Background: an optimization exercise with open tools, aiming at small area. Do not read the settings as production practice. The RTL was checked by simulation tests, not by an equivalence proof against the original design. The series may have gaps, and a smaller design here may also do less where the tests do not look. Power figures rest on the tool's default switching activity, not on a simulated workload.

==> flow/design.v <==
`default_nettype none
`timescale 1ns / 1ps
module spell_execute (
    input wire [7:0] opcode,
    input wire [7:0] pc,
    input wire [4:0] sp,
    input wire [7:0] stack_top,
    input wire [7:0] stack_belowtop,
    input wire [7:0] memory_input,
    input wire out_of_order_exec,
    output reg [7:0] next_pc,
    output reg [4:0] next_sp,
    output reg [1:0] stack_write_count,
    output reg [7:0] set_stack_top,
    output reg [7:0] set_stack_belowtop,
    output reg memory_write_en,
    output reg memory_write_type_data,
    output reg [7:0] memory_write_data,
    output reg [7:0] memory_write_addr,
    output reg [7:0] delay_amount,
    output reg sleep,
    output reg stop
);
  always @(*) begin
    next_pc = out_of_order_exec ? pc : pc + 8'd1;
    next_sp = sp;
    stack_write_count = 2'd0;
    set_stack_top = 8'd0;
    set_stack_belowtop = 8'd0;
    memory_write_en = 1'b0;
    memory_write_type_data = 1'b0;
    memory_write_addr = 8'd0;
    memory_write_data = 8'd0;
    sleep = 0;
    stop = 0;
    delay_amount = 0;
    case (opcode)
      "+": begin
        set_stack_top = stack_belowtop + stack_top;
        stack_write_count = 1;
        next_sp = sp - 1;
      end
      "-": begin
        set_stack_top = stack_belowtop - stack_top;
        stack_write_count = 1;
        next_sp = sp - 1;
      end
      "&": begin
        set_stack_top = stack_belowtop & stack_top;
        stack_write_count = 1;
        next_sp = sp - 1;
      end
      "^": begin
        set_stack_top = stack_belowtop ^ stack_top;
        stack_write_count = 1;
        next_sp = sp - 1;
      end
      "|": begin
        set_stack_top = stack_belowtop | stack_top;
        stack_write_count = 1;
        next_sp = sp - 1;
      end
      ">": begin
        set_stack_top = {1'b0, stack_top[7:1]};
        stack_write_count = 1;
      end
      "<": begin
        set_stack_top = {stack_top[6:0], 1'b0};
        stack_write_count = 1;
      end
      "=": begin
        next_pc = stack_top;
        next_sp = sp - 1;
      end
      "@": begin
        if (stack_belowtop != 8'd0) begin
          next_pc = stack_top;
          next_sp = sp - 1;
          set_stack_top = stack_belowtop - 1;
          stack_write_count = 1;
        end else begin
          next_sp = sp - 2;
        end
      end
      ",": begin
        delay_amount = stack_top;
        next_sp = sp - 1;
      end
      "2": begin
        set_stack_top = stack_top;
        stack_write_count = 1;
        next_sp = sp + 1;
      end
      "!": begin
        memory_write_en = 1'b1;
        memory_write_type_data = 1'b0;
        memory_write_addr = stack_top;
        memory_write_data = stack_belowtop;
        next_sp = sp - 2;
      end
      "?", "r": begin
        set_stack_top = memory_input;
        stack_write_count = 1;
      end
      "w": begin
        memory_write_en = 1'b1;
        memory_write_type_data = 1'b1;
        memory_write_addr = stack_top;
        memory_write_data = stack_belowtop;
        next_sp = sp - 2;
      end
      "x": begin
        set_stack_top = stack_belowtop;
        set_stack_belowtop = stack_top;
        stack_write_count = 2;
      end
      "z":   sleep = 1'b1;
      8'hff: stop = 1'b1;
      default: begin
        set_stack_top = opcode;
        stack_write_count = 1;
        next_sp = sp + 1;
      end
    endcase
  end
endmodule
`default_nettype none
`timescale 1ns / 1ps
module spell_mem_io (
    input wire reset,
    input wire clock,
    input wire select,
    input wire [7:0] addr,
    input wire [7:0] data_in,
    input wire write,
    output reg [7:0] data_out,
    output reg data_ready,
    input  wire [7:0] io_in,
    output reg  [7:0] io_out,
    output reg  [7:0] io_oeb    
);
  localparam REG_PIN = 8'h36;
  localparam REG_DDR = 8'h37;
  localparam REG_PORT = 8'h38;
  reg past_write;
  always @(posedge clock) begin
    if (reset) begin
      io_out <= 8'b00000000;
      io_oeb <= 8'b11111111;
      data_out <= 8'b0;
      data_ready <= 1'b0;
      past_write <= 1'b0;
    end else begin
      past_write <= select & write;
      if (select) begin
        data_out   <= 8'b0;
        data_ready <= 1'b1;
        case (addr)
          REG_PIN: begin
            if (write) begin
              if (!past_write) io_out <= io_out ^ data_in;
            end else begin
              data_out <= io_in;
            end
          end
          REG_DDR: begin
            if (write) begin
              io_oeb <= ~data_in;
            end else begin
              data_out <= ~io_oeb;
            end
          end
          REG_PORT: begin
            if (write) begin
              io_out <= data_in;
            end else begin
              data_out <= io_out;
            end
          end
        endcase
      end else data_ready <= 1'b0;
    end
  end
endmodule
`default_nettype none
`timescale 1ns / 1ps
module spell_mem_dff (
    input wire reset,
    input wire clock,
    input wire select,
    input wire [7:0] addr,
    input wire [7:0] data_in,
    input wire memory_type_data,
    input wire write,
    output reg [7:0] data_out,
    output reg data_ready
);
  localparam code_size = 32;
  localparam data_size = 8;
  reg [7:0] code_mem[code_size-1:0];
  reg [7:0] data_mem[data_size-1:0];
  reg [1:0] cycles;
  integer i;
  always @(posedge clock) begin
    if (reset) begin
      cycles <= 0;
      data_ready <= 0;
      for (i = 0; i < code_size; i++) code_mem[i] = 0;
      for (i = 0; i < data_size; i++) data_mem[i] = 0;
    end else begin
      if (!select) begin
        data_ready <= 1'b0;
      end else if (cycles > 0) begin
        cycles <= cycles - 1;
      end else begin
        data_ready <= 1'b1;
        if (write) begin
          if (memory_type_data && addr < data_size) begin
            data_mem[addr] <= data_in;
          end else if (!memory_type_data && addr < code_size) begin
            code_mem[addr] <= data_in;
          end
        end else begin
          data_out <= 8'b0;
          if (memory_type_data && addr < data_size) begin
            data_out <= data_mem[addr];
          end else if (!memory_type_data && addr < code_size) begin
            data_out <= code_mem[addr];
          end
        end
      end
    end
  end
endmodule
`default_nettype none
`timescale 1ns / 1ps
module spell_mem (
    input wire reset,
    input wire clock,
    input wire sram_enable,
    input wire select,
    input wire [7:0] addr,
    input wire [7:0] data_in,
    input wire memory_type_data,
    input wire write,
    output reg [7:0] data_out,
    output wire data_ready,
    input  wire [7:0] io_in,
    output wire [7:0] io_out,
    output wire [7:0] io_oeb,   
    input wire [31:0] sram_dat_i,
    input wire sram_ack_i,
    output wire sram_cyc_o,
    output wire sram_stb_o,
    output wire sram_we_o,
    output wire [3:0] sram_sel_o,
    output wire [9:0] sram_addr_o,
    output wire [31:0] sram_dat_o
);
  wire code_select = select && !memory_type_data;
  wire data_select = select && memory_type_data;
  wire data_mem_select = data_select && (addr < 8'h20 || addr >= 8'h60);
  wire data_io_select = data_select && (addr >= 8'h20 && addr < 8'h60);
  wire mem_select = code_select || data_mem_select;
  wire sram_select = mem_select && sram_enable;
  wire [1:0] sram_byte_index = addr[1:0];
  assign sram_cyc_o  = sram_select;
  assign sram_stb_o  = sram_select;
  assign sram_we_o   = write;
  assign sram_sel_o  = 1 << sram_byte_index;
  assign sram_addr_o = {1'b0, data_select, addr[7:2], 2'b00};
  assign sram_dat_o  = {data_in, data_in, data_in, data_in};
  wire io_data_ready;
  wire dff_data_ready;
  assign data_ready = io_data_ready | dff_data_ready | (sram_select && sram_ack_i);
  wire [7:0] io_data_out;
  wire [7:0] dff_data_out;
  wire [7:0] sram_data_out;
  spell_mem_io mem_io (
      .reset(reset),
      .clock(clock),
      .select(data_io_select),
      .addr(addr),
      .data_in(data_in),
      .write(write),
      .data_out(io_data_out),
      .data_ready(io_data_ready),
      .io_in (io_in),
      .io_out(io_out),
      .io_oeb(io_oeb)
  );
  spell_mem_dff mem_dff (
      .reset(reset),
      .clock(clock),
      .select(!sram_select && mem_select),
      .addr(addr),
      .data_in(data_in),
      .memory_type_data(memory_type_data),
      .write(write),
      .data_out(dff_data_out),
      .data_ready(dff_data_ready)
  );
  always @(*) begin
    if (data_io_select) begin
      data_out = io_data_out;
    end else if (sram_enable) begin
      case (sram_byte_index)
        0: data_out = sram_dat_i[7:0];
        1: data_out = sram_dat_i[15:8];
        2: data_out = sram_dat_i[23:16];
        3: data_out = sram_dat_i[31:24];
      endcase
    end else begin
      data_out = dff_data_out;
    end
  end
endmodule
`default_nettype none
`timescale 1ns / 1ps
module spell (
    input wire reset,
    input wire clock,
    input wire i_la_write,
    input wire [6:0] i_la_addr,
    input wire [7:0] i_la_data,
    input wire i_la_wb_disable,
    output wire [31:0] la_data_out,
    input  wire        i_wb_cyc,    
    input  wire        i_wb_stb,    
    input  wire        i_wb_we,     
    input  wire [31:0] i_wb_addr,   
    input  wire [31:0] i_wb_data,   
    output wire        o_wb_ack,    
    output reg  [31:0] o_wb_data,   
    input  wire [7:0] io_in,
    output wire [7:0] io_out,
    output wire [7:0] io_oeb,   
    output wire        rambus_wb_rst_o,    
    output wire        rambus_wb_stb_o,    
    output wire        rambus_wb_cyc_o,    
    output wire        rambus_wb_we_o,     
    output wire [ 3:0] rambus_wb_sel_o,    
    output wire [31:0] rambus_wb_dat_o,    
    output wire [ 9:0] rambus_wb_addr_o,   
    input  wire        rambus_wb_ack_i,    
    input  wire [31:0] rambus_wb_dat_i,    
    output wire interrupt
);
  localparam StateFetch = 3'd0;
  localparam StateFetchData = 3'd1;
  localparam StateExecute = 3'd2;
  localparam StateStore = 3'd3;
  localparam StateDelay = 3'd4;
  localparam StateSleep = 3'd5;
  localparam REG_PC = 24'h000;
  localparam REG_SP = 24'h004;
  localparam REG_EXEC = 24'h008;
  localparam REG_CTRL = 24'h00c;
  localparam REG_CYCLES_PER_MS = 24'h010;
  localparam REG_STACK_TOP = 24'h014;
  localparam REG_STACK_PUSH = 24'h018;
  localparam REG_INT_ENABLE = 24'h20;
  localparam REG_INT = 24'h24;
  localparam INTR_SLEEP = 0;
  localparam INTR_STOP = 1;
  localparam INTR_COUNT = 2;
  reg [2:0] state;
  reg [7:0] pc;
  reg [4:0] sp;
  reg [7:0] opcode;
  reg [7:0] memory_input;
  reg [7:0] stack[31:0];
  wire [7:0] next_pc;
  wire [4:0] next_sp;
  wire [1:0] stack_write_count;
  wire [7:0] set_stack_top;
  wire [7:0] set_stack_belowtop;
  wire memory_write_en;
  wire memory_write_type_data;
  wire [7:0] memory_write_addr;
  wire [7:0] memory_write_data;
  wire [7:0] delay_amount;
  wire sleep;
  wire stop;
  reg [INTR_COUNT-1:0] intr;
  reg [INTR_COUNT-1:0] intr_enable;
  reg edge_interrupts;
  wire level_interrupt = |(intr & intr_enable);
  reg prev_level_interrupt;
  assign interrupt = edge_interrupts ? (!prev_level_interrupt && level_interrupt) : level_interrupt;
  reg single_step;
  reg out_of_order_exec;
  wire [4:0] stack_top_index = sp - 1;
  wire [4:0] stack_belowtop_index = sp - 2;
  wire [4:0] next_stack_top_index = next_sp - 1;
  wire [4:0] next_stack_belowtop_index = next_sp - 2;
  wire [7:0] stack_top = stack[stack_top_index];
  reg sram_enable;
  reg mem_select;
  reg mem_type_data;
  reg [7:0] mem_addr;
  reg [7:0] mem_write_value;
  reg mem_write_en;
  wire [7:0] mem_read_value;
  wire mem_data_ready;
  reg [23:0] cycles_per_ms;
  reg [23:0] delay_cycles;
  reg [7:0] delay_counter;
  reg wb_read_ack;
  reg wb_write_ack;
  assign o_wb_ack = wb_read_ack | wb_write_ack;
  wire wb_read = i_wb_stb && i_wb_cyc && !i_wb_we;
  wire wb_write = i_wb_stb && i_wb_cyc && i_wb_we && !i_la_wb_disable;
  wire [23:0] wb_addr = i_wb_addr[23:0];
  reg prev_reg_write;
  wire reg_write = wb_write | i_la_write;
  wire [6:0] reg_write_addr = i_la_write ? i_la_addr : i_wb_addr[6:0];
  wire [31:0] reg_write_data = i_la_write ? {24'b0, i_la_data} : i_wb_data;
  assign rambus_wb_rst_o = reset;
  assign la_data_out = {stack_top, state, sp, opcode, pc};
  reg [63:0] state_name;
  always @(*) begin
    case (state)
      StateFetch: state_name <= "Fetch";
      StateFetchData: state_name <= "FetchDat";
      StateExecute: state_name <= "Execute";
      StateStore: state_name <= "Store";
      StateDelay: state_name <= "Delay";
      StateSleep: state_name <= "Sleep";
      default: state_name <= "Invalid";
    endcase
  end
  spell_execute exec (
      .opcode(opcode),
      .pc(pc),
      .sp(sp),
      .stack_top(stack_top),
      .stack_belowtop(stack[stack_belowtop_index]),
      .memory_input(memory_input),
      .next_pc(next_pc),
      .next_sp(next_sp),
      .out_of_order_exec(out_of_order_exec),
      .stack_write_count(stack_write_count),
      .set_stack_top(set_stack_top),
      .set_stack_belowtop(set_stack_belowtop),
      .memory_write_en(memory_write_en),
      .memory_write_type_data(memory_write_type_data),
      .memory_write_addr(memory_write_addr),
      .memory_write_data(memory_write_data),
      .delay_amount(delay_amount),
      .sleep(sleep),
      .stop(stop)
  );
  spell_mem mem (
      .reset(reset),
      .clock(clock),
      .sram_enable(sram_enable),
      .select(mem_select),
      .addr(mem_addr),
      .data_in(mem_write_value),
      .memory_type_data(mem_type_data),
      .write(mem_write_en),
      .data_out(mem_read_value),
      .data_ready(mem_data_ready),
      .io_in(io_in),
      .io_out(io_out),
      .io_oeb(io_oeb),
      .sram_stb_o(rambus_wb_stb_o),
      .sram_cyc_o(rambus_wb_cyc_o),
      .sram_we_o(rambus_wb_we_o),
      .sram_sel_o(rambus_wb_sel_o),
      .sram_dat_o(rambus_wb_dat_o),
      .sram_addr_o(rambus_wb_addr_o),
      .sram_ack_i(rambus_wb_ack_i),
      .sram_dat_i(rambus_wb_dat_i)
  );
  function is_data_opcode(input [7:0] opcode);
    is_data_opcode = (opcode == "?" || opcode == "r");
  endfunction
  always @(posedge clock) begin
    if (reset) begin
      o_wb_data   <= 0;
      wb_read_ack <= 0;
    end else if (wb_read) begin
      o_wb_data <= 0;
      case (wb_addr)
        REG_PC: o_wb_data <= {24'b0, pc};
        REG_SP: o_wb_data <= {27'b0, sp};
        REG_EXEC: o_wb_data <= {24'b0, opcode};
        REG_CTRL: begin
          o_wb_data <= {28'b0, edge_interrupts, sram_enable, single_step, state != StateSleep};
        end
        REG_CYCLES_PER_MS: o_wb_data <= {8'b0, cycles_per_ms};
        REG_STACK_TOP: o_wb_data <= {24'b0, stack_top};
        REG_INT_ENABLE: o_wb_data[INTR_COUNT-1:0] <= intr_enable;
        REG_INT: o_wb_data[INTR_COUNT-1:0] <= intr;
        default: begin
          o_wb_data <= 32'b0;
        end
      endcase
      wb_read_ack <= 1;
    end else begin
      wb_read_ack <= 0;
    end
  end
  integer j;
  always @(posedge clock) begin
    if (reset) begin
      state <= StateSleep;
      pc    <= 0;
      sp    <= 0;
      for (j = 0; j < 32; j++) stack[j] = 0;
      opcode <= 0;
      mem_select <= 0;
      mem_write_en <= 0;
      single_step <= 0;
      out_of_order_exec <= 0;
      wb_write_ack <= 0;
      prev_reg_write <= 0;
      sram_enable <= 0;
      intr <= 0;
      intr_enable <= 0;
      edge_interrupts <= 0;
      prev_level_interrupt <= 0;
      cycles_per_ms <= 24'd10000;   
      delay_cycles <= 0;
    end else begin
      prev_reg_write <= reg_write;
      prev_level_interrupt <= level_interrupt;
      if (reg_write) begin
        case (reg_write_addr)
          REG_PC: pc <= reg_write_data[7:0];
          REG_SP: sp <= reg_write_data[4:0];
          REG_EXEC: begin
            if (state == StateSleep) begin
              opcode = reg_write_data[7:0];
              state <= is_data_opcode(opcode) ? StateFetchData : StateExecute;
              single_step <= 1;
              out_of_order_exec <= 1;
            end
          end
          REG_CTRL: begin
            if (reg_write_data[0] && state == StateSleep) begin
              out_of_order_exec <= 0;
              state <= StateFetch;
            end
            single_step <= reg_write_data[1];
            sram_enable <= reg_write_data[2];
            edge_interrupts <= reg_write_data[3];
          end
          REG_CYCLES_PER_MS: cycles_per_ms <= reg_write_data[23:0];
          REG_STACK_TOP: stack[stack_top_index] <= reg_write_data[7:0];
          REG_STACK_PUSH:
          if (!prev_reg_write) begin
            stack[sp] <= reg_write_data[7:0];
            sp <= sp + 1;
          end
          REG_INT_ENABLE: intr_enable <= reg_write_data[INTR_COUNT-1:0];
          REG_INT: intr <= intr & ~reg_write_data[INTR_COUNT-1:0];
        endcase
        if (wb_write) wb_write_ack <= 1;
      end else begin
        wb_write_ack <= 0;
        case (state)
          StateFetch: begin
            mem_select <= 1;
            mem_type_data <= 0;
            mem_addr <= pc;
            mem_write_en <= 0;
            if (mem_select && mem_data_ready) begin
              mem_select <= 0;
              opcode = mem_read_value;
              state <= is_data_opcode(opcode) ? StateFetchData : StateExecute;
            end
          end
          StateFetchData: begin
            mem_select <= 1;
            mem_type_data <= (opcode == "r") ? 1'b1 : 1'b0;
            mem_addr <= stack_top;
            mem_write_en <= 0;
            if (mem_select && mem_data_ready) begin
              mem_select <= 0;
              memory_input <= mem_read_value;
              state <= StateExecute;
            end
          end
          StateExecute: begin
            pc <= next_pc;
            sp <= next_sp;
            mem_type_data <= memory_write_type_data;
            mem_addr <= memory_write_addr;
            mem_write_value <= memory_write_data;
            if (sleep) intr[INTR_SLEEP] = 1'b1;
            if (stop) intr[INTR_STOP] = 1'b1;
            if (stack_write_count == 1 || stack_write_count == 2) begin
              stack[next_stack_top_index] = set_stack_top;
            end
            if (stack_write_count == 2) begin
              stack[next_stack_belowtop_index] = set_stack_belowtop;
            end
            if (memory_write_en) begin
              state <= StateStore;
            end else if (sleep || stop || single_step) begin
              state <= StateSleep;
            end else if (delay_amount != 8'b0 && cycles_per_ms != 24'b0) begin
              delay_counter <= delay_amount - 1;
              delay_cycles <= 0;
              state <= StateDelay;
            end else begin
              state <= StateFetch;
            end
          end
          StateStore: begin
            mem_select   <= 1;
            mem_write_en <= 1;
            if (mem_data_ready) begin
              mem_select <= 0;
              mem_write_en <= 0;
              state <= single_step ? StateSleep : StateFetch;
            end
          end
          StateSleep: begin
          end
          StateDelay: begin
            if (delay_cycles + 1 >= cycles_per_ms) begin
              delay_counter <= delay_counter - 1;
              delay_cycles  <= 0;
              if (delay_counter == 0) begin
                state <= single_step ? StateSleep : StateFetch;
              end
            end else begin
              delay_cycles = delay_cycles + 1;
            end
          end
          default: state <= StateSleep;
        endcase
      end
    end
  end
endmodule
==> flow/run.sh <==
#!/bin/bash
# synth_recipe.tcl (not shown) runs the flow's synth.tcl, then flattens the netlist and writes it again
# the make line also repeats each setting of config.mk as NAME=value (left out here)
make -C /OpenROAD-flow-scripts/flow DESIGN_CONFIG=/design/flow/config.mk WORK_HOME=/design/flow/orfs CLKGATE_MAP_FILE= SYNTH_SCRIPT=/design/flow/synth_recipe.tcl finish
==> flow/config.mk <==
export PLATFORM = sky130hd
export DESIGN_NAME = spell
export DESIGN_NICKNAME = spell
export VERILOG_FILES = /design/flow/design.v
export SDC_FILE = /design/flow/constraint.sdc
export NUM_CORES = 4
export LEC_CHECK = 0
export CAP_MARGIN = 20
export CORE_MARGIN = 2
export CORE_UTILIZATION = 40
export SLEW_MARGIN = 20
==> flow/constraint.sdc <==
create_clock -name core_clock -period 10.0 [get_ports {clock}]
set_input_delay 2.0000 -clock core_clock [delete_from_list [all_inputs] [get_ports {clock}]]
set_output_delay 2.0000 -clock core_clock [all_outputs]
set_load 0.01 [all_outputs]
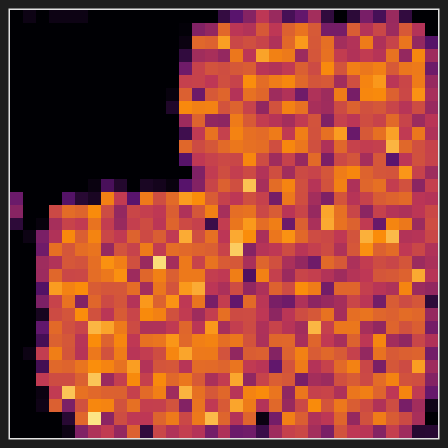
run_1/cell_density.png
The die is cut into 33 by 33 equal tiles; black is low, pale yellow is high, 0 to 100% covered.
tiles over 75% full: 4.8%
nearly empty tiles: 20%
mean over tiles: 43%
fullest tile: 95%
emptiest ninth of the die: top left

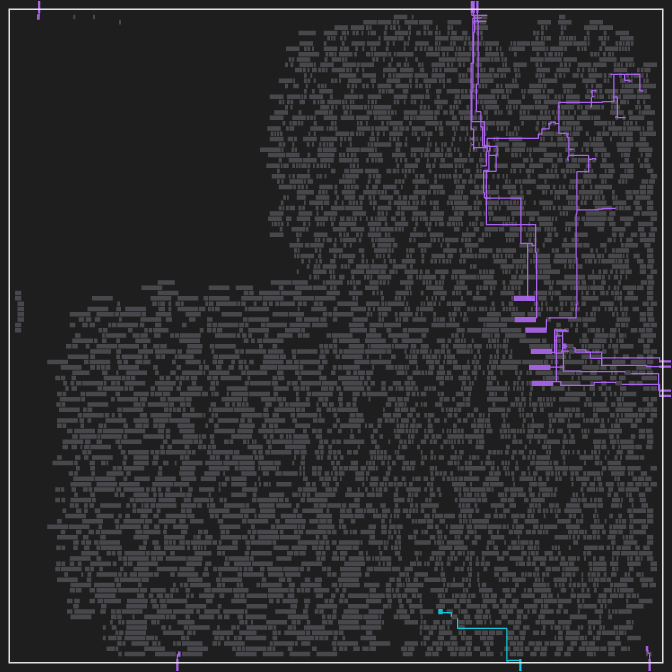
run_1/io_fan.png
legend:
  o_wb_ack:
    color: cyan
    bits: 1
    direction: output
    end_cells: 1
    buffers: 1
    wire: 61.5 um
  rambus_wb_addr_o:
    color: purple
    bits: 10
    direction: output
    end_cells: 10
    buffers: 8
    wire: 1190 um

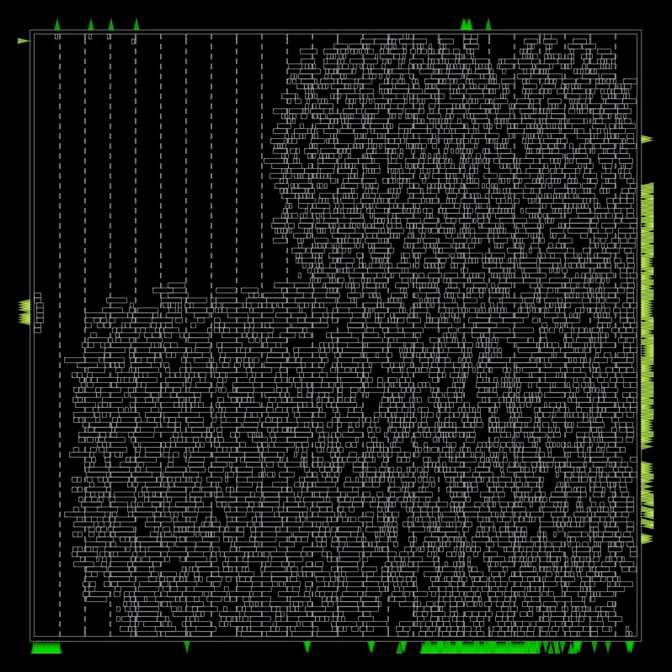
run_1/placement.png
tapcell count: 1414
Placeable Area: 108000 um2

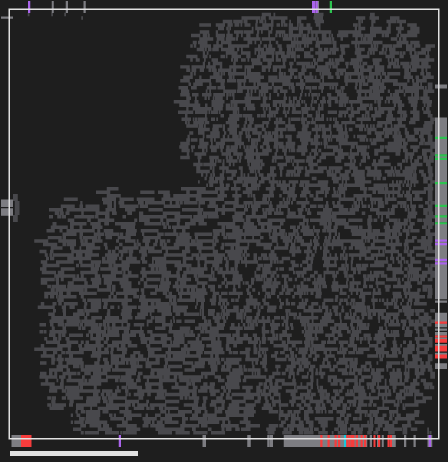
run_1/io_placement.png
Bar = 100 um. Pins as bars across the die edge, other pins in gray.
legend:
  io_out:
    color: green
    pins: 8
    direction: output
    edge: 7 right, 1 top
  i_wb_data:
    color: red
    pins: 32
    direction: input
    edge: 23 bottom, 9 right
  rambus_wb_addr_o:
    color: purple
    pins: 10
    direction: output
    edge: 4 top, 4 right, 2 bottom
  o_wb_ack:
    color: cyan
    pins: 1
    direction: output
    edge: bottom
all pins by edge: 132 right, 109 bottom, 9 left, 9 top
Die X: 334 um
height of the chip: 334 um
I/O Buffers: 231

==> run_results.csv, run 1 <==
group,metric,value,unit
layout,multi_input_area,23100,um2
layout,multi_input_area_share,46.3,%
worst_hold_path,holdPathStages,2,
clock_network,clkSlewWorstSetupHoldPaths,60,ps
timing,fmax,122,MHz
grt,grt_pass1_wl,250,mm
timing,drv_slew,0,
worst_hold_path,min_to,"mem.mem_dff.code_mem[0][6]",
layout,drive_gt1_share,12.1,%
logic_synthesis,netlist_area,43600,um2
route,vias_per_cell,6.49,
layout,nFillCells,10400,
layout,num-nonclk-buffers,409,
critical_path,r2r_start,"sp[1]",
critical_path,rrSetupSlack,1800,ps
placement,dp.cells,6127,
logic_synthesis,ys_types,95,
layout,num_antenna_cells,0,
placement,hpwlAfterDp,113,mm
critical_path,slowest_delay,790,ps
critical_path,cp_common_cell,"nor2_1",
logic_synthesis,yosys.area.top_type,"dfxtp_1",
timing,final-setup-viol-count,0,
clock_network,cts_root_buf,"clkbuf_16",
critical_path,criticalPathCategory,"flip-flop to flip-flop",
outcome,status,"timing/DRC/antenna clean",
route,top_layer_used,"met5",
layout,nets,4997,
critical_path,r2r-end,"stack[1][2]",
layout,area.sequential,18100,um2
critical_path,cp_data_required_time,10490,ps
layout,reg_top3,"mem.mem_dff.code_mem x256, stack x256, mem.mem_dff.data_mem x64",
grt,met1_usage,39.2,%
critical_path,startpoint_type,"flip-flop",
layout,fin_cells,6287,
layout,nonClockInverterCount,84,
logic_synthesis,synth_enable_flop_cells,297,
clock_network,postCtsSetupBuffers,0,
route,vias,40800,
route,antenna_left,0,
logic_synthesis,ys_top_cells_by_area,"dfxtp_1 21%, edfxtp_1 20%, mux4_2 6.5%",
power_and_ir_drop,peakVddDrop,0.114,mV
worst_hold_path,hold_start,"mem.mem_dff.code_mem[0][6]",
timing,period_needed,8200,ps
critical_path,crit_family,"simple AND/OR/NAND/NOR gates",
power_and_ir_drop,p_leak,16.7,nW
floorplan,start_util,40.2,%
power_and_ir_drop,powerDensity,141,nW/um2
placement,gp_congestion,0.962,
layout,largest_cell_class,"multi-input combinational cells",
clock_network,numClockSinks,756,
logic_synthesis,avgSynthCellArea,9.07,um2
logic_synthesis,synth_fa_ha_area_share,1.94,%
logic_synthesis,synthSimpleGateAreaFrac,18.9,%
logic_synthesis,synth-xor-area-share,1.45,%
layout,seq_share,36.3,%
critical_path,worstPathArrival,8690,ps
critical_path,cp_slowest_cell,"ha_1",
grt,grt_overflow,0,
layout,final_util,46.0,%
clock_network,clk_latency,700,ps
logic_synthesis,synth_mux_area_share,10.3,%
layout,buf_share,7.44,%
logic_synthesis,synth_compound_area_share,19.9,%
layout,seq_cells,756,
critical_path,r2r_cells,18,
route,wl_met3,21.2,mm
run,cap_violations,0,
grt,grt_max_degree,164,
layout,layout_commonest_cell,"nand2_1",
route,drc,0,
grt,grt_busiest_layer,"met2",
clock_network,htree_levels,3,
route,first_pass_iters,8,
critical_path,crit_fanout,28,
route,drtIter0Drc,5569,
logic_synthesis,ys_seq_area_share,41.6,%
logic_synthesis,synth.top_cell.area_share,21.1,%
clock_network,cts_tree,"built",
route,wl,171,mm
grt,track_usage,29.5,%
grt,grt_use_met3,8.36,%
critical_path,crit_chain,"inv_1 > ha_1 > nor2b_2 > a22oi_1 > o221ai_1 > a22oi_1 > nand2_1 > and3_1 > a21oi_2 > nor2_1 > ha_1 > or3_1 > a211oi_1 > nor2_1 > nor2_1 > buf_4 > nand2_1 > o31ai_1",
-- run 1: worst max-delay path by stage --
stage / from / to / slack, ps / cells past startpoint
floorplan: sp[1] / stack[15][0] / 2830 / 26
global placement: sp[1] / stack[23][1] / 2020 / 20
detailed placement: sp[1] / stack[23][1] / 1870 / 20
CTS: sp[1] / stack[23][1] / 1820 / 20
global route: sp[0] / stack[23][4] / 1480 / 18
finish: sp[1] / stack[1][2] / 1800 / 18
-- run 1: where the power goes --
part	switching, mW	internal [mW]
clock network	1.38	1.88
registers	0.0326	3.23
logic	0.320	0.185
-- run 1: cell usage after synthesis (119+ instances only) --
master / n
a21oi_1: 418
nand2_1: 649
nor2_1: 273
nand4_1: 181
a22oi_1: 125
mux2i_1: 123
edfxtp_1: 297
clkbuf_1: 340
dfxtp_1: 459
o21ai_0: 119
mux4_2: 125
nand3_1: 346
o31ai_1: 224
-- run 1: metrics by stage --
| stage | hold WS (ps) | setup WS, ps |
|---|---|---|
| finish | 452 | 1800 |
| global route | 469 | 1480 |
| CTS | 453 | 1820 |
| detailed placement | 445 | 1870 |
| global placement | 439 | 2020 |
| floorplan | 433 | 2830 |
run_1/ir_drop.png
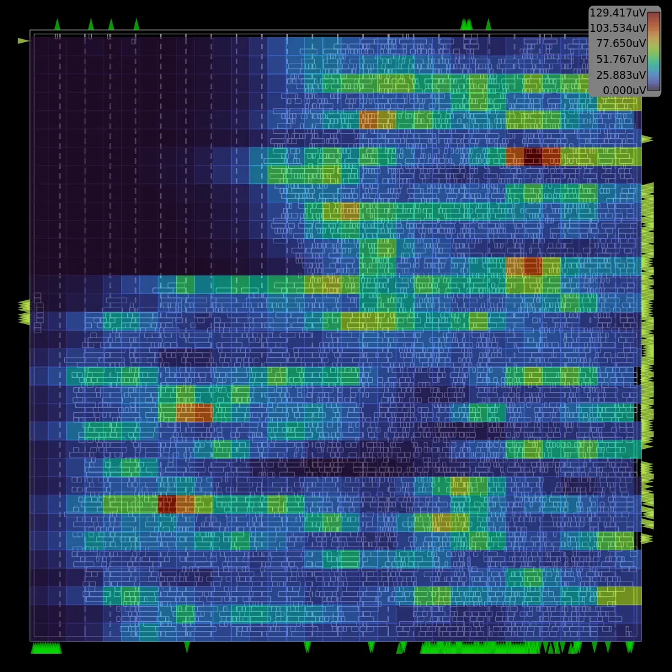

## Run 2: files that changed since run 1, shown whole
==> flow/design.v <==
`default_nettype none
`timescale 1ns / 1ps
module spell_execute (
    input wire [7:0] opcode,
    input wire [7:0] pc,
    input wire [4:0] sp,
    input wire [7:0] stack_top,
    input wire [7:0] stack_belowtop,
    input wire [7:0] memory_input,
    input wire out_of_order_exec,
    output reg [7:0] next_pc,
    output reg [4:0] next_sp,
    output reg wr_sp,
    output reg wr_sp1,
    output reg wr_sp2,
    output reg swap,
    output reg [7:0] value,
    output reg memory_write_en,
    output reg [7:0] delay_amount,
    output reg sleep,
    output reg stop
);
  wire op_add = opcode == "+";
  wire op_sub = opcode == "-";
  wire op_loop = opcode == "@";
  wire below_nz = stack_belowtop != 8'd0;
  wire [7:0] add_b = op_sub ? ~stack_top : (op_loop ? 8'hff : stack_top);
  wire [7:0] sum = stack_belowtop + add_b + {7'd0, op_sub};
  always @(*) begin
    next_pc = out_of_order_exec ? pc : pc + 8'd1;
    next_sp = sp;
    wr_sp = 1'b0;
    wr_sp1 = 1'b0;
    wr_sp2 = 1'b0;
    swap = 1'b0;
    value = opcode;
    memory_write_en = 1'b0;
    sleep = 0;
    stop = 0;
    delay_amount = 0;
    case (opcode)
      "+", "-": begin
        value = sum;
        wr_sp2 = 1'b1;
        next_sp = sp - 1;
      end
      "&": begin
        value = stack_belowtop & stack_top;
        wr_sp2 = 1'b1;
        next_sp = sp - 1;
      end
      "^": begin
        value = stack_belowtop ^ stack_top;
        wr_sp2 = 1'b1;
        next_sp = sp - 1;
      end
      "|": begin
        value = stack_belowtop | stack_top;
        wr_sp2 = 1'b1;
        next_sp = sp - 1;
      end
      ">": begin
        value = {1'b0, stack_top[7:1]};
        wr_sp1 = 1'b1;
      end
      "<": begin
        value = {stack_top[6:0], 1'b0};
        wr_sp1 = 1'b1;
      end
      "=": begin
        next_pc = stack_top;
        next_sp = sp - 1;
      end
      "@": begin
        value = sum;
        if (below_nz) begin
          next_pc = stack_top;
          next_sp = sp - 1;
          wr_sp2 = 1'b1;
        end else begin
          next_sp = sp - 2;
        end
      end
      ",": begin
        delay_amount = stack_top;
        next_sp = sp - 1;
      end
      "2": begin
        value = stack_top;
        wr_sp = 1'b1;
        next_sp = sp + 1;
      end
      "!", "w": begin
        memory_write_en = 1'b1;
        next_sp = sp - 2;
      end
      "?", "r": begin
        value = memory_input;
        wr_sp1 = 1'b1;
      end
      "x": begin
        value = stack_belowtop;
        wr_sp1 = 1'b1;
        wr_sp2 = 1'b1;
        swap = 1'b1;
      end
      "z":   sleep = 1'b1;
      8'hff: stop = 1'b1;
      default: begin
        value = opcode;
        wr_sp = 1'b1;
        next_sp = sp + 1;
      end
    endcase
  end
endmodule
`default_nettype none
`timescale 1ns / 1ps
module spell_mem_io (
    input wire reset,
    input wire clock,
    input wire select,
    input wire [7:0] addr,
    input wire [7:0] data_in,
    input wire write,
    output reg [7:0] data_out,
    output reg data_ready,
    input  wire [7:0] io_in,
    output reg  [7:0] io_out,
    output reg  [7:0] io_oeb    
);
  localparam REG_PIN = 8'h36;
  localparam REG_DDR = 8'h37;
  localparam REG_PORT = 8'h38;
  reg past_write;
  always @(posedge clock) begin
    if (reset) begin
      io_out <= 8'b00000000;
      io_oeb <= 8'b11111111;
      data_out <= 8'b0;
      data_ready <= 1'b0;
      past_write <= 1'b0;
    end else begin
      past_write <= select & write;
      if (select) begin
        data_out   <= 8'b0;
        data_ready <= 1'b1;
        case (addr)
          REG_PIN: begin
            if (write) begin
              if (!past_write) io_out <= io_out ^ data_in;
            end else begin
              data_out <= io_in;
            end
          end
          REG_DDR: begin
            if (write) begin
              io_oeb <= ~data_in;
            end else begin
              data_out <= ~io_oeb;
            end
          end
          REG_PORT: begin
            if (write) begin
              io_out <= data_in;
            end else begin
              data_out <= io_out;
            end
          end
        endcase
      end else data_ready <= 1'b0;
    end
  end
endmodule
`default_nettype none
`timescale 1ns / 1ps
module spell_mem_dff (
    input wire reset,
    input wire clock,
    input wire select,
    input wire [7:0] addr,
    input wire [7:0] data_in,
    input wire memory_type_data,
    input wire write,
    output reg [7:0] data_out,
    output reg data_ready
);
  wire code_hit = !memory_type_data && addr[7:5] == 3'd0;
  wire data_hit = memory_type_data && addr[7:3] == 5'd0;
  wire do_write = select && write;
  wire [31:0] dec = 32'd1 << addr[4:0];
  wire [7:0] wd = reset ? 8'd0 : data_in;
  reg [7:0] rd;
  integer i;
  reg [255:0] code_q;
  reg [63:0] data_q;
  genvar g;
  generate
    for (g = 0; g < 32; g = g + 1) begin : code
      always @(posedge clock) if (reset || (do_write && code_hit && dec[g])) code_q[g*8+:8] <= wd;
    end
    for (g = 0; g < 8; g = g + 1) begin : data
      always @(posedge clock) if (reset || (do_write && data_hit && dec[g])) data_q[g*8+:8] <= wd;
    end
  endgenerate
  wire [7:0] code_rd[0:31];
  wire [7:0] data_rd[0:7];
  generate
    for (g = 0; g < 32; g = g + 1) begin : crd
      assign code_rd[g] = (code_hit && dec[g]) ? code_q[g*8+:8] : 8'd0;
    end
    for (g = 0; g < 8; g = g + 1) begin : drd
      assign data_rd[g] = (data_hit && dec[g]) ? data_q[g*8+:8] : 8'd0;
    end
  endgenerate
  always @(*) begin
    rd = 8'd0;
    for (i = 0; i < 32; i = i + 1) rd = rd | code_rd[i];
    for (i = 0; i < 8; i = i + 1) rd = rd | data_rd[i];
  end
  always @(posedge clock) begin
    if (reset) begin
      data_ready <= 0;
    end else begin
      data_ready <= select;
      if (select && !write) data_out <= rd;
    end
  end
endmodule
`default_nettype none
`timescale 1ns / 1ps
module spell_mem (
    input wire reset,
    input wire clock,
    input wire sram_enable,
    input wire select,
    input wire [7:0] addr,
    input wire [7:0] data_in,
    input wire memory_type_data,
    input wire write,
    output reg [7:0] data_out,
    output wire data_ready,
    input  wire [7:0] io_in,
    output wire [7:0] io_out,
    output wire [7:0] io_oeb,   
    input wire [31:0] sram_dat_i,
    input wire sram_ack_i,
    output wire sram_cyc_o,
    output wire sram_stb_o,
    output wire sram_we_o,
    output wire [3:0] sram_sel_o,
    output wire [9:0] sram_addr_o,
    output wire [31:0] sram_dat_o
);
  wire code_select = select && !memory_type_data;
  wire data_select = select && memory_type_data;
  wire data_mem_select = data_select && (addr < 8'h20 || addr >= 8'h60);
  wire data_io_select = data_select && (addr >= 8'h20 && addr < 8'h60);
  wire mem_select = code_select || data_mem_select;
  wire sram_select = mem_select && sram_enable;
  wire [1:0] sram_byte_index = addr[1:0];
  assign sram_cyc_o  = sram_select;
  assign sram_stb_o  = sram_select;
  assign sram_we_o   = write;
  assign sram_sel_o  = 1 << sram_byte_index;
  assign sram_addr_o = {1'b0, data_select, addr[7:2], 2'b00};
  assign sram_dat_o  = {data_in, data_in, data_in, data_in};
  wire io_data_ready;
  wire dff_data_ready;
  assign data_ready = io_data_ready | dff_data_ready | (sram_select && sram_ack_i);
  wire [7:0] io_data_out;
  wire [7:0] dff_data_out;
  wire [7:0] sram_data_out;
  spell_mem_io mem_io (
      .reset(reset),
      .clock(clock),
      .select(data_io_select),
      .addr(addr),
      .data_in(data_in),
      .write(write),
      .data_out(io_data_out),
      .data_ready(io_data_ready),
      .io_in (io_in),
      .io_out(io_out),
      .io_oeb(io_oeb)
  );
  spell_mem_dff mem_dff (
      .reset(reset),
      .clock(clock),
      .select(!sram_select && mem_select),
      .addr(addr),
      .data_in(data_in),
      .memory_type_data(memory_type_data),
      .write(write),
      .data_out(dff_data_out),
      .data_ready(dff_data_ready)
  );
  always @(*) begin
    if (data_io_select) begin
      data_out = io_data_out;
    end else if (sram_enable) begin
      case (sram_byte_index)
        0: data_out = sram_dat_i[7:0];
        1: data_out = sram_dat_i[15:8];
        2: data_out = sram_dat_i[23:16];
        3: data_out = sram_dat_i[31:24];
      endcase
    end else begin
      data_out = dff_data_out;
    end
  end
endmodule
`default_nettype none
`timescale 1ns / 1ps
module spell (
    input wire reset,
    input wire clock,
    input wire i_la_write,
    input wire [6:0] i_la_addr,
    input wire [7:0] i_la_data,
    input wire i_la_wb_disable,
    output wire [31:0] la_data_out,
    input  wire        i_wb_cyc,    
    input  wire        i_wb_stb,    
    input  wire        i_wb_we,     
    input  wire [31:0] i_wb_addr,   
    input  wire [31:0] i_wb_data,   
    output wire        o_wb_ack,    
    output reg  [31:0] o_wb_data,   
    input  wire [7:0] io_in,
    output wire [7:0] io_out,
    output wire [7:0] io_oeb,   
    output wire        rambus_wb_rst_o,    
    output wire        rambus_wb_stb_o,    
    output wire        rambus_wb_cyc_o,    
    output wire        rambus_wb_we_o,     
    output wire [ 3:0] rambus_wb_sel_o,    
    output wire [31:0] rambus_wb_dat_o,    
    output wire [ 9:0] rambus_wb_addr_o,   
    input  wire        rambus_wb_ack_i,    
    input  wire [31:0] rambus_wb_dat_i,    
    output wire interrupt
);
  localparam StateFetch = 3'd0;
  localparam StateFetchData = 3'd1;
  localparam StateExecute = 3'd2;
  localparam StateStore = 3'd3;
  localparam StateDelay = 3'd4;
  localparam StateSleep = 3'd5;
  localparam REG_PC = 24'h000;
  localparam REG_SP = 24'h004;
  localparam REG_EXEC = 24'h008;
  localparam REG_CTRL = 24'h00c;
  localparam REG_CYCLES_PER_MS = 24'h010;
  localparam REG_STACK_TOP = 24'h014;
  localparam REG_STACK_PUSH = 24'h018;
  localparam REG_INT_ENABLE = 24'h20;
  localparam REG_INT = 24'h24;
  localparam INTR_SLEEP = 0;
  localparam INTR_STOP = 1;
  localparam INTR_COUNT = 2;
  reg [2:0] state;
  reg [7:0] pc;
  reg [4:0] sp;
  reg [7:0] opcode;
  reg [7:0] memory_input;
  wire [7:0] next_pc;
  wire [4:0] next_sp;
  wire ex_wr_sp, ex_wr_sp1, ex_wr_sp2, ex_swap;
  wire [7:0] ex_value;
  wire memory_write_en;
  wire [7:0] delay_amount;
  wire sleep;
  wire stop;
  reg [INTR_COUNT-1:0] intr;
  reg [INTR_COUNT-1:0] intr_enable;
  reg edge_interrupts;
  wire level_interrupt = |(intr & intr_enable);
  reg prev_level_interrupt;
  assign interrupt = edge_interrupts ? (!prev_level_interrupt && level_interrupt) : level_interrupt;
  reg single_step;
  reg out_of_order_exec;
  reg sram_enable;
  reg mem_select;
  reg mem_type_data;
  reg [7:0] mem_addr;
  reg [7:0] mem_write_value;
  reg mem_write_en;
  wire [7:0] mem_read_value;
  wire mem_data_ready;
  reg [23:0] cycles_per_ms;
  reg [23:0] delay_cycles;
  reg [7:0] delay_counter;
  reg wb_read_ack;
  reg wb_write_ack;
  assign o_wb_ack = wb_read_ack | wb_write_ack;
  wire wb_read = i_wb_stb && i_wb_cyc && !i_wb_we;
  wire wb_write = i_wb_stb && i_wb_cyc && i_wb_we && !i_la_wb_disable;
  wire [23:0] wb_addr = i_wb_addr[23:0];
  reg prev_reg_write;
  wire reg_write = wb_write | i_la_write;
  wire [6:0] reg_write_addr = i_la_write ? i_la_addr : i_wb_addr[6:0];
  wire [31:0] reg_write_data = i_la_write ? {24'b0, i_la_data} : i_wb_data;
  wire wa_pc = reg_write_addr == REG_PC[6:0];
  wire wa_sp = reg_write_addr == REG_SP[6:0];
  wire wa_exec = reg_write_addr == REG_EXEC[6:0];
  wire wa_ctrl = reg_write_addr == REG_CTRL[6:0];
  wire wa_cpm = reg_write_addr == REG_CYCLES_PER_MS[6:0];
  wire wa_top = reg_write_addr == REG_STACK_TOP[6:0];
  wire wa_push = reg_write_addr == REG_STACK_PUSH[6:0];
  wire wa_ien = reg_write_addr == REG_INT_ENABLE[6:0];
  wire wa_int = reg_write_addr == REG_INT[6:0];
  assign rambus_wb_rst_o = reset;
  wire [3:0] h = sp[4:1];
  wire [15:0] dh = 16'd1 << h;
  wire [15:0] dm = {dh[0], dh[15:1]};   
  wire [15:0] de = sp[0] ? dh : dm;
  reg [7:0] even_out, odd_out;
  wire [7:0] stack_top = sp[0] ? even_out : odd_out;
  wire [7:0] stack_belowtop = sp[0] ? odd_out : even_out;
  wire exec_cycle = !reset && !reg_write && state == StateExecute;
  wire host_top = !reset && reg_write && wa_top;
  wire host_push = !reset && reg_write && wa_push && !prev_reg_write;
  wire wr_sp = host_push || (exec_cycle && ex_wr_sp);
  wire wr_sp1 = host_top || (exec_cycle && ex_wr_sp1);
  wire wr_sp2 = exec_cycle && ex_wr_sp2;
  wire [7:0] dd = reg_write ? reg_write_data[7:0] : ex_value;
  wire [7:0] d2 = ex_swap ? stack_top : ex_value;
  wire even_en_h = sp[0] ? wr_sp1 : wr_sp;
  wire even_en_m = !sp[0] && wr_sp2;
  wire odd_en_h = sp[0] && wr_sp;
  wire odd_en_m = sp[0] ? wr_sp2 : wr_sp1;
  wire [7:0] even_wd = reset ? 8'd0 : ((sp[0] || wr_sp) ? dd : d2);
  wire [7:0] odd_wd = reset ? 8'd0 : ((!sp[0] || wr_sp) ? dd : d2);
  reg [127:0] stk_e, stk_o;
  genvar g;
  generate
    for (g = 0; g < 16; g = g + 1) begin : stk
      always @(posedge clock) begin
        if (reset || (even_en_h && dh[g]) || (even_en_m && dm[g])) stk_e[g*8+:8] <= even_wd;
        if (reset || (odd_en_h && dh[g]) || (odd_en_m && dm[g])) stk_o[g*8+:8] <= odd_wd;
      end
    end
  endgenerate
  wire [7:0] e_rd[0:15];
  wire [7:0] o_rd[0:15];
  generate
    for (g = 0; g < 16; g = g + 1) begin : srd
      assign e_rd[g] = de[g] ? stk_e[g*8+:8] : 8'd0;
      assign o_rd[g] = dm[g] ? stk_o[g*8+:8] : 8'd0;
    end
  endgenerate
  integer i;
  always @(*) begin
    even_out = 8'd0;
    odd_out = 8'd0;
    for (i = 0; i < 16; i = i + 1) begin
      even_out = even_out | e_rd[i];
      odd_out = odd_out | o_rd[i];
    end
  end
  assign la_data_out = {stack_top, state, sp, opcode, pc};
  spell_execute exec (
      .opcode(opcode),
      .pc(pc),
      .sp(sp),
      .stack_top(stack_top),
      .stack_belowtop(stack_belowtop),
      .memory_input(memory_input),
      .out_of_order_exec(out_of_order_exec),
      .next_pc(next_pc),
      .next_sp(next_sp),
      .wr_sp(ex_wr_sp),
      .wr_sp1(ex_wr_sp1),
      .wr_sp2(ex_wr_sp2),
      .swap(ex_swap),
      .value(ex_value),
      .memory_write_en(memory_write_en),
      .delay_amount(delay_amount),
      .sleep(sleep),
      .stop(stop)
  );
  spell_mem mem (
      .reset(reset),
      .clock(clock),
      .sram_enable(sram_enable),
      .select(mem_select),
      .addr(mem_addr),
      .data_in(mem_write_value),
      .memory_type_data(mem_type_data),
      .write(mem_write_en),
      .data_out(mem_read_value),
      .data_ready(mem_data_ready),
      .io_in(io_in),
      .io_out(io_out),
      .io_oeb(io_oeb),
      .sram_stb_o(rambus_wb_stb_o),
      .sram_cyc_o(rambus_wb_cyc_o),
      .sram_we_o(rambus_wb_we_o),
      .sram_sel_o(rambus_wb_sel_o),
      .sram_dat_o(rambus_wb_dat_o),
      .sram_addr_o(rambus_wb_addr_o),
      .sram_ack_i(rambus_wb_ack_i),
      .sram_dat_i(rambus_wb_dat_i)
  );
  function is_data_opcode(input [7:0] opcode);
    is_data_opcode = (opcode == "?" || opcode == "r");
  endfunction
  always @(posedge clock) begin
    if (reset) begin
      o_wb_data   <= 0;
      wb_read_ack <= 0;
    end else if (wb_read) begin
      o_wb_data <= 0;
      case (wb_addr)
        REG_PC: o_wb_data <= {24'b0, pc};
        REG_SP: o_wb_data <= {27'b0, sp};
        REG_EXEC: o_wb_data <= {24'b0, opcode};
        REG_CTRL: begin
          o_wb_data <= {28'b0, edge_interrupts, sram_enable, single_step, state != StateSleep};
        end
        REG_CYCLES_PER_MS: o_wb_data <= {8'b0, cycles_per_ms};
        REG_STACK_TOP: o_wb_data <= {24'b0, stack_top};
        REG_INT_ENABLE: o_wb_data[INTR_COUNT-1:0] <= intr_enable;
        REG_INT: o_wb_data[INTR_COUNT-1:0] <= intr;
        default: begin
          o_wb_data <= 32'b0;
        end
      endcase
      wb_read_ack <= 1;
    end else begin
      wb_read_ack <= 0;
    end
  end
  always @(posedge clock) begin
    if (reset) begin
      state <= StateSleep;
      pc    <= 0;
      sp    <= 0;
      opcode <= 0;
      mem_select <= 0;
      mem_write_en <= 0;
      single_step <= 0;
      out_of_order_exec <= 0;
      wb_write_ack <= 0;
      prev_reg_write <= 0;
      sram_enable <= 0;
      intr <= 0;
      intr_enable <= 0;
      edge_interrupts <= 0;
      prev_level_interrupt <= 0;
      cycles_per_ms <= 24'd10000;   
    end else begin
      prev_reg_write <= reg_write;
      prev_level_interrupt <= level_interrupt;
      if (reg_write) begin
        if (wa_pc) pc <= reg_write_data[7:0];
        if (wa_sp) sp <= reg_write_data[4:0];
        if (wa_exec && state == StateSleep) begin
          opcode <= reg_write_data[7:0];
          state <= is_data_opcode(reg_write_data[7:0]) ? StateFetchData : StateExecute;
          single_step <= 1;
          out_of_order_exec <= 1;
        end
        if (wa_ctrl) begin
          if (reg_write_data[0] && state == StateSleep) begin
            out_of_order_exec <= 0;
            state <= StateFetch;
          end
          single_step <= reg_write_data[1];
          sram_enable <= reg_write_data[2];
          edge_interrupts <= reg_write_data[3];
        end
        if (wa_cpm) cycles_per_ms <= reg_write_data[23:0];
        if (wa_push && !prev_reg_write) sp <= sp + 1;
        if (wa_ien) intr_enable <= reg_write_data[INTR_COUNT-1:0];
        if (wa_int) intr <= intr & ~reg_write_data[INTR_COUNT-1:0];
        if (wb_write) wb_write_ack <= 1;
      end else begin
        wb_write_ack <= 0;
        case (state)
          StateFetch: begin
            mem_select <= 1;
            mem_type_data <= 0;
            mem_addr <= pc;
            mem_write_en <= 0;
            if (mem_select && mem_data_ready) begin
              mem_select <= 0;
              opcode <= mem_read_value;
              state <= is_data_opcode(mem_read_value) ? StateFetchData : StateExecute;
            end
          end
          StateFetchData: begin
            mem_select <= 1;
            mem_type_data <= (opcode == "r") ? 1'b1 : 1'b0;
            mem_addr <= stack_top;
            mem_write_en <= 0;
            if (mem_select && mem_data_ready) begin
              mem_select <= 0;
              memory_input <= mem_read_value;
              state <= StateExecute;
            end
          end
          StateExecute: begin
            pc <= next_pc;
            sp <= next_sp;
            mem_type_data <= opcode[6];
            mem_addr <= stack_top;
            mem_write_value <= stack_belowtop;
            if (sleep) intr[INTR_SLEEP] <= 1'b1;
            if (stop) intr[INTR_STOP] <= 1'b1;
            if (memory_write_en) begin
              state <= StateStore;
            end else if (sleep || stop || single_step) begin
              state <= StateSleep;
            end else if (delay_amount != 8'b0 && cycles_per_ms != 24'b0) begin
              delay_counter <= delay_amount - 1;
              delay_cycles <= 0;
              state <= StateDelay;
            end else begin
              state <= StateFetch;
            end
          end
          StateStore: begin
            mem_select   <= 1;
            mem_write_en <= 1;
            if (mem_data_ready) begin
              mem_select <= 0;
              mem_write_en <= 0;
              state <= single_step ? StateSleep : StateFetch;
            end
          end
          StateSleep: begin
          end
          StateDelay: begin
            if (delay_cycles + 1 >= cycles_per_ms) begin
              delay_counter <= delay_counter - 1;
              delay_cycles  <= 0;
              if (delay_counter == 0) begin
                state <= single_step ? StateSleep : StateFetch;
              end
            end else begin
              delay_cycles <= delay_cycles + 1;
            end
          end
          default: state <= StateSleep;
        endcase
      end
    end
  end
endmodule
==> flow/config.mk <==
export PLATFORM = sky130hd
export DESIGN_NAME = spell
export DESIGN_NICKNAME = spell
export VERILOG_FILES = /design/flow/design.v
export SDC_FILE = /design/flow/constraint.sdc
export NUM_CORES = 4
export LEC_CHECK = 0
export CAP_MARGIN = 20
export CORE_MARGIN = 2
export CORE_UTILIZATION = 40
export CTS_BUF_LIST = sky130_fd_sc_hd__clkbuf_4
export SLEW_MARGIN = 20
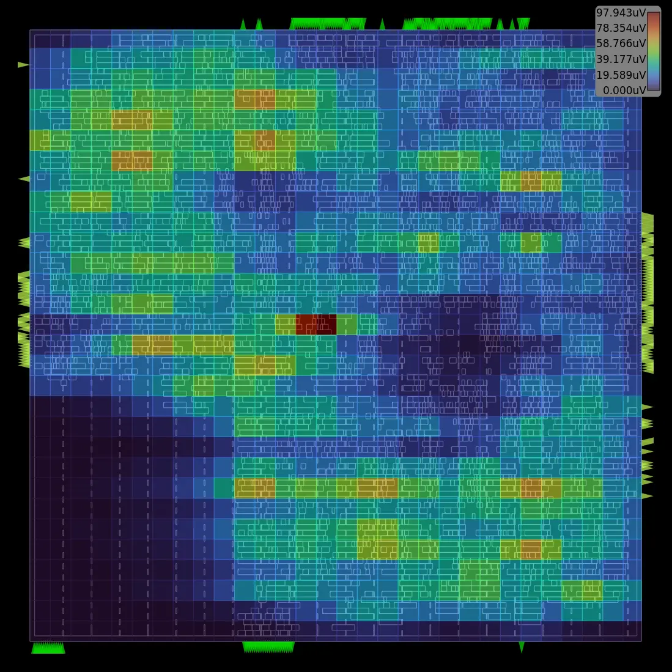
run_2/ir_drop.png
Pint: 5.07 mW
Final Power: 6.66 mW
Switch Pwr: 1.58 mW
cell area power density: 163 nW/um2

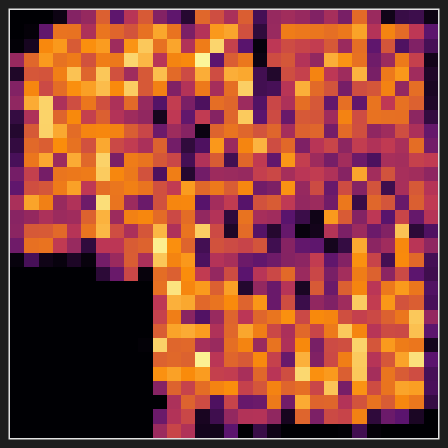
run_2/cell_density.png
The die is cut into 30 by 30 equal tiles; black is low, pale yellow is high, 0 to 100% covered.
densest ninth of the die: top left
nearly empty tiles: 15%
fullest tile: 98%
emptiest ninth of the die: bottom left
Initial Utilization: 40.2%
utilization after layout: 47.3%
Placeable Area: 86500 um2

==> run 2 against run 1 <==
  * Register-to-register slack gained 770 ps
  * First-iteration DRC count fell by 36%
  * Clock power shrank 17%
  * Flip-flop and latch count is 2 lower
  * Worst hold slack better by 1.7 ps
  * Routed wire length down 30%
  * Sequential share of layout area grew 16 points
  * Clock skew increased by 32 ps
  * Critical path type is now flip-flop to output port
==> run_results.csv, run 2 <==
group,metric,value,unit
timing,final-setup-viol-count,0,
timing,grt_setup_unrepaired,"false",
floorplan,die_x,299,um
logic_synthesis,synthArstFlopShare,0,%
route,first_pass_iters,8,
clock_network,cts_resized,0,
clock_network,clkSlewWorstSetupHoldPaths,60,ps
placement,gp_congestion,0.921,
timing,hold_slack,454,ps
critical_path,rrSetupSlack,2570,ps
placement,post-place-ws,2240,ps
layout,area_growth,17.7,%
outcome,status,"timing/DRC/antenna clean",
timing,hold_violations,0,
power_and_ir_drop,p_leak,14.4,nW
layout,top_register,"mem.mem_dff.code_q",
route,drc,0,
logic_synthesis,synth.top_cell.area_share,55.3,%
floorplan,dieArea,89300,um2
grt,track_usage,26.3,%
clock_network,clk_latency,1090,ps
run,cap_violations,0,
logic_synthesis,synthFlopType,"edfxtp_1",
layout,layout_commonest_cell,"edfxtp_1",
floorplan,die_h,299,um
power_and_ir_drop,p_sw_share,23.8,%
critical_path,crit_fanout,37,
logic_synthesis,yosys.area.top_type,"edfxtp_1",
clock_network,postCtsSetupBuffers,0,
logic_synthesis,ys_top_cells_by_area,"edfxtp_1 55%, dfxtp_1 6.5%, nand2_1 2.5%",
floorplan,io_pins,259,
logic_synthesis,synth-xor-area-share,1.33,%
route,wl,120,mm
logic_synthesis,postSynthCellCount,2848,
logic_synthesis,synth_enable_flop_cells,641,
logic_synthesis,synth_seq_cells,754,
critical_path,r2r_start,"sp[1]",
grt,grtUsageMet2,41.0,%
worst_hold_path,hold_path_class,"flip-flop to flip-flop",
timing,layout_setup_ws,2350,ps
layout,nets,3348,
critical_path,cp_data_required_time,8000,ps
clock_network,clock_path_buffers,3,
placement,portBuffers,231,
layout,fin_cells,4477,
logic_synthesis,ys_seq_area_share,61.8,%
route,wl_met3,11.6,mm
power_and_ir_drop,combPwrFrac,5.8,%
grt,grt_pass1_wl,174,mm
logic_synthesis,synth_mux_area_share,4.09,%
logic_synthesis,yosysMostFrequentCell,"edfxtp_1",
logic_synthesis,netlist_area,34800,um2
grt,grt_use_met3,6.28,%
grt,met1_usage,35.5,%
layout,mostFrequentLayoutCells,"641 x edfxtp_1, 289 x clkbuf_4, 234 x nand2_1",
critical_path,worstPathArrival,5650,ps
logic_synthesis,synth_compound_area_share,14.7,%
placement,dpl-instance-area,38300,um2
critical_path,cp-end-kind,"output port",
layout,finish.instance_area,40900,um2
grt,antenna_found_initial,6,
power_and_ir_drop,clockPowerShare,40.8,%
power_and_ir_drop,pg_seq,3.55,mW
timing,final.setup.tns,0,ps
clock_network,numCtsBuffers,194,
power_and_ir_drop,pg_clk,2.72,mW
route,routedWlPerCell,26.8,um
route,vias_per_cell,5.99,
logic_synthesis,synth_common_cells,"641 x edfxtp_1, 234 x nand2_1, 203 x nor2_1, 129 x clkbuf_1, 128 x a21oi_1",
worst_hold_path,hold_start,"o_wb_data[12]",
timing,finClkSkew,78.9,ps
logic_synthesis,synth_top_family_by_area,"compound AO/OA/AOI/OAI gates",
critical_path,r2r_cells,22,
timing,tightest_slew,1210,ps
clock_network,numClockSinks,754,
logic_synthesis,avgSynthCellArea,12.2,um2
timing,fmax,131,MHz
power_and_ir_drop,maxPowerGroup,"sequential cells",
route,drtIter0Drc,3549,
layout,largest_reg_flops,256,
route,wl_met2,55.1,mm
timing,period_needed,7650,ps
layout,drive_gt1_share,14.7,%
floorplan,num_rows,108,
worst_hold_path,min_to,"o_wb_data[12]",
worst_hold_path,holdPathStages,2,
route,antenna_left,0,
layout,reg_top3,"mem.mem_dff.code_q x256, stk_e x128, stk_o x128",
grt,grt_max_degree,87,
timing,drv_slew,0,
logic_synthesis,synthSimpleGateAreaFrac,12.3,%
placement,dp.cells,4122,
critical_path,r2r-end,"stk_o[71]",
clock_network,cts_tree,"built",
grt,grt_overflow,0,
route,top_layer_used,"met4",
clock_network,htree_levels,4,
clock_network,postCtsHoldBufs,0,
power_and_ir_drop,peakVddDrop,0.0998,mV
logic_synthesis,ys_types,88,
grt,grt_pass1_vias,26100,
clock_network,cts_root_buf,"clkbuf_4",
logic_synthesis,ys_warn_count,5,
logic_synthesis,synth_fa_ha_area_share,2.13,%
route,vias,26800,
power_and_ir_drop,p_comb,0.388,mW
critical_path,startpoint_type,"flip-flop",
timing,timing.final.crit_share,76.5,%
route,wl_met1,49.0,mm
placement,hpwlAfterDp,81.1,mm
timing,slew_headroom,18.8,%
grt,grt_busiest_layer,"met2",
critical_path,criticalPathCategory,"flip-flop to output port",
power_and_ir_drop,p_seq_share,53.4,%
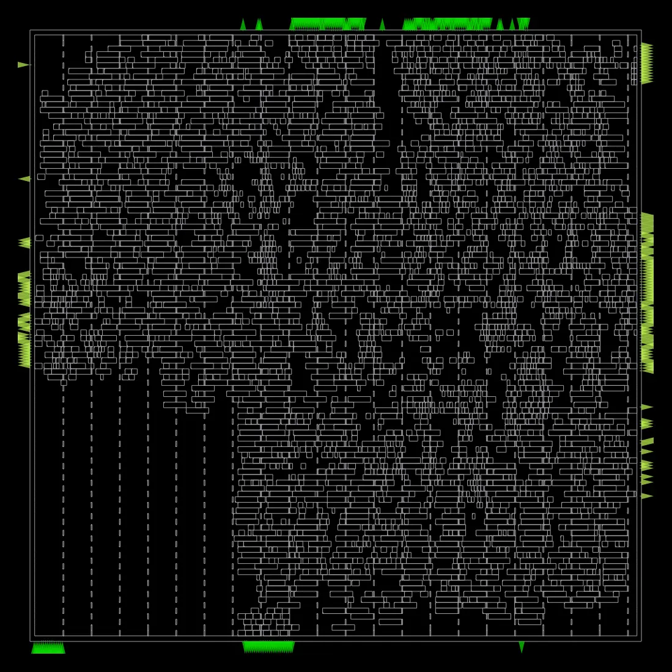
run_2/placement.png
tapcell count: 1155
FF+latch count: 754
fill count: 7832
Seq area share: 52.6%

run 2: changes by cell type in the layout (fill, tap and decap cells not counted), sizes merged, moves of 31 or more:
cell	before	now
clkbuf	119	289
edfxtp	297	641
o31ai	229	10
a211o	35	4
buf	180	83
dfxtp	459	113
mux4	125	13
nand3	346	108
o21ai	123	89
a21oi	419	129
nand2	655	234
mux2i	123	82
nor2	274	203
nand4	182	42
run 2: worst max-delay path by stage:
stage                     start               to  slack, ps
after floorplan           sp[2]       stk_e[101]       3590
after global placement    sp[1]       stk_o[103]       2400
after detailed placement  sp[1]       stk_o[103]       2240
after CTS                 sp[1]        stk_o[95]       2170
after global routing      sp[1]        stk_o[95]       2120
final                     sp[1]  la_data_out[28]       2350
run 2: worst max-delay path, stage by stage (launching register included):
cell and delay [ps]:
dfxtp_1 610, inv_1 210, ha_1 260, buf_4 280, mux2i_1 860, nor2_1 190, a221o_1 340, a2111oi_1 830
mux2i_1 160, buf_4 270, clkdlybuf4s50_1 540
run 2: layout make-up:
cell class              instances  area, um2
diodes                          8       20.0
inverters                      82        308
fillers                      7832      45500
well taps                    1155       1450
repair buffers                312       2920
clock buffers                 289       2170
clock inverters                58        370
flip-flops and latches        754      21500
multi-input cells            1819      12200
run_2/io_fan.png
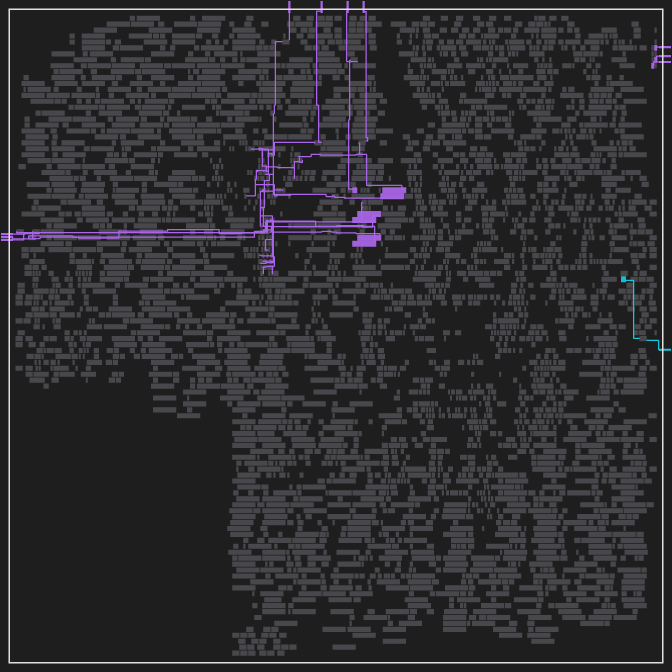

==> run 3: changes to the inputs <==
--- a/flow/config.mk
+++ b/flow/config.mk
@@ -8,5 +8,4 @@
 export CAP_MARGIN = 20
 export CORE_MARGIN = 2
 export CORE_UTILIZATION = 40
-export CTS_BUF_LIST = sky130_fd_sc_hd__clkbuf_4
 export SLEW_MARGIN = 20
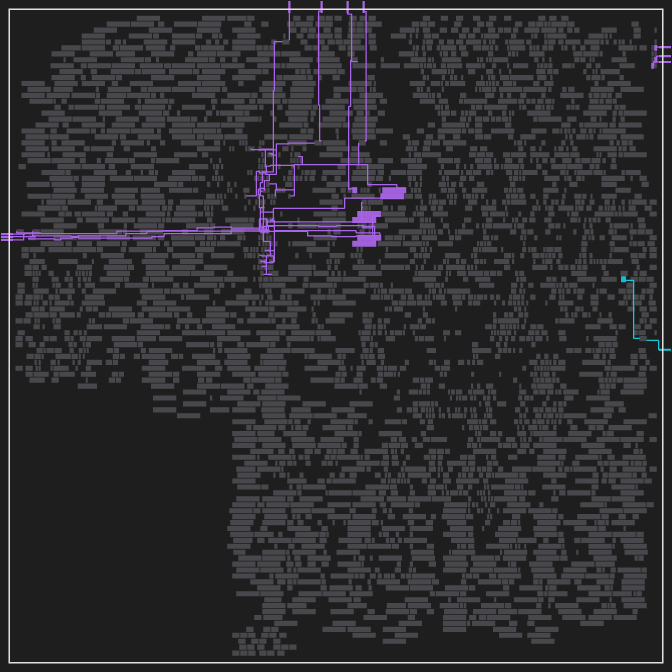
run_3/io_fan.png
legend:
  rambus_wb_addr_o:
    color: purple
    bits: 10
    direction: output
    end_cells: 10
    buffers: 7
    wire: 1400 um
  o_wb_ack:
    color: cyan
    bits: 1
    direction: output
    end_cells: 1
    buffers: 1
    wire: 43.9 um
I/O pin cnt: 259

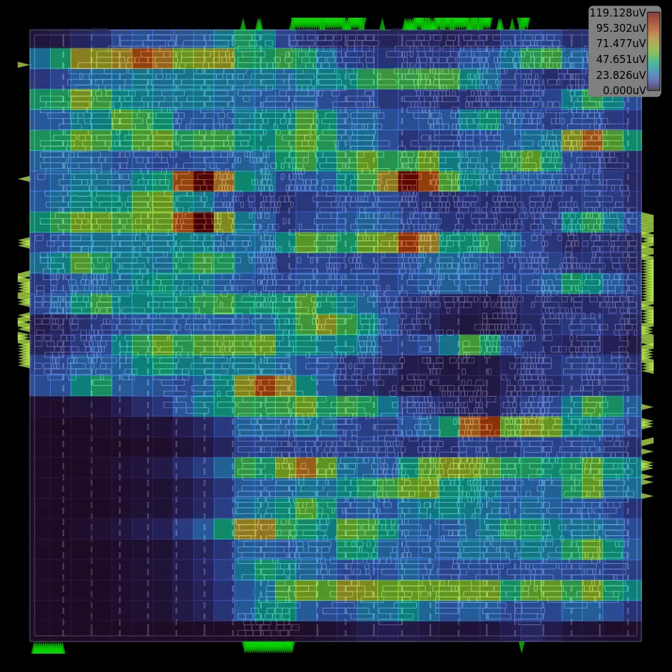
run_3/ir_drop.png
Pint: 5.37 mW
Final Power: 6.99 mW
Switch Pwr: 1.62 mW
cell area power density: 170 nW/um2

==> run 3 against run 2 <==
  * First-iteration DRC count rose by 0.17%
  * Worst setup slack improved by 110 ps
  * Clock skew fell by 29 ps
  * Cell count fell by 4.4%
  * Synthesized cell count unchanged
  * Still clean
  * Sequential power barely moved
  * Synthesized area is the same
==> run_results.csv, run 3 <==
group,metric,value,unit
grt,met1_usage,36.1,%
timing,layout_setup_ws,2460,ps
layout,largest_reg_flops,256,
logic_synthesis,synthArstFlopShare,0,%
timing,fmax,133,MHz
route,first_pass_iters,8,
worst_hold_path,holdPathStages,2,
critical_path,startpoint_type,"flip-flop",
layout,final_util,47.5,%
layout,nFillCells,7699,
critical_path,criticalPathCategory,"flip-flop to flip-flop",
floorplan,start_util,40.2,%
clock_network,cts_tree,"built",
logic_synthesis,ys_warn_count,5,
clock_network,numCtsBuffers,81,
power_and_ir_drop,p_sw_share,23.1,%
route,antenna_left,0,
logic_synthesis,yosys.area.top_type,"edfxtp_1",
timing,final.setup.tns,0,ps
floorplan,die_h,299,um
critical_path,worstPathArrival,7860,ps
logic_synthesis,synth_common_cells,"641 x edfxtp_1, 234 x nand2_1, 203 x nor2_1, 129 x clkbuf_1, 128 x a21oi_1",
logic_synthesis,synthFlopType,"edfxtp_1",
floorplan,dieArea,89300,um2
clock_network,postCtsHoldBufs,0,
power_and_ir_drop,combPwrFrac,5.5,%
timing,grt_setup_unrepaired,"false",
timing,drv_slew,0,
power_and_ir_drop,p_seq_share,50.9,%
grt,track_usage,25.9,%
critical_path,r2r-end,"stk_o[103]",
layout,area_growth,18.2,%
clock_network,postCtsSetupBuffers,0,
logic_synthesis,synth_seq_cells,754,
layout,reg_top3,"mem.mem_dff.code_q x256, stk_e x128, stk_o x128",
layout,top_register,"mem.mem_dff.code_q",
grt,grt_pass1_wl,172,mm
route,wl_met1,48.9,mm
grt,grt_overflow,0,
layout,largest_cell_class,"sequential cells",
worst_hold_path,min_to,"o_wb_data[18]",
layout,seq_cells,754,
placement,hpwlAfterDp,81.1,mm
layout,multi_input_area,12200,um2
logic_synthesis,ys_top_cells_by_area,"edfxtp_1 55%, dfxtp_1 6.5%, nand2_1 2.5%",
logic_synthesis,postSynthCellCount,2848,
placement,post-place-ws,2240,ps
layout,num_antenna_cells,3,
placement,gp_congestion,0.921,
timing,hold_slack,453,ps
power_and_ir_drop,clockPowerShare,43.6,%
critical_path,cp-end-kind,"flip-flop",
timing,final-setup-viol-count,0,
route,drc,0,
route,vias_per_cell,6.10,
clock_network,clkSlewWorstSetupHoldPaths,70,ps
critical_path,rrSetupSlack,2460,ps
route,top_layer_used,"met4",
logic_synthesis,ys_types,88,
layout,layout_commonest_cell,"edfxtp_1",
worst_hold_path,hold_path_class,"flip-flop to flip-flop",
layout,nonClockInverterCount,82,
layout,num-nonclk-buffers,313,
layout,nets,3236,
layout,multi_input_area_share,29.7,%
floorplan,num_rows,108,
route,wl,119,mm
outcome,status,"timing/DRC/antenna clean",
layout,drive_gt1_share,9.74,%
placement,portBuffers,231,
layout,clk_share,6.59,%
grt,antenna_found_initial,4,
critical_path,crit_fanout,37,
timing,finClkSkew,49.7,ps
timing,tightest_slew,1150,ps
grt,grtUsageMet2,41.2,%
logic_synthesis,synth_enable_flop_cells,641,
route,vias,26100,
grt,grt_use_met3,4.32,%
run,cap_violations,0,
floorplan,die_x,299,um
logic_synthesis,yosysMostFrequentCell,"edfxtp_1",
timing,hold_violations,0,
power_and_ir_drop,peakVddDrop,0.111,mV
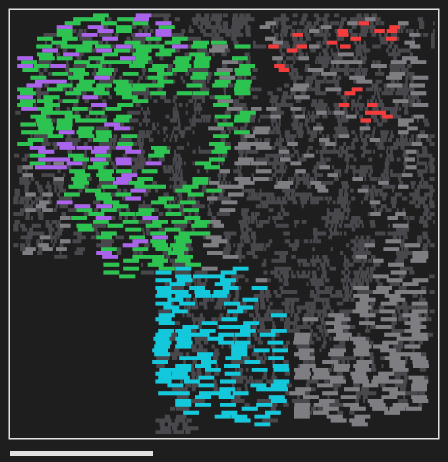
run_3/flops_by_reg.png
Bar = 100 um. Other sequential cells in the stronger gray, the rest of the logic in the fainter gray.
legend:
  cycles_per_ms:
    color: red
    sequential_cells: 24
    where: top right
  mem.mem_dff.code_q:
    color: green
    sequential_cells: 256
  mem.mem_dff.data_q:
    color: purple
    sequential_cells: 64
  stk_e:
    color: cyan
    sequential_cells: 128
    where: bottom middle

## run 3: critical path: cells and delay by family, from the launching register on
| family | cells | cell delay (ps) |
|---|---|---|
| buffers and inverters | 3 | 810 |
| flip-flops | 1 | 610 |
| AND/OR/NAND/NOR | 4 | 680 |
| multiplexers | 2 | 1450 |
| AO/OA/AOI/OAI | 10 | 2770 |
| XOR/XNOR | 1 | 310 |
| adder cells (fa/ha/maj) | 2 | 550 |
## run 3: power groups by stage
stage / registers [mW] / clock network [mW] / logic [mW]
after CTS: 3.55 / 3.08 / 0.383
after floorplan: 3.61 / 0 / 0.198
final: 3.55 / 3.05 / 0.387
after detailed placement: 3.62 / 0 / 0.381
after global placement: 3.62 / 0 / 0.375
after global routing: 3.56 / 3.20 / 0.409
## run 3: logic make-up (layout without fill, tap and decap cells)
family	count (synthesis)	after routing	share of synthesized area [%]
fa+ha+maj	58	58	2.13
other cells	1	14	0.0108
compound gates	705	705	14.7
xor+xnor	53	53	1.33
flops	754	754	61.8
buf+inv	285	547	3.61
simple gates	870	870	12.3
mux	122	122	4.09
run_3/io_placement.png
Bar = 100 um. Pins as bars across the die edge, other pins in gray.
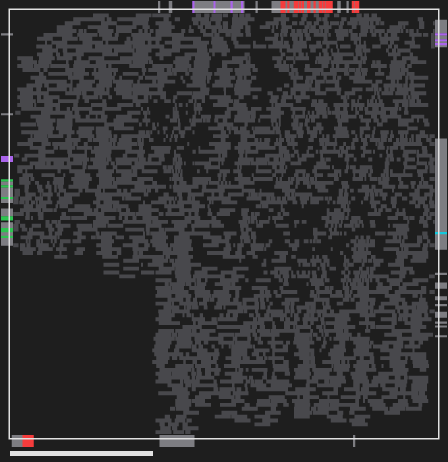

==> run 4: changes to the inputs <==
--- a/flow/config.mk
+++ b/flow/config.mk
@@ -8,4 +8,5 @@
 export CAP_MARGIN = 20
 export CORE_MARGIN = 2
 export CORE_UTILIZATION = 40
+export CTS_BUF_LIST = sky130_fd_sc_hd__clkbuf_8
 export SLEW_MARGIN = 20
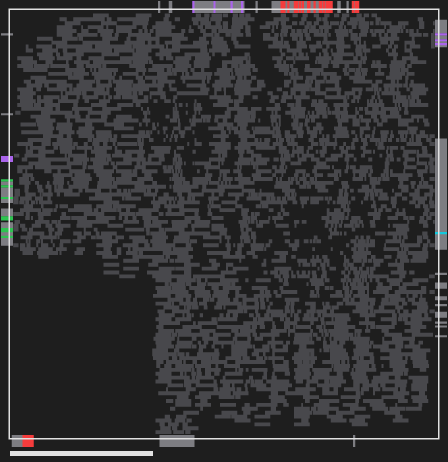
run_4/io_placement.png
Bar = 100 um. Pins as bars across the die edge, other pins in gray.
legend:
  rambus_wb_addr_o:
    color: purple
    pins: 10
    direction: output
    edge: 4 top, 3 right, 3 left
  i_wb_data:
    color: red
    pins: 32
    direction: input
    edge: 24 top, 8 bottom
  io_out:
    color: green
    pins: 8
    direction: output
    edge: left
  o_wb_ack:
    color: cyan
    pins: 1
    direction: output
    edge: right

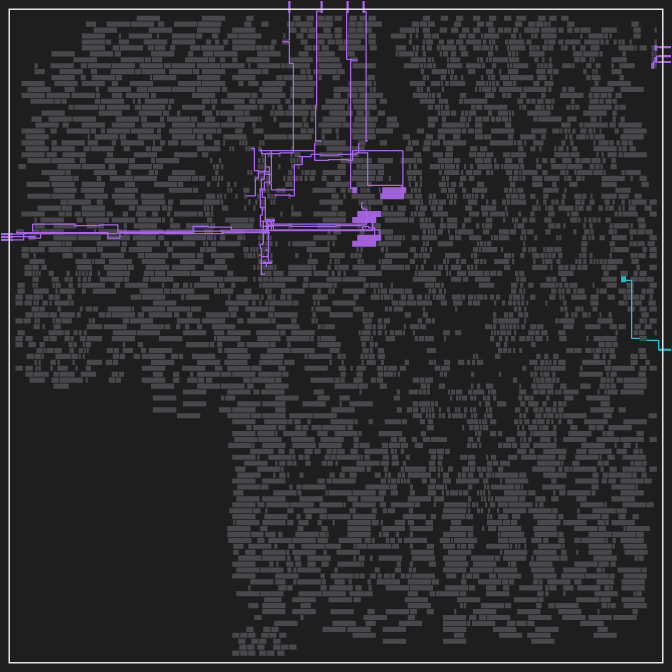
run_4/io_fan.png

==> run 4 against run 3 <==
  * Still clean
  * First-iteration DRC count decreased by 7.0%
  * Design area decreased by 0.46%
  * Die area unchanged
  * Clock skew increased by 28 ps
  * Via count increased by 0.92%
  * Critical path type unchanged
  * Largest power group unchanged
==> run_results.csv, run 4 <==
group,metric,value,unit
worst_hold_path,hold_start,"o_wb_data[12]",
clock_network,cts_root_buf,"clkbuf_8",
floorplan,core,86500,um2
critical_path,cp-end-kind,"flip-flop",
layout,reg_top3,"mem.mem_dff.code_q x256, stk_e x128, stk_o x128",
layout,nonClockInverterCount,82,
critical_path,rrSetupSlack,2520,ps
layout,buf_share,7.13,%
critical_path,criticalPathCategory,"flip-flop to flip-flop",
grt,grt_pass1_vias,25700,
worst_hold_path,hold_path_class,"flip-flop to flip-flop",
logic_synthesis,synth_compound_area_share,14.7,%
timing,final.setup.tns,0,ps
placement,gp_congestion,0.921,
layout,layout_commonest_cell,"edfxtp_1",
worst_hold_path,holdPathStages,2,
logic_synthesis,synth_common_cells,"641 x edfxtp_1, 234 x nand2_1, 203 x nor2_1, 129 x clkbuf_1, 128 x a21oi_1",
floorplan,die_h,299,um
logic_synthesis,ys_warn_count,5,
timing,tightest_slew,1180,ps
layout,clk_share,6.18,%
critical_path,crit_family,"compound AO/OA/AOI/OAI gates",
critical_path,cp_data_required_time,10470,ps
layout,multi_input_area_share,29.8,%
critical_path,r2r_start,"sp[1]",
floorplan,dieArea,89300,um2
route,routedWlPerCell,27.4,um
timing,fmax,134,MHz
critical_path,r2r_cells,22,
floorplan,io_pins,259,
logic_synthesis,synthSimpleGateAreaFrac,12.3,%
timing,hold_violations,0,
power_and_ir_drop,p_comb,0.387,mW
placement,hpwlAfterDp,81.1,mm
logic_synthesis,ys_types,88,
route,drc,0,
power_and_ir_drop,combPwrFrac,5.8,%
layout,largest_cell_class,"sequential cells",
route,drtIter0Drc,3307,
power_and_ir_drop,maxPowerGroup,"sequential cells",
critical_path,crit_buf_inv,3,
timing,final-setup-viol-count,0,
logic_synthesis,ys_seq_area_share,61.8,%
critical_path,worstPathArrival,7950,ps
layout,nClkBuffers,139,
timing,slew_headroom,21.2,%
route,antenna_left,0,
layout,top_register,"mem.mem_dff.code_q",
power_and_ir_drop,pg_seq,3.56,mW
clock_network,postCtsHoldBufs,0,
power_and_ir_drop,p_int,5.05,mW
layout,nets,3285,
floorplan,tap_cells,1155,
power_and_ir_drop,peakVddDrop,0.102,mV
layout,mostFrequentLayoutCells,"641 x edfxtp_1, 234 x nand2_1, 229 x clkdlybuf4s50_1",
critical_path,crit_fanout,37,
grt,grt_pass1_wl,173,mm
logic_synthesis,synthArstFlopShare,0,%
logic_synthesis,synth_top_family_by_area,"compound AO/OA/AOI/OAI gates",
layout,multi_input_gates,1819,
layout,area_growth,17.6,%
logic_synthesis,ys_top_cells_by_area,"edfxtp_1 55%, dfxtp_1 6.5%, nand2_1 2.5%",
route,wl,119,mm
critical_path,crit_chain,"inv_1 > ha_1 > buf_4 > mux2i_1 > o32ai_1 > a22oi_1 > nand4_1 > mux2_2 > inv_1 > nand2_1 > and2_1 > ha_1 > a21o_1 > a21oi_1 > o21bai_1 > a2111oi_0 > nor3_1 > xnor2_1 > o21bai_1 > a211oi_1 > o221ai_1 > a21oi_2",
power_and_ir_drop,powerDensity,164,nW/um2
power_and_ir_drop,pg_clk,2.75,mW
route,vias_per_cell,6.05,
outcome,status,"timing/DRC/antenna clean",
clock_network,cts_tree,"built",
layout,area.sequential,21500,um2
layout,multi_input_area,12200,um2
layout,drive_gt1_share,10.9,%
power_and_ir_drop,clockPowerShare,41.1,%
clock_network,clock_path_buffers,3,
layout,num-nonclk-buffers,312,
route,first_pass_iters,6,
logic_synthesis,synth_fa_ha_area_share,2.13,%
layout,seq_cells,754,
logic_synthesis,synth-xor-area-share,1.33,%
placement,portBuffers,231,
critical_path,slowest_delay,900,ps
clock_network,numClockSinks,754,
route,vias,26300,
grt,grt_overflow,0,
placement,post-place-ws,2240,ps
logic_synthesis,synthFlopType,"edfxtp_1",
grt,antenna_found_initial,5,
floorplan,num_rows,108,
grt,grt_max_degree,87,
layout,largest_reg_flops,256,
clock_network,htree_levels,4,
grt,track_usage,26.1,%
critical_path,cp_slowest_cell,"mux2i_1",
timing,drv_slew,0,
timing,layout_setup_ws,2520,ps
layout,num_antenna_cells,4,
logic_synthesis,avgSynthCellArea,12.2,um2
clock_network,numCtsBuffers,131,
floorplan,start_util,40.2,%
clock_network,postCtsSetupBuffers,0,
clock_network,clkSlewWorstSetupHoldPaths,60,ps
logic_synthesis,synth.top_cell.area_share,55.3,%
clock_network,clk_latency,830,ps
critical_path,startpoint_type,"flip-flop",
logic_synthesis,yosys.area.top_type,"edfxtp_1",
power_and_ir_drop,p_sw_share,24.6,%
power_and_ir_drop,p_seq_share,53.1,%
timing,finClkSkew,77.8,ps
clock_network,cts_resized,0,
logic_synthesis,yosysMostFrequentCell,"edfxtp_1",
timing,period_needed,7480,ps
floorplan,die_x,299,um
logic_synthesis,netlist_area,34800,um2
timing,timing.final.crit_share,74.8,%
run,cap_violations,0,
timing,grt_setup_unrepaired,"false",
logic_synthesis,synth_seq_cells,754,
logic_synthesis,postSynthCellCount,2848,
critical_path,r2r-end,"stk_o[103]",
layout,nFillCells,7744,
logic_synthesis,synth_mux_area_share,4.09,%
worst_hold_path,min_to,"o_wb_data[12]",
layout,seq_share,52.6,%
power_and_ir_drop,p_sw,1.64,mW
logic_synthesis,synth_enable_flop_cells,641,
power_and_ir_drop,p_leak,14.3,nW
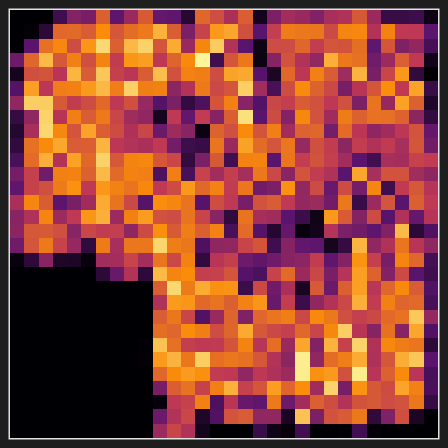
run_4/cell_density.png
The die is cut into 30 by 30 equal tiles; black is low, pale yellow is high, 0 to 100% covered.
nearly empty tiles: 15%
tiles over 75% full: 11%
emptiest ninth of the die: bottom left
mean over tiles: 44%
fullest tile: 98%
utilization after layout: 47.3%

[run 4: routing by layer]
| layer | global-route usage (%) | share of wire [%] | vias to the layer above |
|---|---|---|---|
| li1 | - | - | 11500 |
| met5 | 0 | 0 | - |
| met2 | 40.6 | 46 | 1471 |
| met3 | 5.55 | 9.4 | 256 |
| met1 | 35.6 | 41 | 13100 |
| met4 | 10.6 | 3.9 | 0 |
[run 4: how the worst max path moves through the flow]
stage	from	endpoint	slack (ps)	depth (start not counted)
finish	sp[1]	stk_o[103]	2520	22
global route	sp[1]	stk_o[79]	2090	22
global placement	sp[1]	stk_o[103]	2400	22
CTS	sp[1]	stk_o[103]	2180	22
detailed placement	sp[1]	stk_o[103]	2240	22
floorplan	sp[2]	stk_e[101]	3590	24
[run 4: through the flow]
step / area, um2 / power [mW] / hold slack, ps / cells / utilization, %
floorplan: 34800 / 3.81 / 433 / 2858 / -
global placement: 38300 / 3.99 / 442 / 4122 / 44.3
detailed placement: 38300 / 4.00 / 449 / 4122 / 44.3
CTS: 40900 / 6.74 / 456 / 4349 / 47.3
global route: 40900 / 6.91 / 469 / 4352 / 47.3
finish: 40900 / 6.70 / 453 / 4353 / 47.3
run_4/flops_by_reg.png
Bar = 100 um. Other sequential cells in the stronger gray, the rest of the logic in the fainter gray.
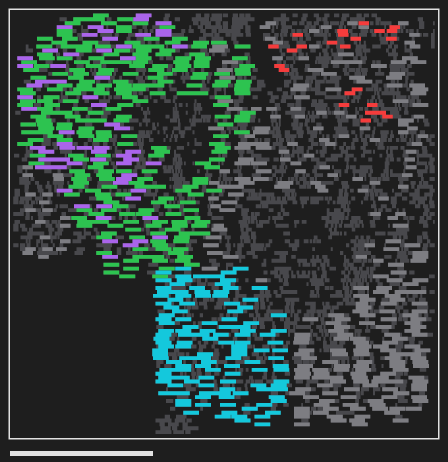

==> run 5: changes to the inputs <==
--- a/flow/design.v
+++ b/flow/design.v
@@ -123,8 +123,7 @@
     input wire [7:0] addr,
     input wire [7:0] data_in,
     input wire write,
-    output reg [7:0] data_out,
-    output reg data_ready,
+    output reg [7:0] rd,
     input  wire [7:0] io_in,
     output reg  [7:0] io_out,
     output reg  [7:0] io_oeb    
@@ -133,42 +132,28 @@
   localparam REG_DDR = 8'h37;
   localparam REG_PORT = 8'h38;
   reg past_write;
+  always @(*) begin
+    rd = 8'b0;
+    if (!write) begin
+      case (addr)
+        REG_PIN: rd = io_in;
+        REG_DDR: rd = ~io_oeb;
+        REG_PORT: rd = io_out;
+        default: rd = 8'b0;
+      endcase
+    end
+  end
   always @(posedge clock) begin
+    past_write <= select & write;
     if (reset) begin
       io_out <= 8'b00000000;
       io_oeb <= 8'b11111111;
-      data_out <= 8'b0;
-      data_ready <= 1'b0;
-      past_write <= 1'b0;
-    end else begin
-      past_write <= select & write;
-      if (select) begin
-        data_out   <= 8'b0;
-        data_ready <= 1'b1;
-        case (addr)
-          REG_PIN: begin
-            if (write) begin
-              if (!past_write) io_out <= io_out ^ data_in;
-            end else begin
-              data_out <= io_in;
-            end
-          end
-          REG_DDR: begin
-            if (write) begin
-              io_oeb <= ~data_in;
-            end else begin
-              data_out <= ~io_oeb;
-            end
-          end
-          REG_PORT: begin
-            if (write) begin
-              io_out <= data_in;
-            end else begin
-              data_out <= io_out;
-            end
-          end
-        endcase
-      end else data_ready <= 1'b0;
+    end else if (select && write) begin
+      case (addr)
+        REG_PIN: if (!past_write) io_out <= io_out ^ data_in;
+        REG_DDR: io_oeb <= ~data_in;
+        REG_PORT: io_out <= data_in;
+      endcase
     end
   end
 endmodule
@@ -177,30 +162,26 @@
 module spell_mem_dff (
     input wire reset,
     input wire clock,
-    input wire select,
     input wire [7:0] addr,
     input wire [7:0] data_in,
     input wire memory_type_data,
-    input wire write,
-    output reg [7:0] data_out,
-    output reg data_ready
+    input wire write_en,
+    output reg [7:0] rd
 );
   wire code_hit = !memory_type_data && addr[7:5] == 3'd0;
   wire data_hit = memory_type_data && addr[7:3] == 5'd0;
-  wire do_write = select && write;
   wire [31:0] dec = 32'd1 << addr[4:0];
   wire [7:0] wd = reset ? 8'd0 : data_in;
-  reg [7:0] rd;
-  integer i;
   reg [255:0] code_q;
   reg [63:0] data_q;
+  integer i;
   genvar g;
   generate
     for (g = 0; g < 32; g = g + 1) begin : code
-      always @(posedge clock) if (reset || (do_write && code_hit && dec[g])) code_q[g*8+:8] <= wd;
+      always @(posedge clock) if (reset || (write_en && code_hit && dec[g])) code_q[g*8+:8] <= wd;
     end
     for (g = 0; g < 8; g = g + 1) begin : data
-      always @(posedge clock) if (reset || (do_write && data_hit && dec[g])) data_q[g*8+:8] <= wd;
+      always @(posedge clock) if (reset || (write_en && data_hit && dec[g])) data_q[g*8+:8] <= wd;
     end
   endgenerate
   wire [7:0] code_rd[0:31];
@@ -218,14 +199,6 @@
     for (i = 0; i < 32; i = i + 1) rd = rd | code_rd[i];
     for (i = 0; i < 8; i = i + 1) rd = rd | data_rd[i];
   end
-  always @(posedge clock) begin
-    if (reset) begin
-      data_ready <= 0;
-    end else begin
-      data_ready <= select;
-      if (select && !write) data_out <= rd;
-    end
-  end
 endmodule
 `default_nettype none
 `timescale 1ns / 1ps
@@ -238,8 +211,10 @@
     input wire [7:0] data_in,
     input wire memory_type_data,
     input wire write,
-    output reg [7:0] data_out,
+    input wire capture,
+    output wire [7:0] data_out,
     output wire data_ready,
+    output reg [7:0] rdata,
     input  wire [7:0] io_in,
     output wire [7:0] io_out,
     output wire [7:0] io_oeb,   
@@ -252,25 +227,23 @@
     output wire [9:0] sram_addr_o,
     output wire [31:0] sram_dat_o
 );
-  wire code_select = select && !memory_type_data;
-  wire data_select = select && memory_type_data;
-  wire data_mem_select = data_select && (addr < 8'h20 || addr >= 8'h60);
-  wire data_io_select = data_select && (addr >= 8'h20 && addr < 8'h60);
-  wire mem_select = code_select || data_mem_select;
-  wire sram_select = mem_select && sram_enable;
+  wire io_range = addr >= 8'h20 && addr < 8'h60;
+  wire io_hit = memory_type_data && io_range;
+  wire data_io_select = select && io_hit;
+  wire sram_select = select && !io_hit && sram_enable;
+  wire dff_select = select && !io_hit && !sram_enable;
   wire [1:0] sram_byte_index = addr[1:0];
   assign sram_cyc_o  = sram_select;
   assign sram_stb_o  = sram_select;
   assign sram_we_o   = write;
   assign sram_sel_o  = 1 << sram_byte_index;
-  assign sram_addr_o = {1'b0, data_select, addr[7:2], 2'b00};
+  assign sram_addr_o = {1'b0, memory_type_data, addr[7:2], 2'b00};
   assign sram_dat_o  = {data_in, data_in, data_in, data_in};
-  wire io_data_ready;
-  wire dff_data_ready;
-  assign data_ready = io_data_ready | dff_data_ready | (sram_select && sram_ack_i);
-  wire [7:0] io_data_out;
-  wire [7:0] dff_data_out;
-  wire [7:0] sram_data_out;
+  reg ready_r;
+  assign data_ready = ready_r | (sram_select && sram_ack_i);
+  wire [7:0] io_rd;
+  wire [7:0] dff_rd;
+  reg [7:0] sram_byte;
   spell_mem_io mem_io (
       .reset(reset),
       .clock(clock),
@@ -278,8 +251,7 @@
       .addr(addr),
       .data_in(data_in),
       .write(write),
-      .data_out(io_data_out),
-      .data_ready(io_data_ready),
+      .rd(io_rd),
       .io_in (io_in),
       .io_out(io_out),
       .io_oeb(io_oeb)
@@ -287,27 +259,26 @@
   spell_mem_dff mem_dff (
       .reset(reset),
       .clock(clock),
-      .select(!sram_select && mem_select),
       .addr(addr),
       .data_in(data_in),
       .memory_type_data(memory_type_data),
-      .write(write),
-      .data_out(dff_data_out),
-      .data_ready(dff_data_ready)
+      .write_en(dff_select && write),
+      .rd(dff_rd)
   );
   always @(*) begin
-    if (data_io_select) begin
-      data_out = io_data_out;
-    end else if (sram_enable) begin
-      case (sram_byte_index)
-        0: data_out = sram_dat_i[7:0];
-        1: data_out = sram_dat_i[15:8];
-        2: data_out = sram_dat_i[23:16];
-        3: data_out = sram_dat_i[31:24];
-      endcase
-    end else begin
-      data_out = dff_data_out;
-    end
+    case (sram_byte_index)
+      0: sram_byte = sram_dat_i[7:0];
+      1: sram_byte = sram_dat_i[15:8];
+      2: sram_byte = sram_dat_i[23:16];
+      3: sram_byte = sram_dat_i[31:24];
+    endcase
+  end
+  assign data_out = (!data_io_select && sram_enable) ? sram_byte : rdata;
+  always @(posedge clock) begin
+    ready_r <= data_io_select || dff_select;
+    if (capture) rdata <= data_out;
+    else if (data_io_select) rdata <= io_rd;
+    else if (dff_select && !write) rdata <= dff_rd;
   end
 endmodule
 `default_nettype none
@@ -363,7 +334,7 @@
   reg [7:0] pc;
   reg [4:0] sp;
   reg [7:0] opcode;
-  reg [7:0] memory_input;
+  wire [7:0] memory_input;
   wire [7:0] next_pc;
   wire [4:0] next_sp;
   wire ex_wr_sp, ex_wr_sp1, ex_wr_sp2, ex_swap;
@@ -382,10 +353,10 @@
   reg out_of_order_exec;
   reg sram_enable;
   reg mem_select;
-  reg mem_type_data;
   reg [7:0] mem_addr;
   reg [7:0] mem_write_value;
-  reg mem_write_en;
+  wire mem_type_data = opcode[6] && state[0];
+  wire mem_write_en = state == StateStore;
   wire [7:0] mem_read_value;
   wire mem_data_ready;
   reg [23:0] cycles_per_ms;
@@ -401,6 +372,8 @@
   wire reg_write = wb_write | i_la_write;
   wire [6:0] reg_write_addr = i_la_write ? i_la_addr : i_wb_addr[6:0];
   wire [31:0] reg_write_data = i_la_write ? {24'b0, i_la_data} : i_wb_data;
+  wire mem_capture = !reg_write && mem_select && mem_data_ready &&
+                     (state == StateFetch || state == StateFetchData);
   wire wa_pc = reg_write_addr == REG_PC[6:0];
   wire wa_sp = reg_write_addr == REG_SP[6:0];
   wire wa_exec = reg_write_addr == REG_EXEC[6:0];
@@ -489,8 +462,10 @@
       .data_in(mem_write_value),
       .memory_type_data(mem_type_data),
       .write(mem_write_en),
+      .capture(mem_capture),
       .data_out(mem_read_value),
       .data_ready(mem_data_ready),
+      .rdata(memory_input),
       .io_in(io_in),
       .io_out(io_out),
       .io_oeb(io_oeb),
@@ -539,7 +514,6 @@
       sp    <= 0;
       opcode <= 0;
       mem_select <= 0;
-      mem_write_en <= 0;
       single_step <= 0;
       out_of_order_exec <= 0;
       wb_write_ack <= 0;
@@ -581,9 +555,7 @@
         case (state)
           StateFetch: begin
             mem_select <= 1;
-            mem_type_data <= 0;
             mem_addr <= pc;
-            mem_write_en <= 0;
             if (mem_select && mem_data_ready) begin
               mem_select <= 0;
               opcode <= mem_read_value;
@@ -592,19 +564,15 @@
           end
           StateFetchData: begin
             mem_select <= 1;
-            mem_type_data <= (opcode == "r") ? 1'b1 : 1'b0;
             mem_addr <= stack_top;
-            mem_write_en <= 0;
             if (mem_select && mem_data_ready) begin
               mem_select <= 0;
-              memory_input <= mem_read_value;
               state <= StateExecute;
             end
           end
           StateExecute: begin
             pc <= next_pc;
             sp <= next_sp;
-            mem_type_data <= opcode[6];
             mem_addr <= stack_top;
             mem_write_value <= stack_belowtop;
             if (sleep) intr[INTR_SLEEP] <= 1'b1;
@@ -623,10 +591,8 @@
           end
           StateStore: begin
             mem_select   <= 1;
-            mem_write_en <= 1;
             if (mem_data_ready) begin
               mem_select <= 0;
-              mem_write_en <= 0;
               state <= single_step ? StateSleep : StateFetch;
             end
           end
--- a/flow/config.mk
+++ b/flow/config.mk
@@ -8,5 +8,4 @@
 export CAP_MARGIN = 20
 export CORE_MARGIN = 2
 export CORE_UTILIZATION = 40
-export CTS_BUF_LIST = sky130_fd_sc_hd__clkbuf_8
 export SLEW_MARGIN = 20
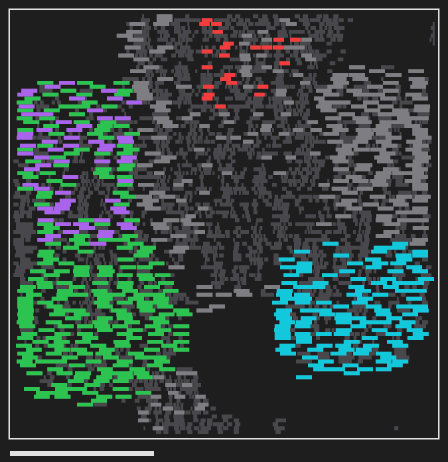
run_5/flops_by_reg.png
Bar = 100 um. Other sequential cells in the stronger gray, the rest of the logic in the fainter gray.
register area: 21000 um2
utilization after layout: 47.5%

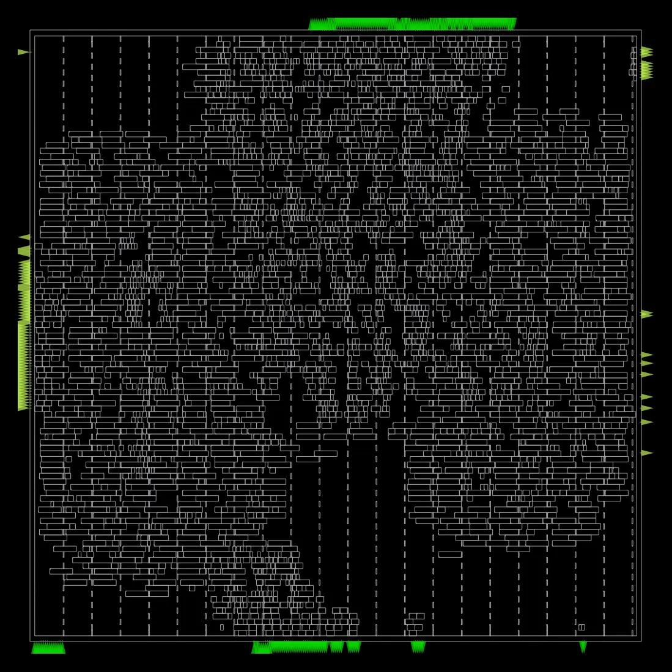
run_5/placement.png
Finished Layout Cells: 4172
fill count: 7564
FF+latch count: 735

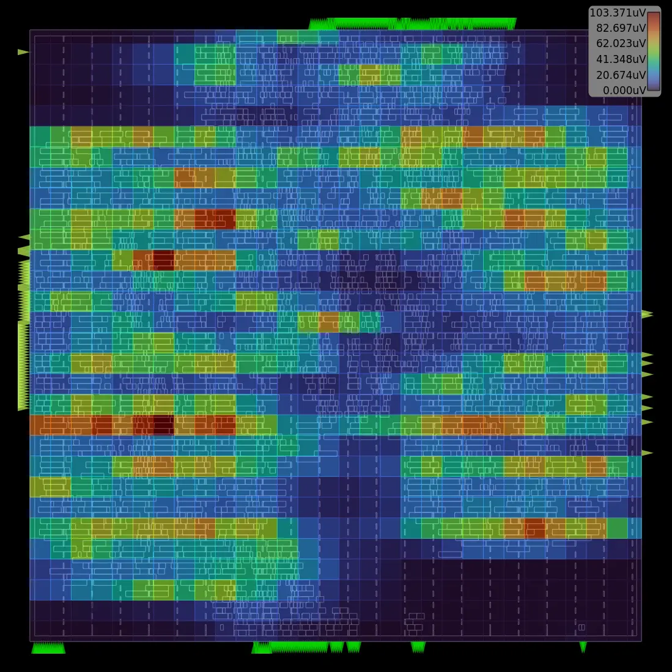
run_5/ir_drop.png
Pint: 5.34 mW
Switch Pwr: 1.60 mW
Final Power: 6.94 mW

==> run 5 against run 4 <==
  * Flip-flop and latch count is 19 lower
  * Sequential power is 2% lower
  * Highest routed layer unchanged
  * Critical path depth is 13 lower
  * Critical endpoint is now la_data_out[28]
  * Routed wire length is 5.6% lower
  * Maximum frequency is 7.0% higher
  * Still clean
  * Cell count is 4.2% lower
==> run_results.csv, run 5 <==
group,metric,value,unit
route,drtIter0Drc,3011,
layout,largest_cell_class,"sequential cells",
placement,post-place-ws,3080,ps
worst_hold_path,hold_start,"o_wb_data[2]",
route,drc,0,
critical_path,startpoint_type,"flip-flop",
worst_hold_path,holdPathStages,2,
grt,grt_use_met3,4.74,%
timing,final.setup.tns,0,ps
run,cap_violations,0,
grt,antenna_found_initial,0,
logic_synthesis,netlist_area,34300,um2
power_and_ir_drop,peakVddDrop,0.130,mV
layout,multi_input_area,12100,um2
route,top_layer_used,"met4",
clock_network,numCtsBuffers,79,
layout,buf_share,7.03,%
placement,dp.cells,4023,
worst_hold_path,min_to,"o_wb_data[2]",
logic_synthesis,yosys.area.top_type,"edfxtp_1",
clock_network,cts_resized,0,
placement,gp_congestion,0.912,
timing,timing.final.crit_share,69.9,%
floorplan,io_pins,259,
grt,grt_busiest_layer,"met2",
timing,period_needed,6990,ps
route,antenna_left,0,
layout,multi_input_area_share,30.0,%
logic_synthesis,avgSynthCellArea,12.4,um2
layout,layout_commonest_cell,"edfxtp_1",
layout,reg_top3,"mem.mem_dff.code_q x256, stk_e x128, stk_o x128",
logic_synthesis,synth_enable_flop_cells,632,
floorplan,core,85000,um2
critical_path,rrSetupSlack,3220,ps
route,wl_met2,53.1,mm
logic_synthesis,synthArstFlopShare,0,%
power_and_ir_drop,p_seq_share,50.5,%
floorplan,start_util,40.3,%
logic_synthesis,ys_types,101,
layout,num_antenna_cells,1,
logic_synthesis,ys_seq_area_share,61.4,%
grt,grt_max_degree,82,
layout,nClkBuffers,94,
route,wl_met3,10.2,mm
layout,largest_reg_flops,256,
power_and_ir_drop,p_leak,13.9,nW
grt,grt_pass1_vias,24500,
route,vias,25500,
layout,nets,3146,
layout,mostFrequentLayoutCells,"632 x edfxtp_1, 230 x clkdlybuf4s50_1, 193 x nand2_1",
logic_synthesis,postSynthCellCount,2763,
power_and_ir_drop,clockPowerShare,43.5,%
logic_synthesis,synthFlopType,"edfxtp_1",
clock_network,postCtsHoldBufs,0,
clock_network,numClockSinks,735,
logic_synthesis,yosysMostFrequentCell,"edfxtp_1",
clock_network,clock_path_buffers,3,
grt,track_usage,25.1,%
timing,hold_violations,0,
critical_path,crit_fanout,29,
route,vias_per_cell,6.10,
critical_path,crit_buf_inv,3,
route,first_pass_iters,7,
layout,nonClockInverterCount,74,
timing,layout_setup_ws,3010,ps
power_and_ir_drop,powerDensity,172,nW/um2
layout,seq_share,52.1,%
critical_path,r2r_start,"sp[2]",
timing,grt_setup_unrepaired,"false",
clock_network,clkSlewWorstSetupHoldPaths,60,ps
critical_path,cp_data_required_time,8000,ps
critical_path,crit_chain,"inv_1 > ha_1 > buf_4 > a221oi_1 > a21oi_1 > a2111oi_0 > nor2_1 > mux2_2 > clkdlybuf4s50_1",
power_and_ir_drop,combPwrFrac,6.0,%
placement,hpwlAfterDp,77.5,mm
grt,grt_overflow,0,
critical_path,crit_family,"compound AO/OA/AOI/OAI gates",
floorplan,dieArea,88000,um2
timing,slew_headroom,21.1,%
power_and_ir_drop,p_comb,0.418,mW
critical_path,cp-end-kind,"output port",
route,routedWlPerCell,27.0,um
layout,multi_input_gates,1769,
timing,finClkSkew,48.2,ps
route,wl_met1,45.3,mm
timing,tightest_slew,1180,ps
layout,clk_share,6.65,%
placement,dpl-instance-area,37700,um2
outcome,status,"timing/DRC/antenna clean",
route,wl,113,mm
layout,finish.instance_area,40400,um2
critical_path,cp_slowest_cell,"a2111oi_0",
floorplan,die_x,297,um
timing,fmax,143,MHz
floorplan,die_h,297,um
logic_synthesis,synth_common_cells,"632 x edfxtp_1, 193 x nand2_1, 193 x nor2_1, 171 x a22oi_1, 123 x a21oi_1",
layout,area_growth,17.9,%
grt,met1_usage,33.8,%
clock_network,clk_latency,660,ps
timing,drv_slew,0,
layout,top_register,"mem.mem_dff.code_q",
clock_network,postCtsSetupBuffers,0,
clock_network,cts_tree,"built",
critical_path,slowest_delay,910,ps
power_and_ir_drop,maxPowerGroup,"sequential cells",
logic_synthesis,synth_seq_cells,735,
critical_path,worstPathArrival,4990,ps
timing,hold_slack,454,ps
logic_synthesis,ys_warn_count,5,
logic_synthesis,ys_top_cells_by_area,"edfxtp_1 55%, dfxtp_1 6.0%, a22oi_1 3.7%",
placement,portBuffers,231,
logic_synthesis,synth.top_cell.area_share,55.4,%
floorplan,num_rows,107,
clock_network,cts_root_buf,"clkbuf_16",
clock_network,htree_levels,3,
critical_path,r2r_cells,21,
critical_path,criticalPathCategory,"flip-flop to output port",
grt,grtUsageMet2,40.7,%
power_and_ir_drop,pg_seq,3.50,mW
grt,grt_pass1_wl,164,mm
power_and_ir_drop,p_sw_share,23.0,%
power_and_ir_drop,pg_clk,3.01,mW
floorplan,tap_cells,1144,
timing,final-setup-viol-count,0,
worst_hold_path,hold_path_class,"flip-flop to flip-flop",
critical_path,r2r-end,"stk_o[42]",
layout,num-nonclk-buffers,302,
layout,drive_gt1_share,10.3,%
[run 5: cell types whose count changed in the layout (fill, tap and decap cells not counted), sizes merged, moves of 16 or more]
cell    change
inv        -57
nor3       -18
nand2      -41
mux2i      -18
a22oi      +55
a221oi     -16
a221o      +25
clkbuf     -45
a22o       -29
nand3      -16
o21ai      +34
[run 5: worst max path at each step]
stage / from / end / slack (ps) / cells past startpoint
5_1_grt: sp[2] / stk_e[125] / 2880 / 23
3_3_place_gp: i_la_write / stk_e[29] / 3080 / 12
4_1_cts: sp[2] / la_data_out[28] / 3150 / 9
2_1_floorplan: i_wb_cyc / stk_e[0] / 3290 / 11
6_report: sp[2] / la_data_out[28] / 3010 / 9
3_5_place_dp: i_la_write / stk_e[29] / 3080 / 12
[run 5: cells by family (layout without fill, tap and decap cells)]
family          count (synthesis)  after routing  share of synthesized area, %
other cells                     1             12                        0.0109
mux                           110            110                          3.90
flops                         735            735                          61.4
xor+xnor                       46             46                          1.18
fa+ha+maj                      58             58                          2.16
compound gates                766            766                          16.3
simple gates                  778            778                          11.3
buf+inv                       269            523                          3.70
run_5/cell_density.png
The die is cut into 30 by 30 equal tiles; black is low, pale yellow is high, 0 to 100% covered.
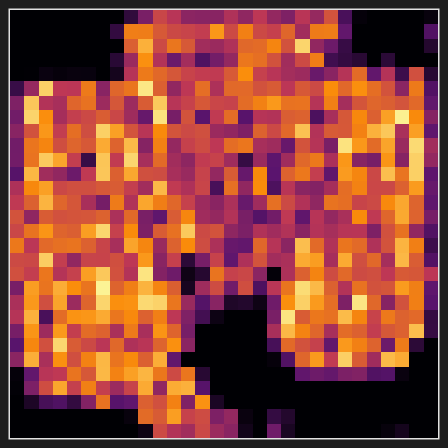

==> run 6: changes to the inputs <==
==> flow/flow/run.sh (new file) <==
#!/bin/bash
# Own layout flow: the standard ORFS flow, with two changes to how cells are chosen:
#  - port buffers use the smallest buffer (buf_1) instead of ORFS's default choice;
#  - clock tree synthesis uses clkbuf_8 and inserts no dummy loads.
# Everything else (synthesis, floorplan, power grid, tap cells, placement, routing) is the
# standard flow, run through standard.sh. Its full output goes to standard.log here, and
# ORFS's own per-step logs stay under orfs/logs/.
set -euo pipefail
export BUFFER_PORTS_ARGS="-buffer_cell sky130_fd_sc_hd__buf_1"
export CTS_ARGS="-sink_clustering_enable -repair_clock_nets -dont_use_dummy_load -buf_list sky130_fd_sc_hd__clkbuf_8"
bash standard.sh > standard.log 2>&1
==> flow/standard.sh (new file) <==
#!/bin/bash
# synth_recipe.tcl (not shown) runs the flow's synth.tcl, then flattens the netlist and writes it again
# the make line also repeats each setting of config.mk as NAME=value (left out here)
make -C /OpenROAD-flow-scripts/flow DESIGN_CONFIG=/design/flow/config.mk WORK_HOME=/design/flow/orfs CLKGATE_MAP_FILE= SYNTH_SCRIPT=/design/flow/synth_recipe.tcl "${@:-finish}"
removed: flow/run.sh
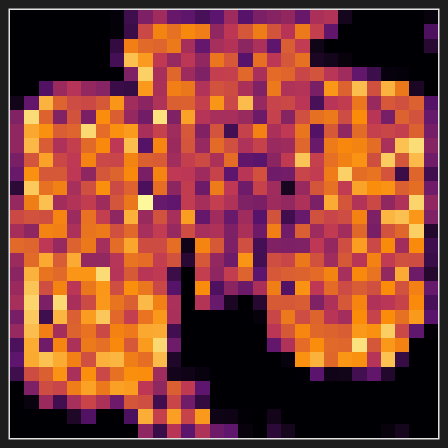
run_6/cell_density.png
The die is cut into 30 by 30 equal tiles; black is low, pale yellow is high, 0 to 100% covered.
nearly empty tiles: 21%
mean over tiles: 41%
fullest tile: 98%
tiles over 75% full: 12%

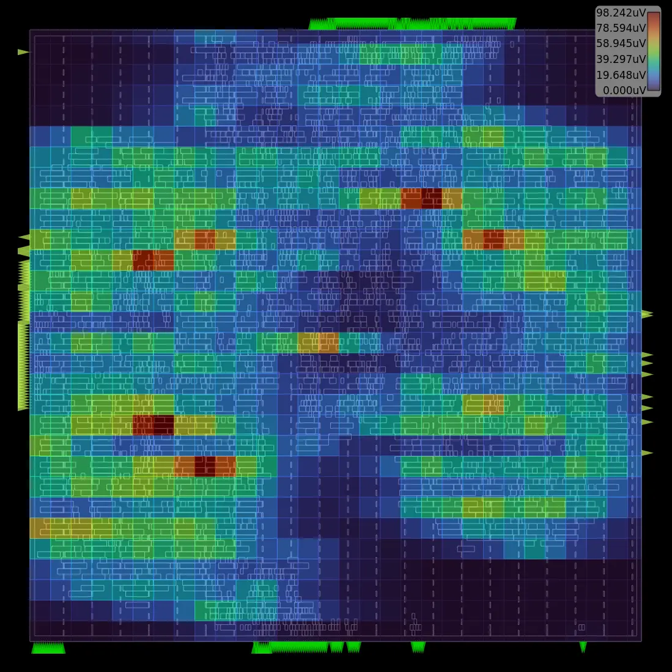
run_6/ir_drop.png
Switch Pwr: 1.39 mW
Pint: 4.60 mW
cell area power density: 158 nW/um2
Final Power: 5.99 mW

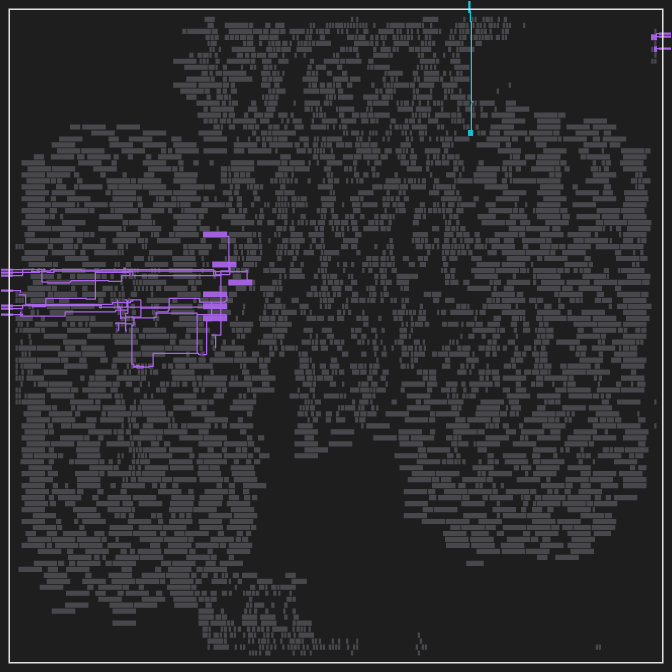
run_6/io_fan.png

==> run 6 against run 5 <==
  * Register-to-register slack better by 20 ps
  * Die area unchanged
  * Worst setup slack better by 230 ps
  * Synthesized area unchanged
  * Via count up 0.66%
  * Combinational power down 8.1%
  * Critical path depth up 16
  * Critical endpoint is now stk_o[62]
  * Critical path type is now flip-flop to flip-flop
  * Still clean
==> run_results.csv, run 6 <==
group,metric,value,unit
outcome,status,"timing/DRC/antenna clean",
logic_synthesis,synth_fa_ha_area_share,2.16,%
worst_hold_path,hold_path_class,"flip-flop to flip-flop",
timing,tightest_slew,1150,ps
layout,reg_top3,"mem.mem_dff.code_q x256, stk_e x128, stk_o x128",
critical_path,crit_buf_inv,6,
placement,gp_congestion,0.912,
critical_path,cp_slowest_cell,"o32ai_2",
critical_path,cp_data_required_time,10390,ps
route,vias_per_cell,6.19,
timing,final-setup-viol-count,0,
floorplan,num_rows,107,
placement,portBuffers,231,
power_and_ir_drop,p_sw_share,23.2,%
route,drtIter0Drc,3456,
run,cap_violations,0,
logic_synthesis,synth_mux_area_share,3.90,%
floorplan,core,85000,um2
clock_network,postCtsSetupBuffers,0,
critical_path,slowest_delay,730,ps
logic_synthesis,synth_seq_cells,735,
route,antenna_left,0,
placement,hpwlAfterDp,77.3,mm
timing,timing.final.crit_share,67.6,%
grt,grt_max_degree,75,
clock_network,clkSlewWorstSetupHoldPaths,60,ps
route,vias,25600,
layout,mostFrequentLayoutCells,"632 x edfxtp_1, 229 x buf_1, 193 x nand2_1",
clock_network,numClockSinks,735,
logic_synthesis,ys_types,101,
logic_synthesis,synth_common_cells,"632 x edfxtp_1, 193 x nand2_1, 193 x nor2_1, 171 x a22oi_1, 123 x a21oi_1",
timing,finClkSkew,118,ps
floorplan,dieArea,88000,um2
logic_synthesis,yosys.area.top_type,"edfxtp_1",
critical_path,crit_family,"compound AO/OA/AOI/OAI gates",
critical_path,crit_fanout,42,
grt,grt_overflow,0,
timing,fmax,148,MHz
power_and_ir_drop,p_seq_share,58.6,%
timing,period_needed,6760,ps
critical_path,cp-end-kind,"flip-flop",
route,wl,113,mm
logic_synthesis,avgSynthCellArea,12.4,um2
logic_synthesis,synth_top_family_by_area,"compound AO/OA/AOI/OAI gates",
grt,grt_pass1_vias,24500,
layout,largest_reg_flops,256,
power_and_ir_drop,p_comb,0.384,mW
layout,layout_commonest_cell,"edfxtp_1",
floorplan,die_x,297,um
layout,area_growth,10.6,%
power_and_ir_drop,pg_clk,2.09,mW
logic_synthesis,synth_compound_area_share,16.3,%
timing,hold_slack,453,ps
route,routedWlPerCell,27.2,um
critical_path,startpoint_type,"flip-flop",
layout,nets,3184,
logic_synthesis,synthFlopType,"edfxtp_1",
grt,antenna_found_initial,2,
logic_synthesis,ys_seq_area_share,61.4,%
layout,finish.instance_area,37900,um2
timing,hold_violations,0,
critical_path,criticalPathCategory,"flip-flop to flip-flop",
logic_synthesis,synth.top_cell.area_share,55.4,%
timing,slew_headroom,23.1,%
floorplan,io_pins,259,
floorplan,start_util,40.3,%
route,drc,0,
logic_synthesis,synthArstFlopShare,0,%
clock_network,numCtsBuffers,118,
clock_network,cts_resized,0,
grt,track_usage,25.0,%
timing,grt_setup_unrepaired,"false",
logic_synthesis,ys_top_cells_by_area,"edfxtp_1 55%, dfxtp_1 6.0%, a22oi_1 3.7%",
logic_synthesis,postSynthCellCount,2763,
power_and_ir_drop,p_leak,12.9,nW
clock_network,clk_latency,780,ps
power_and_ir_drop,peakVddDrop,0.124,mV
clock_network,clock_path_buffers,3,
timing,final.setup.tns,0,ps
run 6: path summary, 6_finish.rpt:
kind,from,to,slack (ps),cells after the start
hold / removal,o_wb_data[19],o_wb_data[19],450,2
setup / recovery,sp[2],stk_o[62],3240,25
setup reg to reg,sp[2],stk_o[62],3240,25
hold reg to reg,o_wb_data[19],o_wb_data[19],450,2
run 6: layer usage:
metal | GRT usage, % | routed length [um]
met4 | 9.67 | 4640
met1 | 33.3 | 44400
met5 | 0 | 16
met2 | 40.2 | 52800
met3 | 5.01 | 11000
run 6: layout make-up:
cell class | instances | area [um2]
Fill cell | 7777 | 47100
Sequential cell | 735 | 21000
Multi-Input combinational cell | 1769 | 12100
Clock buffer | 118 | 1620
Tap cell | 1144 | 1430
Timing Repair Buffer | 301 | 1400
Inverter | 74 | 278
Antenna cell | 2 | 5.00
run 6: stage by stage:
step                      util, %  worst slack, ps
final                        44.6             3240
after global routing         44.6             2780
after CTS                    44.5             3140
after detailed placement     42.6             2920
after global placement       42.6             3000
after floorplan                 -             3290
run_6/placement.png
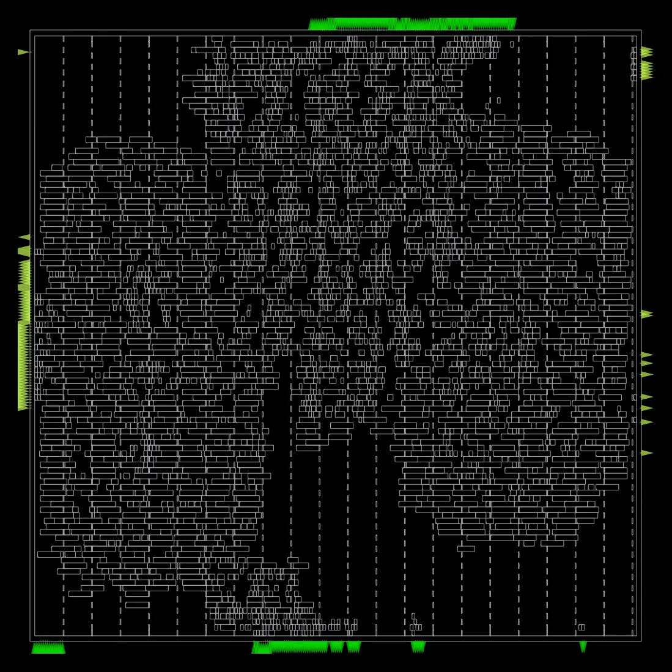

==> run 7: changes to the inputs <==
--- a/flow/design.v
+++ b/flow/design.v
@@ -16,7 +16,7 @@
     output reg swap,
     output reg [7:0] value,
     output reg memory_write_en,
-    output reg [7:0] delay_amount,
+    output reg is_delay,
     output reg sleep,
     output reg stop
 );
@@ -26,9 +26,15 @@
   wire below_nz = stack_belowtop != 8'd0;
   wire [7:0] add_b = op_sub ? ~stack_top : (op_loop ? 8'hff : stack_top);
   wire [7:0] sum = stack_belowtop + add_b + {7'd0, op_sub};
+  reg sp_inc, sp_dec1, sp_dec2;
+  always @(*) begin
+    next_sp = sp + (sp_inc ? 5'd1 : sp_dec1 ? 5'd31 : sp_dec2 ? 5'd30 : 5'd0);
+  end
   always @(*) begin
     next_pc = out_of_order_exec ? pc : pc + 8'd1;
-    next_sp = sp;
+    sp_inc = 1'b0;
+    sp_dec1 = 1'b0;
+    sp_dec2 = 1'b0;
     wr_sp = 1'b0;
     wr_sp1 = 1'b0;
     wr_sp2 = 1'b0;
@@ -37,27 +43,27 @@
     memory_write_en = 1'b0;
     sleep = 0;
     stop = 0;
-    delay_amount = 0;
+    is_delay = 1'b0;
     case (opcode)
       "+", "-": begin
         value = sum;
         wr_sp2 = 1'b1;
-        next_sp = sp - 1;
+        sp_dec1 = 1'b1;
       end
       "&": begin
         value = stack_belowtop & stack_top;
         wr_sp2 = 1'b1;
-        next_sp = sp - 1;
+        sp_dec1 = 1'b1;
       end
       "^": begin
         value = stack_belowtop ^ stack_top;
         wr_sp2 = 1'b1;
-        next_sp = sp - 1;
+        sp_dec1 = 1'b1;
       end
       "|": begin
         value = stack_belowtop | stack_top;
         wr_sp2 = 1'b1;
-        next_sp = sp - 1;
+        sp_dec1 = 1'b1;
       end
       ">": begin
         value = {1'b0, stack_top[7:1]};
@@ -69,37 +75,36 @@
       end
       "=": begin
         next_pc = stack_top;
-        next_sp = sp - 1;
+        sp_dec1 = 1'b1;
       end
       "@": begin
         value = sum;
         if (below_nz) begin
           next_pc = stack_top;
-          next_sp = sp - 1;
+          sp_dec1 = 1'b1;
           wr_sp2 = 1'b1;
         end else begin
-          next_sp = sp - 2;
+          sp_dec2 = 1'b1;
         end
       end
       ",": begin
-        delay_amount = stack_top;
-        next_sp = sp - 1;
+        is_delay = 1'b1;
+        sp_dec1 = 1'b1;
       end
       "2": begin
         value = stack_top;
         wr_sp = 1'b1;
-        next_sp = sp + 1;
+        sp_inc = 1'b1;
       end
       "!", "w": begin
         memory_write_en = 1'b1;
-        next_sp = sp - 2;
+        sp_dec2 = 1'b1;
       end
       "?", "r": begin
         value = memory_input;
         wr_sp1 = 1'b1;
       end
       "x": begin
-        value = stack_belowtop;
         wr_sp1 = 1'b1;
         wr_sp2 = 1'b1;
         swap = 1'b1;
@@ -109,7 +114,7 @@
       default: begin
         value = opcode;
         wr_sp = 1'b1;
-        next_sp = sp + 1;
+        sp_inc = 1'b1;
       end
     endcase
   end
@@ -340,7 +345,7 @@
   wire ex_wr_sp, ex_wr_sp1, ex_wr_sp2, ex_swap;
   wire [7:0] ex_value;
   wire memory_write_en;
-  wire [7:0] delay_amount;
+  wire is_delay;
   wire sleep;
   wire stop;
   reg [INTR_COUNT-1:0] intr;
@@ -398,13 +403,13 @@
   wire wr_sp1 = host_top || (exec_cycle && ex_wr_sp1);
   wire wr_sp2 = exec_cycle && ex_wr_sp2;
   wire [7:0] dd = reg_write ? reg_write_data[7:0] : ex_value;
-  wire [7:0] d2 = ex_swap ? stack_top : ex_value;
+  wire xswap = exec_cycle && ex_swap;
   wire even_en_h = sp[0] ? wr_sp1 : wr_sp;
   wire even_en_m = !sp[0] && wr_sp2;
   wire odd_en_h = sp[0] && wr_sp;
   wire odd_en_m = sp[0] ? wr_sp2 : wr_sp1;
-  wire [7:0] even_wd = reset ? 8'd0 : ((sp[0] || wr_sp) ? dd : d2);
-  wire [7:0] odd_wd = reset ? 8'd0 : ((!sp[0] || wr_sp) ? dd : d2);
+  wire [7:0] even_wd = reset ? 8'd0 : (xswap ? odd_out : dd);
+  wire [7:0] odd_wd = reset ? 8'd0 : (xswap ? even_out : dd);
   reg [127:0] stk_e, stk_o;
   genvar g;
   generate
@@ -449,7 +454,7 @@
       .swap(ex_swap),
       .value(ex_value),
       .memory_write_en(memory_write_en),
-      .delay_amount(delay_amount),
+      .is_delay(is_delay),
       .sleep(sleep),
       .stop(stop)
   );
@@ -508,6 +513,10 @@
     end
   end
   always @(posedge clock) begin
+    if (state != StateDelay) delay_cycles <= 0;
+    else if (!reg_write) delay_cycles <= (delay_cycles + 1 >= cycles_per_ms) ? 24'd0 : delay_cycles + 1;
+  end
+  always @(posedge clock) begin
     if (reset) begin
       state <= StateSleep;
       pc    <= 0;
@@ -575,15 +584,14 @@
             sp <= next_sp;
             mem_addr <= stack_top;
             mem_write_value <= stack_belowtop;
+            delay_counter <= stack_top;
             if (sleep) intr[INTR_SLEEP] <= 1'b1;
             if (stop) intr[INTR_STOP] <= 1'b1;
             if (memory_write_en) begin
               state <= StateStore;
             end else if (sleep || stop || single_step) begin
               state <= StateSleep;
-            end else if (delay_amount != 8'b0 && cycles_per_ms != 24'b0) begin
-              delay_counter <= delay_amount - 1;
-              delay_cycles <= 0;
+            end else if (is_delay && stack_top != 8'b0 && cycles_per_ms != 24'b0) begin
               state <= StateDelay;
             end else begin
               state <= StateFetch;
@@ -601,12 +609,9 @@
           StateDelay: begin
             if (delay_cycles + 1 >= cycles_per_ms) begin
               delay_counter <= delay_counter - 1;
-              delay_cycles  <= 0;
-              if (delay_counter == 0) begin
+              if (delay_counter == 8'd1) begin
                 state <= single_step ? StateSleep : StateFetch;
               end
-            end else begin
-              delay_cycles <= delay_cycles + 1;
             end
           end
           default: state <= StateSleep;
==> flow/flow/run.sh (replaced) <==
#!/bin/bash
# Own layout flow: the standard ORFS flow (standard.sh), with three changes to how cells
# are chosen; the floorplan, power grid, tap cells, placement and routing are the standard ones.
#  - synthesis: the same synthesis script, but ABC maps the combinational logic for area
#    (no delay-driven mapping, buffering or gate upsizing; timing has ample slack at 10 ns),
#    and adders are left to ABC instead of being mapped to half/full-adder cells first.
#    Registers are mapped before ABC runs, so they are exactly the standard synthesis's.
#  - port buffers use the smallest buffer (buf_1) instead of ORFS's default choice;
#  - clock tree synthesis uses larger sink clusters and inserts no dummy loads.
# Each tool's full output goes to a log file here (synth.log, standard.log), and ORFS's
# per-step logs stay under orfs/logs/.
set -euo pipefail
rm -rf scripts_area
cp -r "$FLOW_HOME/scripts" scripts_area
printf '&get -n\n&st\n&dc2\n&dch\n&nf -R 1000 -p\n&put\n' > scripts_area/abc_speed.script
bash standard.sh SCRIPTS_DIR="$PWD/scripts_area" ADDER_MAP_FILE= synth > synth.log 2>&1
export BUFFER_PORTS_ARGS="-buffer_cell sky130_fd_sc_hd__buf_1"
export CTS_ARGS="-sink_clustering_enable -repair_clock_nets -dont_use_dummy_load -buf_list sky130_fd_sc_hd__clkbuf_16 -sink_clustering_size 30 -sink_clustering_max_diameter 100"
bash standard.sh > standard.log 2>&1
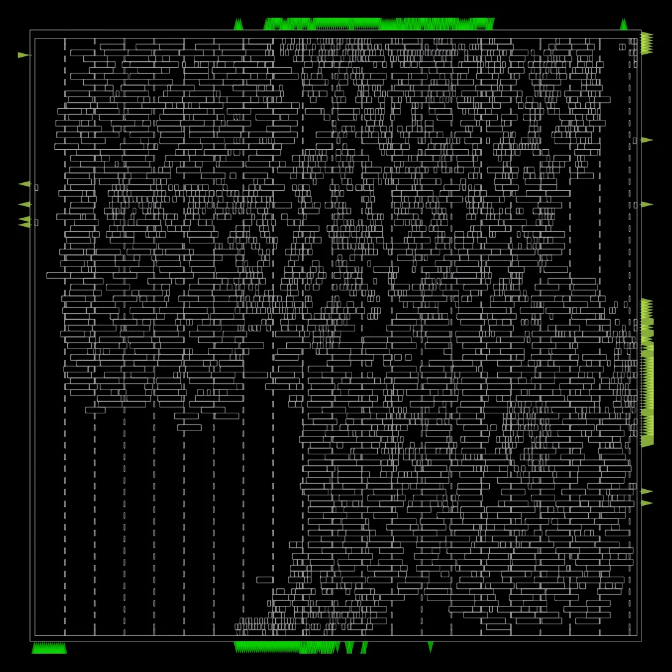
run_7/placement.png
utilization after layout: 45.0%
Cell Rows: 102
Seq area share: 59.6%
Placeable Area: 77600 um2
fill count: 7176

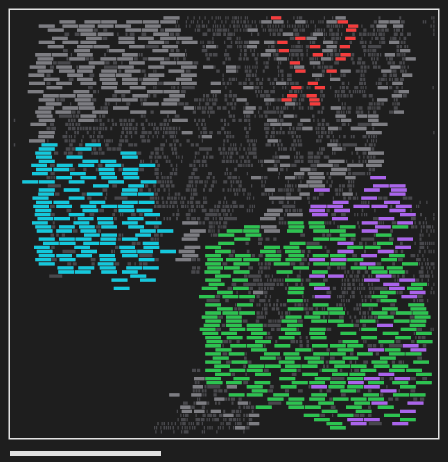
run_7/flops_by_reg.png
Bar = 100 um. Other sequential cells in the stronger gray, the rest of the logic in the fainter gray.
legend:
  stk_e:
    color: cyan
    sequential_cells: 128
    where: left middle
  mem.mem_dff.code_q:
    color: green
    sequential_cells: 256
  cycles_per_ms:
    color: red
    sequential_cells: 24
  mem.mem_dff.data_q:
    color: purple
    sequential_cells: 64
P_seq: 3.54 mW
register area: 20800 um2

==> run 7 against run 6 <==
  * Synthesized area decreased by 8.5%
  * Critical path depth decreased by 5
  * Design area decreased by 7.9%
  * Combinational power increased by 67%
  * Critical path type unchanged
  * Largest cell class unchanged
  * Largest power group unchanged
==> run_results.csv, run 7 <==
group,metric,value,unit
route,drc,0,
grt,grt_use_met3,3.91,%
layout,layout_commonest_cell,"edfxtp_1",
floorplan,io_pins,259,
grt,grt_busiest_layer,"met2",
layout,reg_top3,"mem.mem_dff.code_q x256, stk_e x128, stk_o x128",
clock_network,postCtsSetupBuffers,0,
timing,hold_slack,475,ps
route,vias_per_cell,6.28,
critical_path,startpoint_type,"flip-flop",
grt,grtUsageMet2,39.8,%
worst_hold_path,holdPathStages,2,
grt,antenna_found_initial,2,
logic_synthesis,synth_seq_cells,735,
clock_network,cts_resized,0,
clock_network,clkSlewWorstSetupHoldPaths,110,ps
layout,num_antenna_cells,0,
logic_synthesis,ys_top_cells_by_area,"edfxtp_1 58%, dfxtp_1 8.1%, a222oi_1 4.1%",
route,drtIter0Drc,3963,
grt,grt_max_degree,76,
critical_path,cp_slowest_cell,"dfxtp_1",
critical_path,criticalPathCategory,"flip-flop to flip-flop",
route,routedWlPerCell,26.5,um
outcome,status,"timing/DRC/antenna clean",
timing,fmax,131,MHz
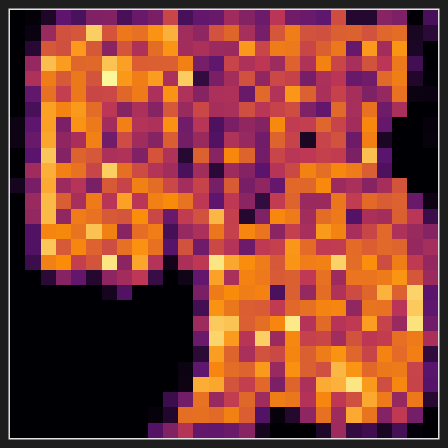
run_7/cell_density.png
The die is cut into 28 by 28 equal tiles; black is low, pale yellow is high, 0 to 100% covered.
nearly empty tiles: 20%
fullest tile: 98%
mean over tiles: 42%

-- run 7: changes by cell type after synthesis, sizes merged, moves of 20 or more --
cell | before | now
ha | 56 | 0
a22oi | 171 | 119
a222oi | 25 | 127
buf | 97 | 44
and3 | 35 | 14
nor2 | 193 | 275
edfxtp | 632 | 608
dfxtp | 103 | 127
clkbuf | 98 | 0
nand2 | 193 | 215
mux2i | 64 | 20
nand4 | 34 | 56
inv | 74 | 0
nor3 | 39 | 59
-- run 7: path summary, 6_finish.rpt --
check,from,to,slack [ps]
worst max-delay path,sp[1],sp[4],2340
worst min-delay path,o_wb_data[7],o_wb_data[7],470
worst max register to register,sp[1],sp[4],2340
worst min register to register,o_wb_data[7],o_wb_data[7],470
-- run 7: power breakdown --
| group | total [mW] | internal, mW | switching (mW) |
|---|---|---|---|
| logic | 0.640 | 0.177 | 0.463 |
| clock network | 1.42 | 0.537 | 0.882 |
| registers | 3.54 | 3.47 | 0.0685 |
| total | 5.59 | 4.18 | 1.41 |
-- run 7: final cells by class --
type	count	area [um2]	area share [%]
flip-flops and latches	735	20800	59.6
inverters	15	56.3	0.161
well taps	1040	1300	3.73
clock buffers	30	751	2.15
repair buffers	332	1630	4.66
multi-input cells	1676	10400	29.7

## Gallery

Register map, names as in the netlist.
Bar = 100 um. Other sequential cells in the stronger gray, the rest of the logic in the fainter gray.
Plate I
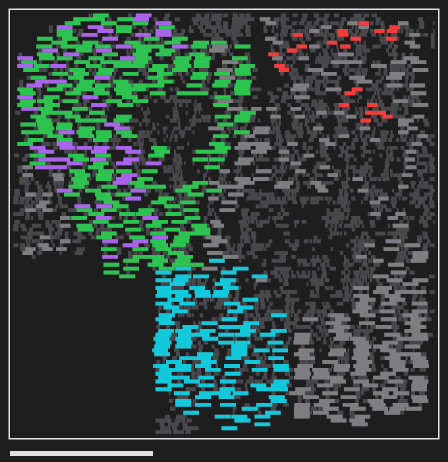
Plate II
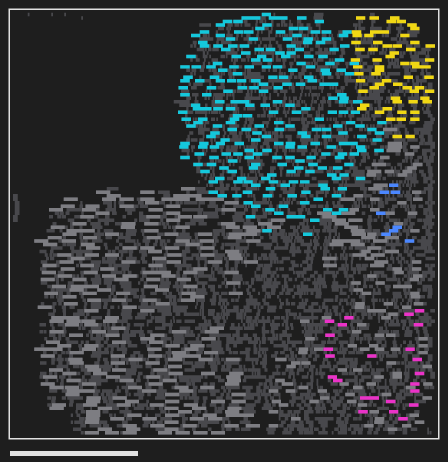
Plate III
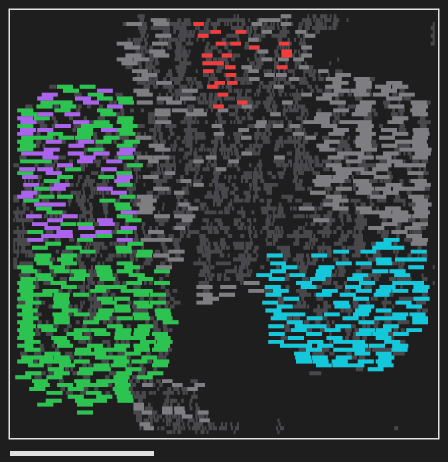
run 6: Plate III
run 2: Plate I
run 1: Plate II
- largest die: Plate II
- most cells: Plate II

Key to Plate I:
legend:
  cycles_per_ms:
    color: red
    sequential_cells: 24
    where: top right
  mem.mem_dff.data_q:
    color: purple
    sequential_cells: 64
  mem.mem_dff.code_q:
    color: green
    sequential_cells: 256
  stk_e:
    color: cyan
    sequential_cells: 128
    where: bottom middle
not colored: 282


==> notes/layouts.md <==
Pictures saved along the way, in no particular order.

Pin placement.
Bar = 100 um. Pins as bars across the die edge, other pins in gray.
panel A
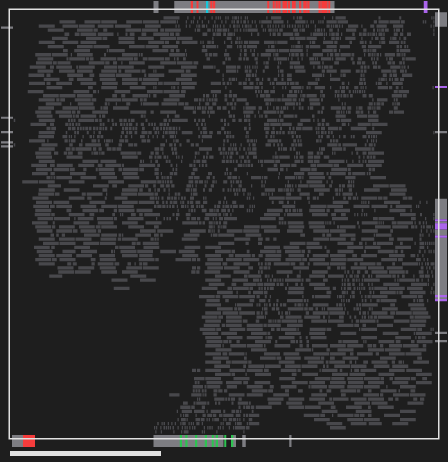
panel B
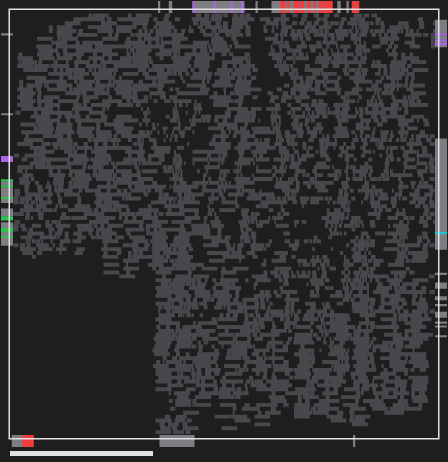
panel C
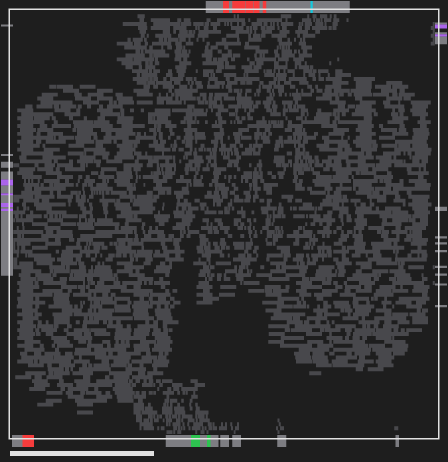
Panel A comes from run 7.
Panel B comes from run 2.
Panel C comes from run 6.

afterwards: timing with drivers on the ports:
The flow's constraints put no driver on any port. The routed layouts listed below were extracted and timed again, unchanged, in two steps. Step 1 sets driving cells, clkbuf_16 on the clock port and buf_2 on the other inputs (assumed; they add their load-dependent delay and slew). Step 2, shift: input delay + t, output delay - t, t = (earliest + latest rising clock arrival at the registers) / 2. This alone moves slack from input paths to output paths. Slacks: ideal ports / drivers / drivers and shift; pairs: ideal ports / drivers.
run | t (ns) | slack for setup (ns) | slew at the worst register clock pin (ns)
run 1 | 0.745 | 1.797 / 1.797 / 1.797 | 0.07 / 0.07
run 2 | 1.123 | 2.351 / 2.281 / 2.570 | 0.07 / 0.07
run 3 | 0.714 | 2.459 / 2.459 / 2.459 | 0.07 / 0.07
run 4 | 0.862 | 2.519 / 2.519 / 2.519 | 0.07 / 0.07
run 5 | 0.706 | 3.010 / 2.941 / 2.995 | 0.07 / 0.07
run 6 | 0.779 | 3.241 / 3.241 / 2.752 | 0.07 / 0.07
run 7 | 0.683 | 2.342 / 2.342 / 2.342 | 0.12 / 0.12
After both steps setup and hold are still met in every run listed. The setup slack of run 6, which loses most, moves by 0.000 ns with the drivers and by -0.489 ns with both steps.
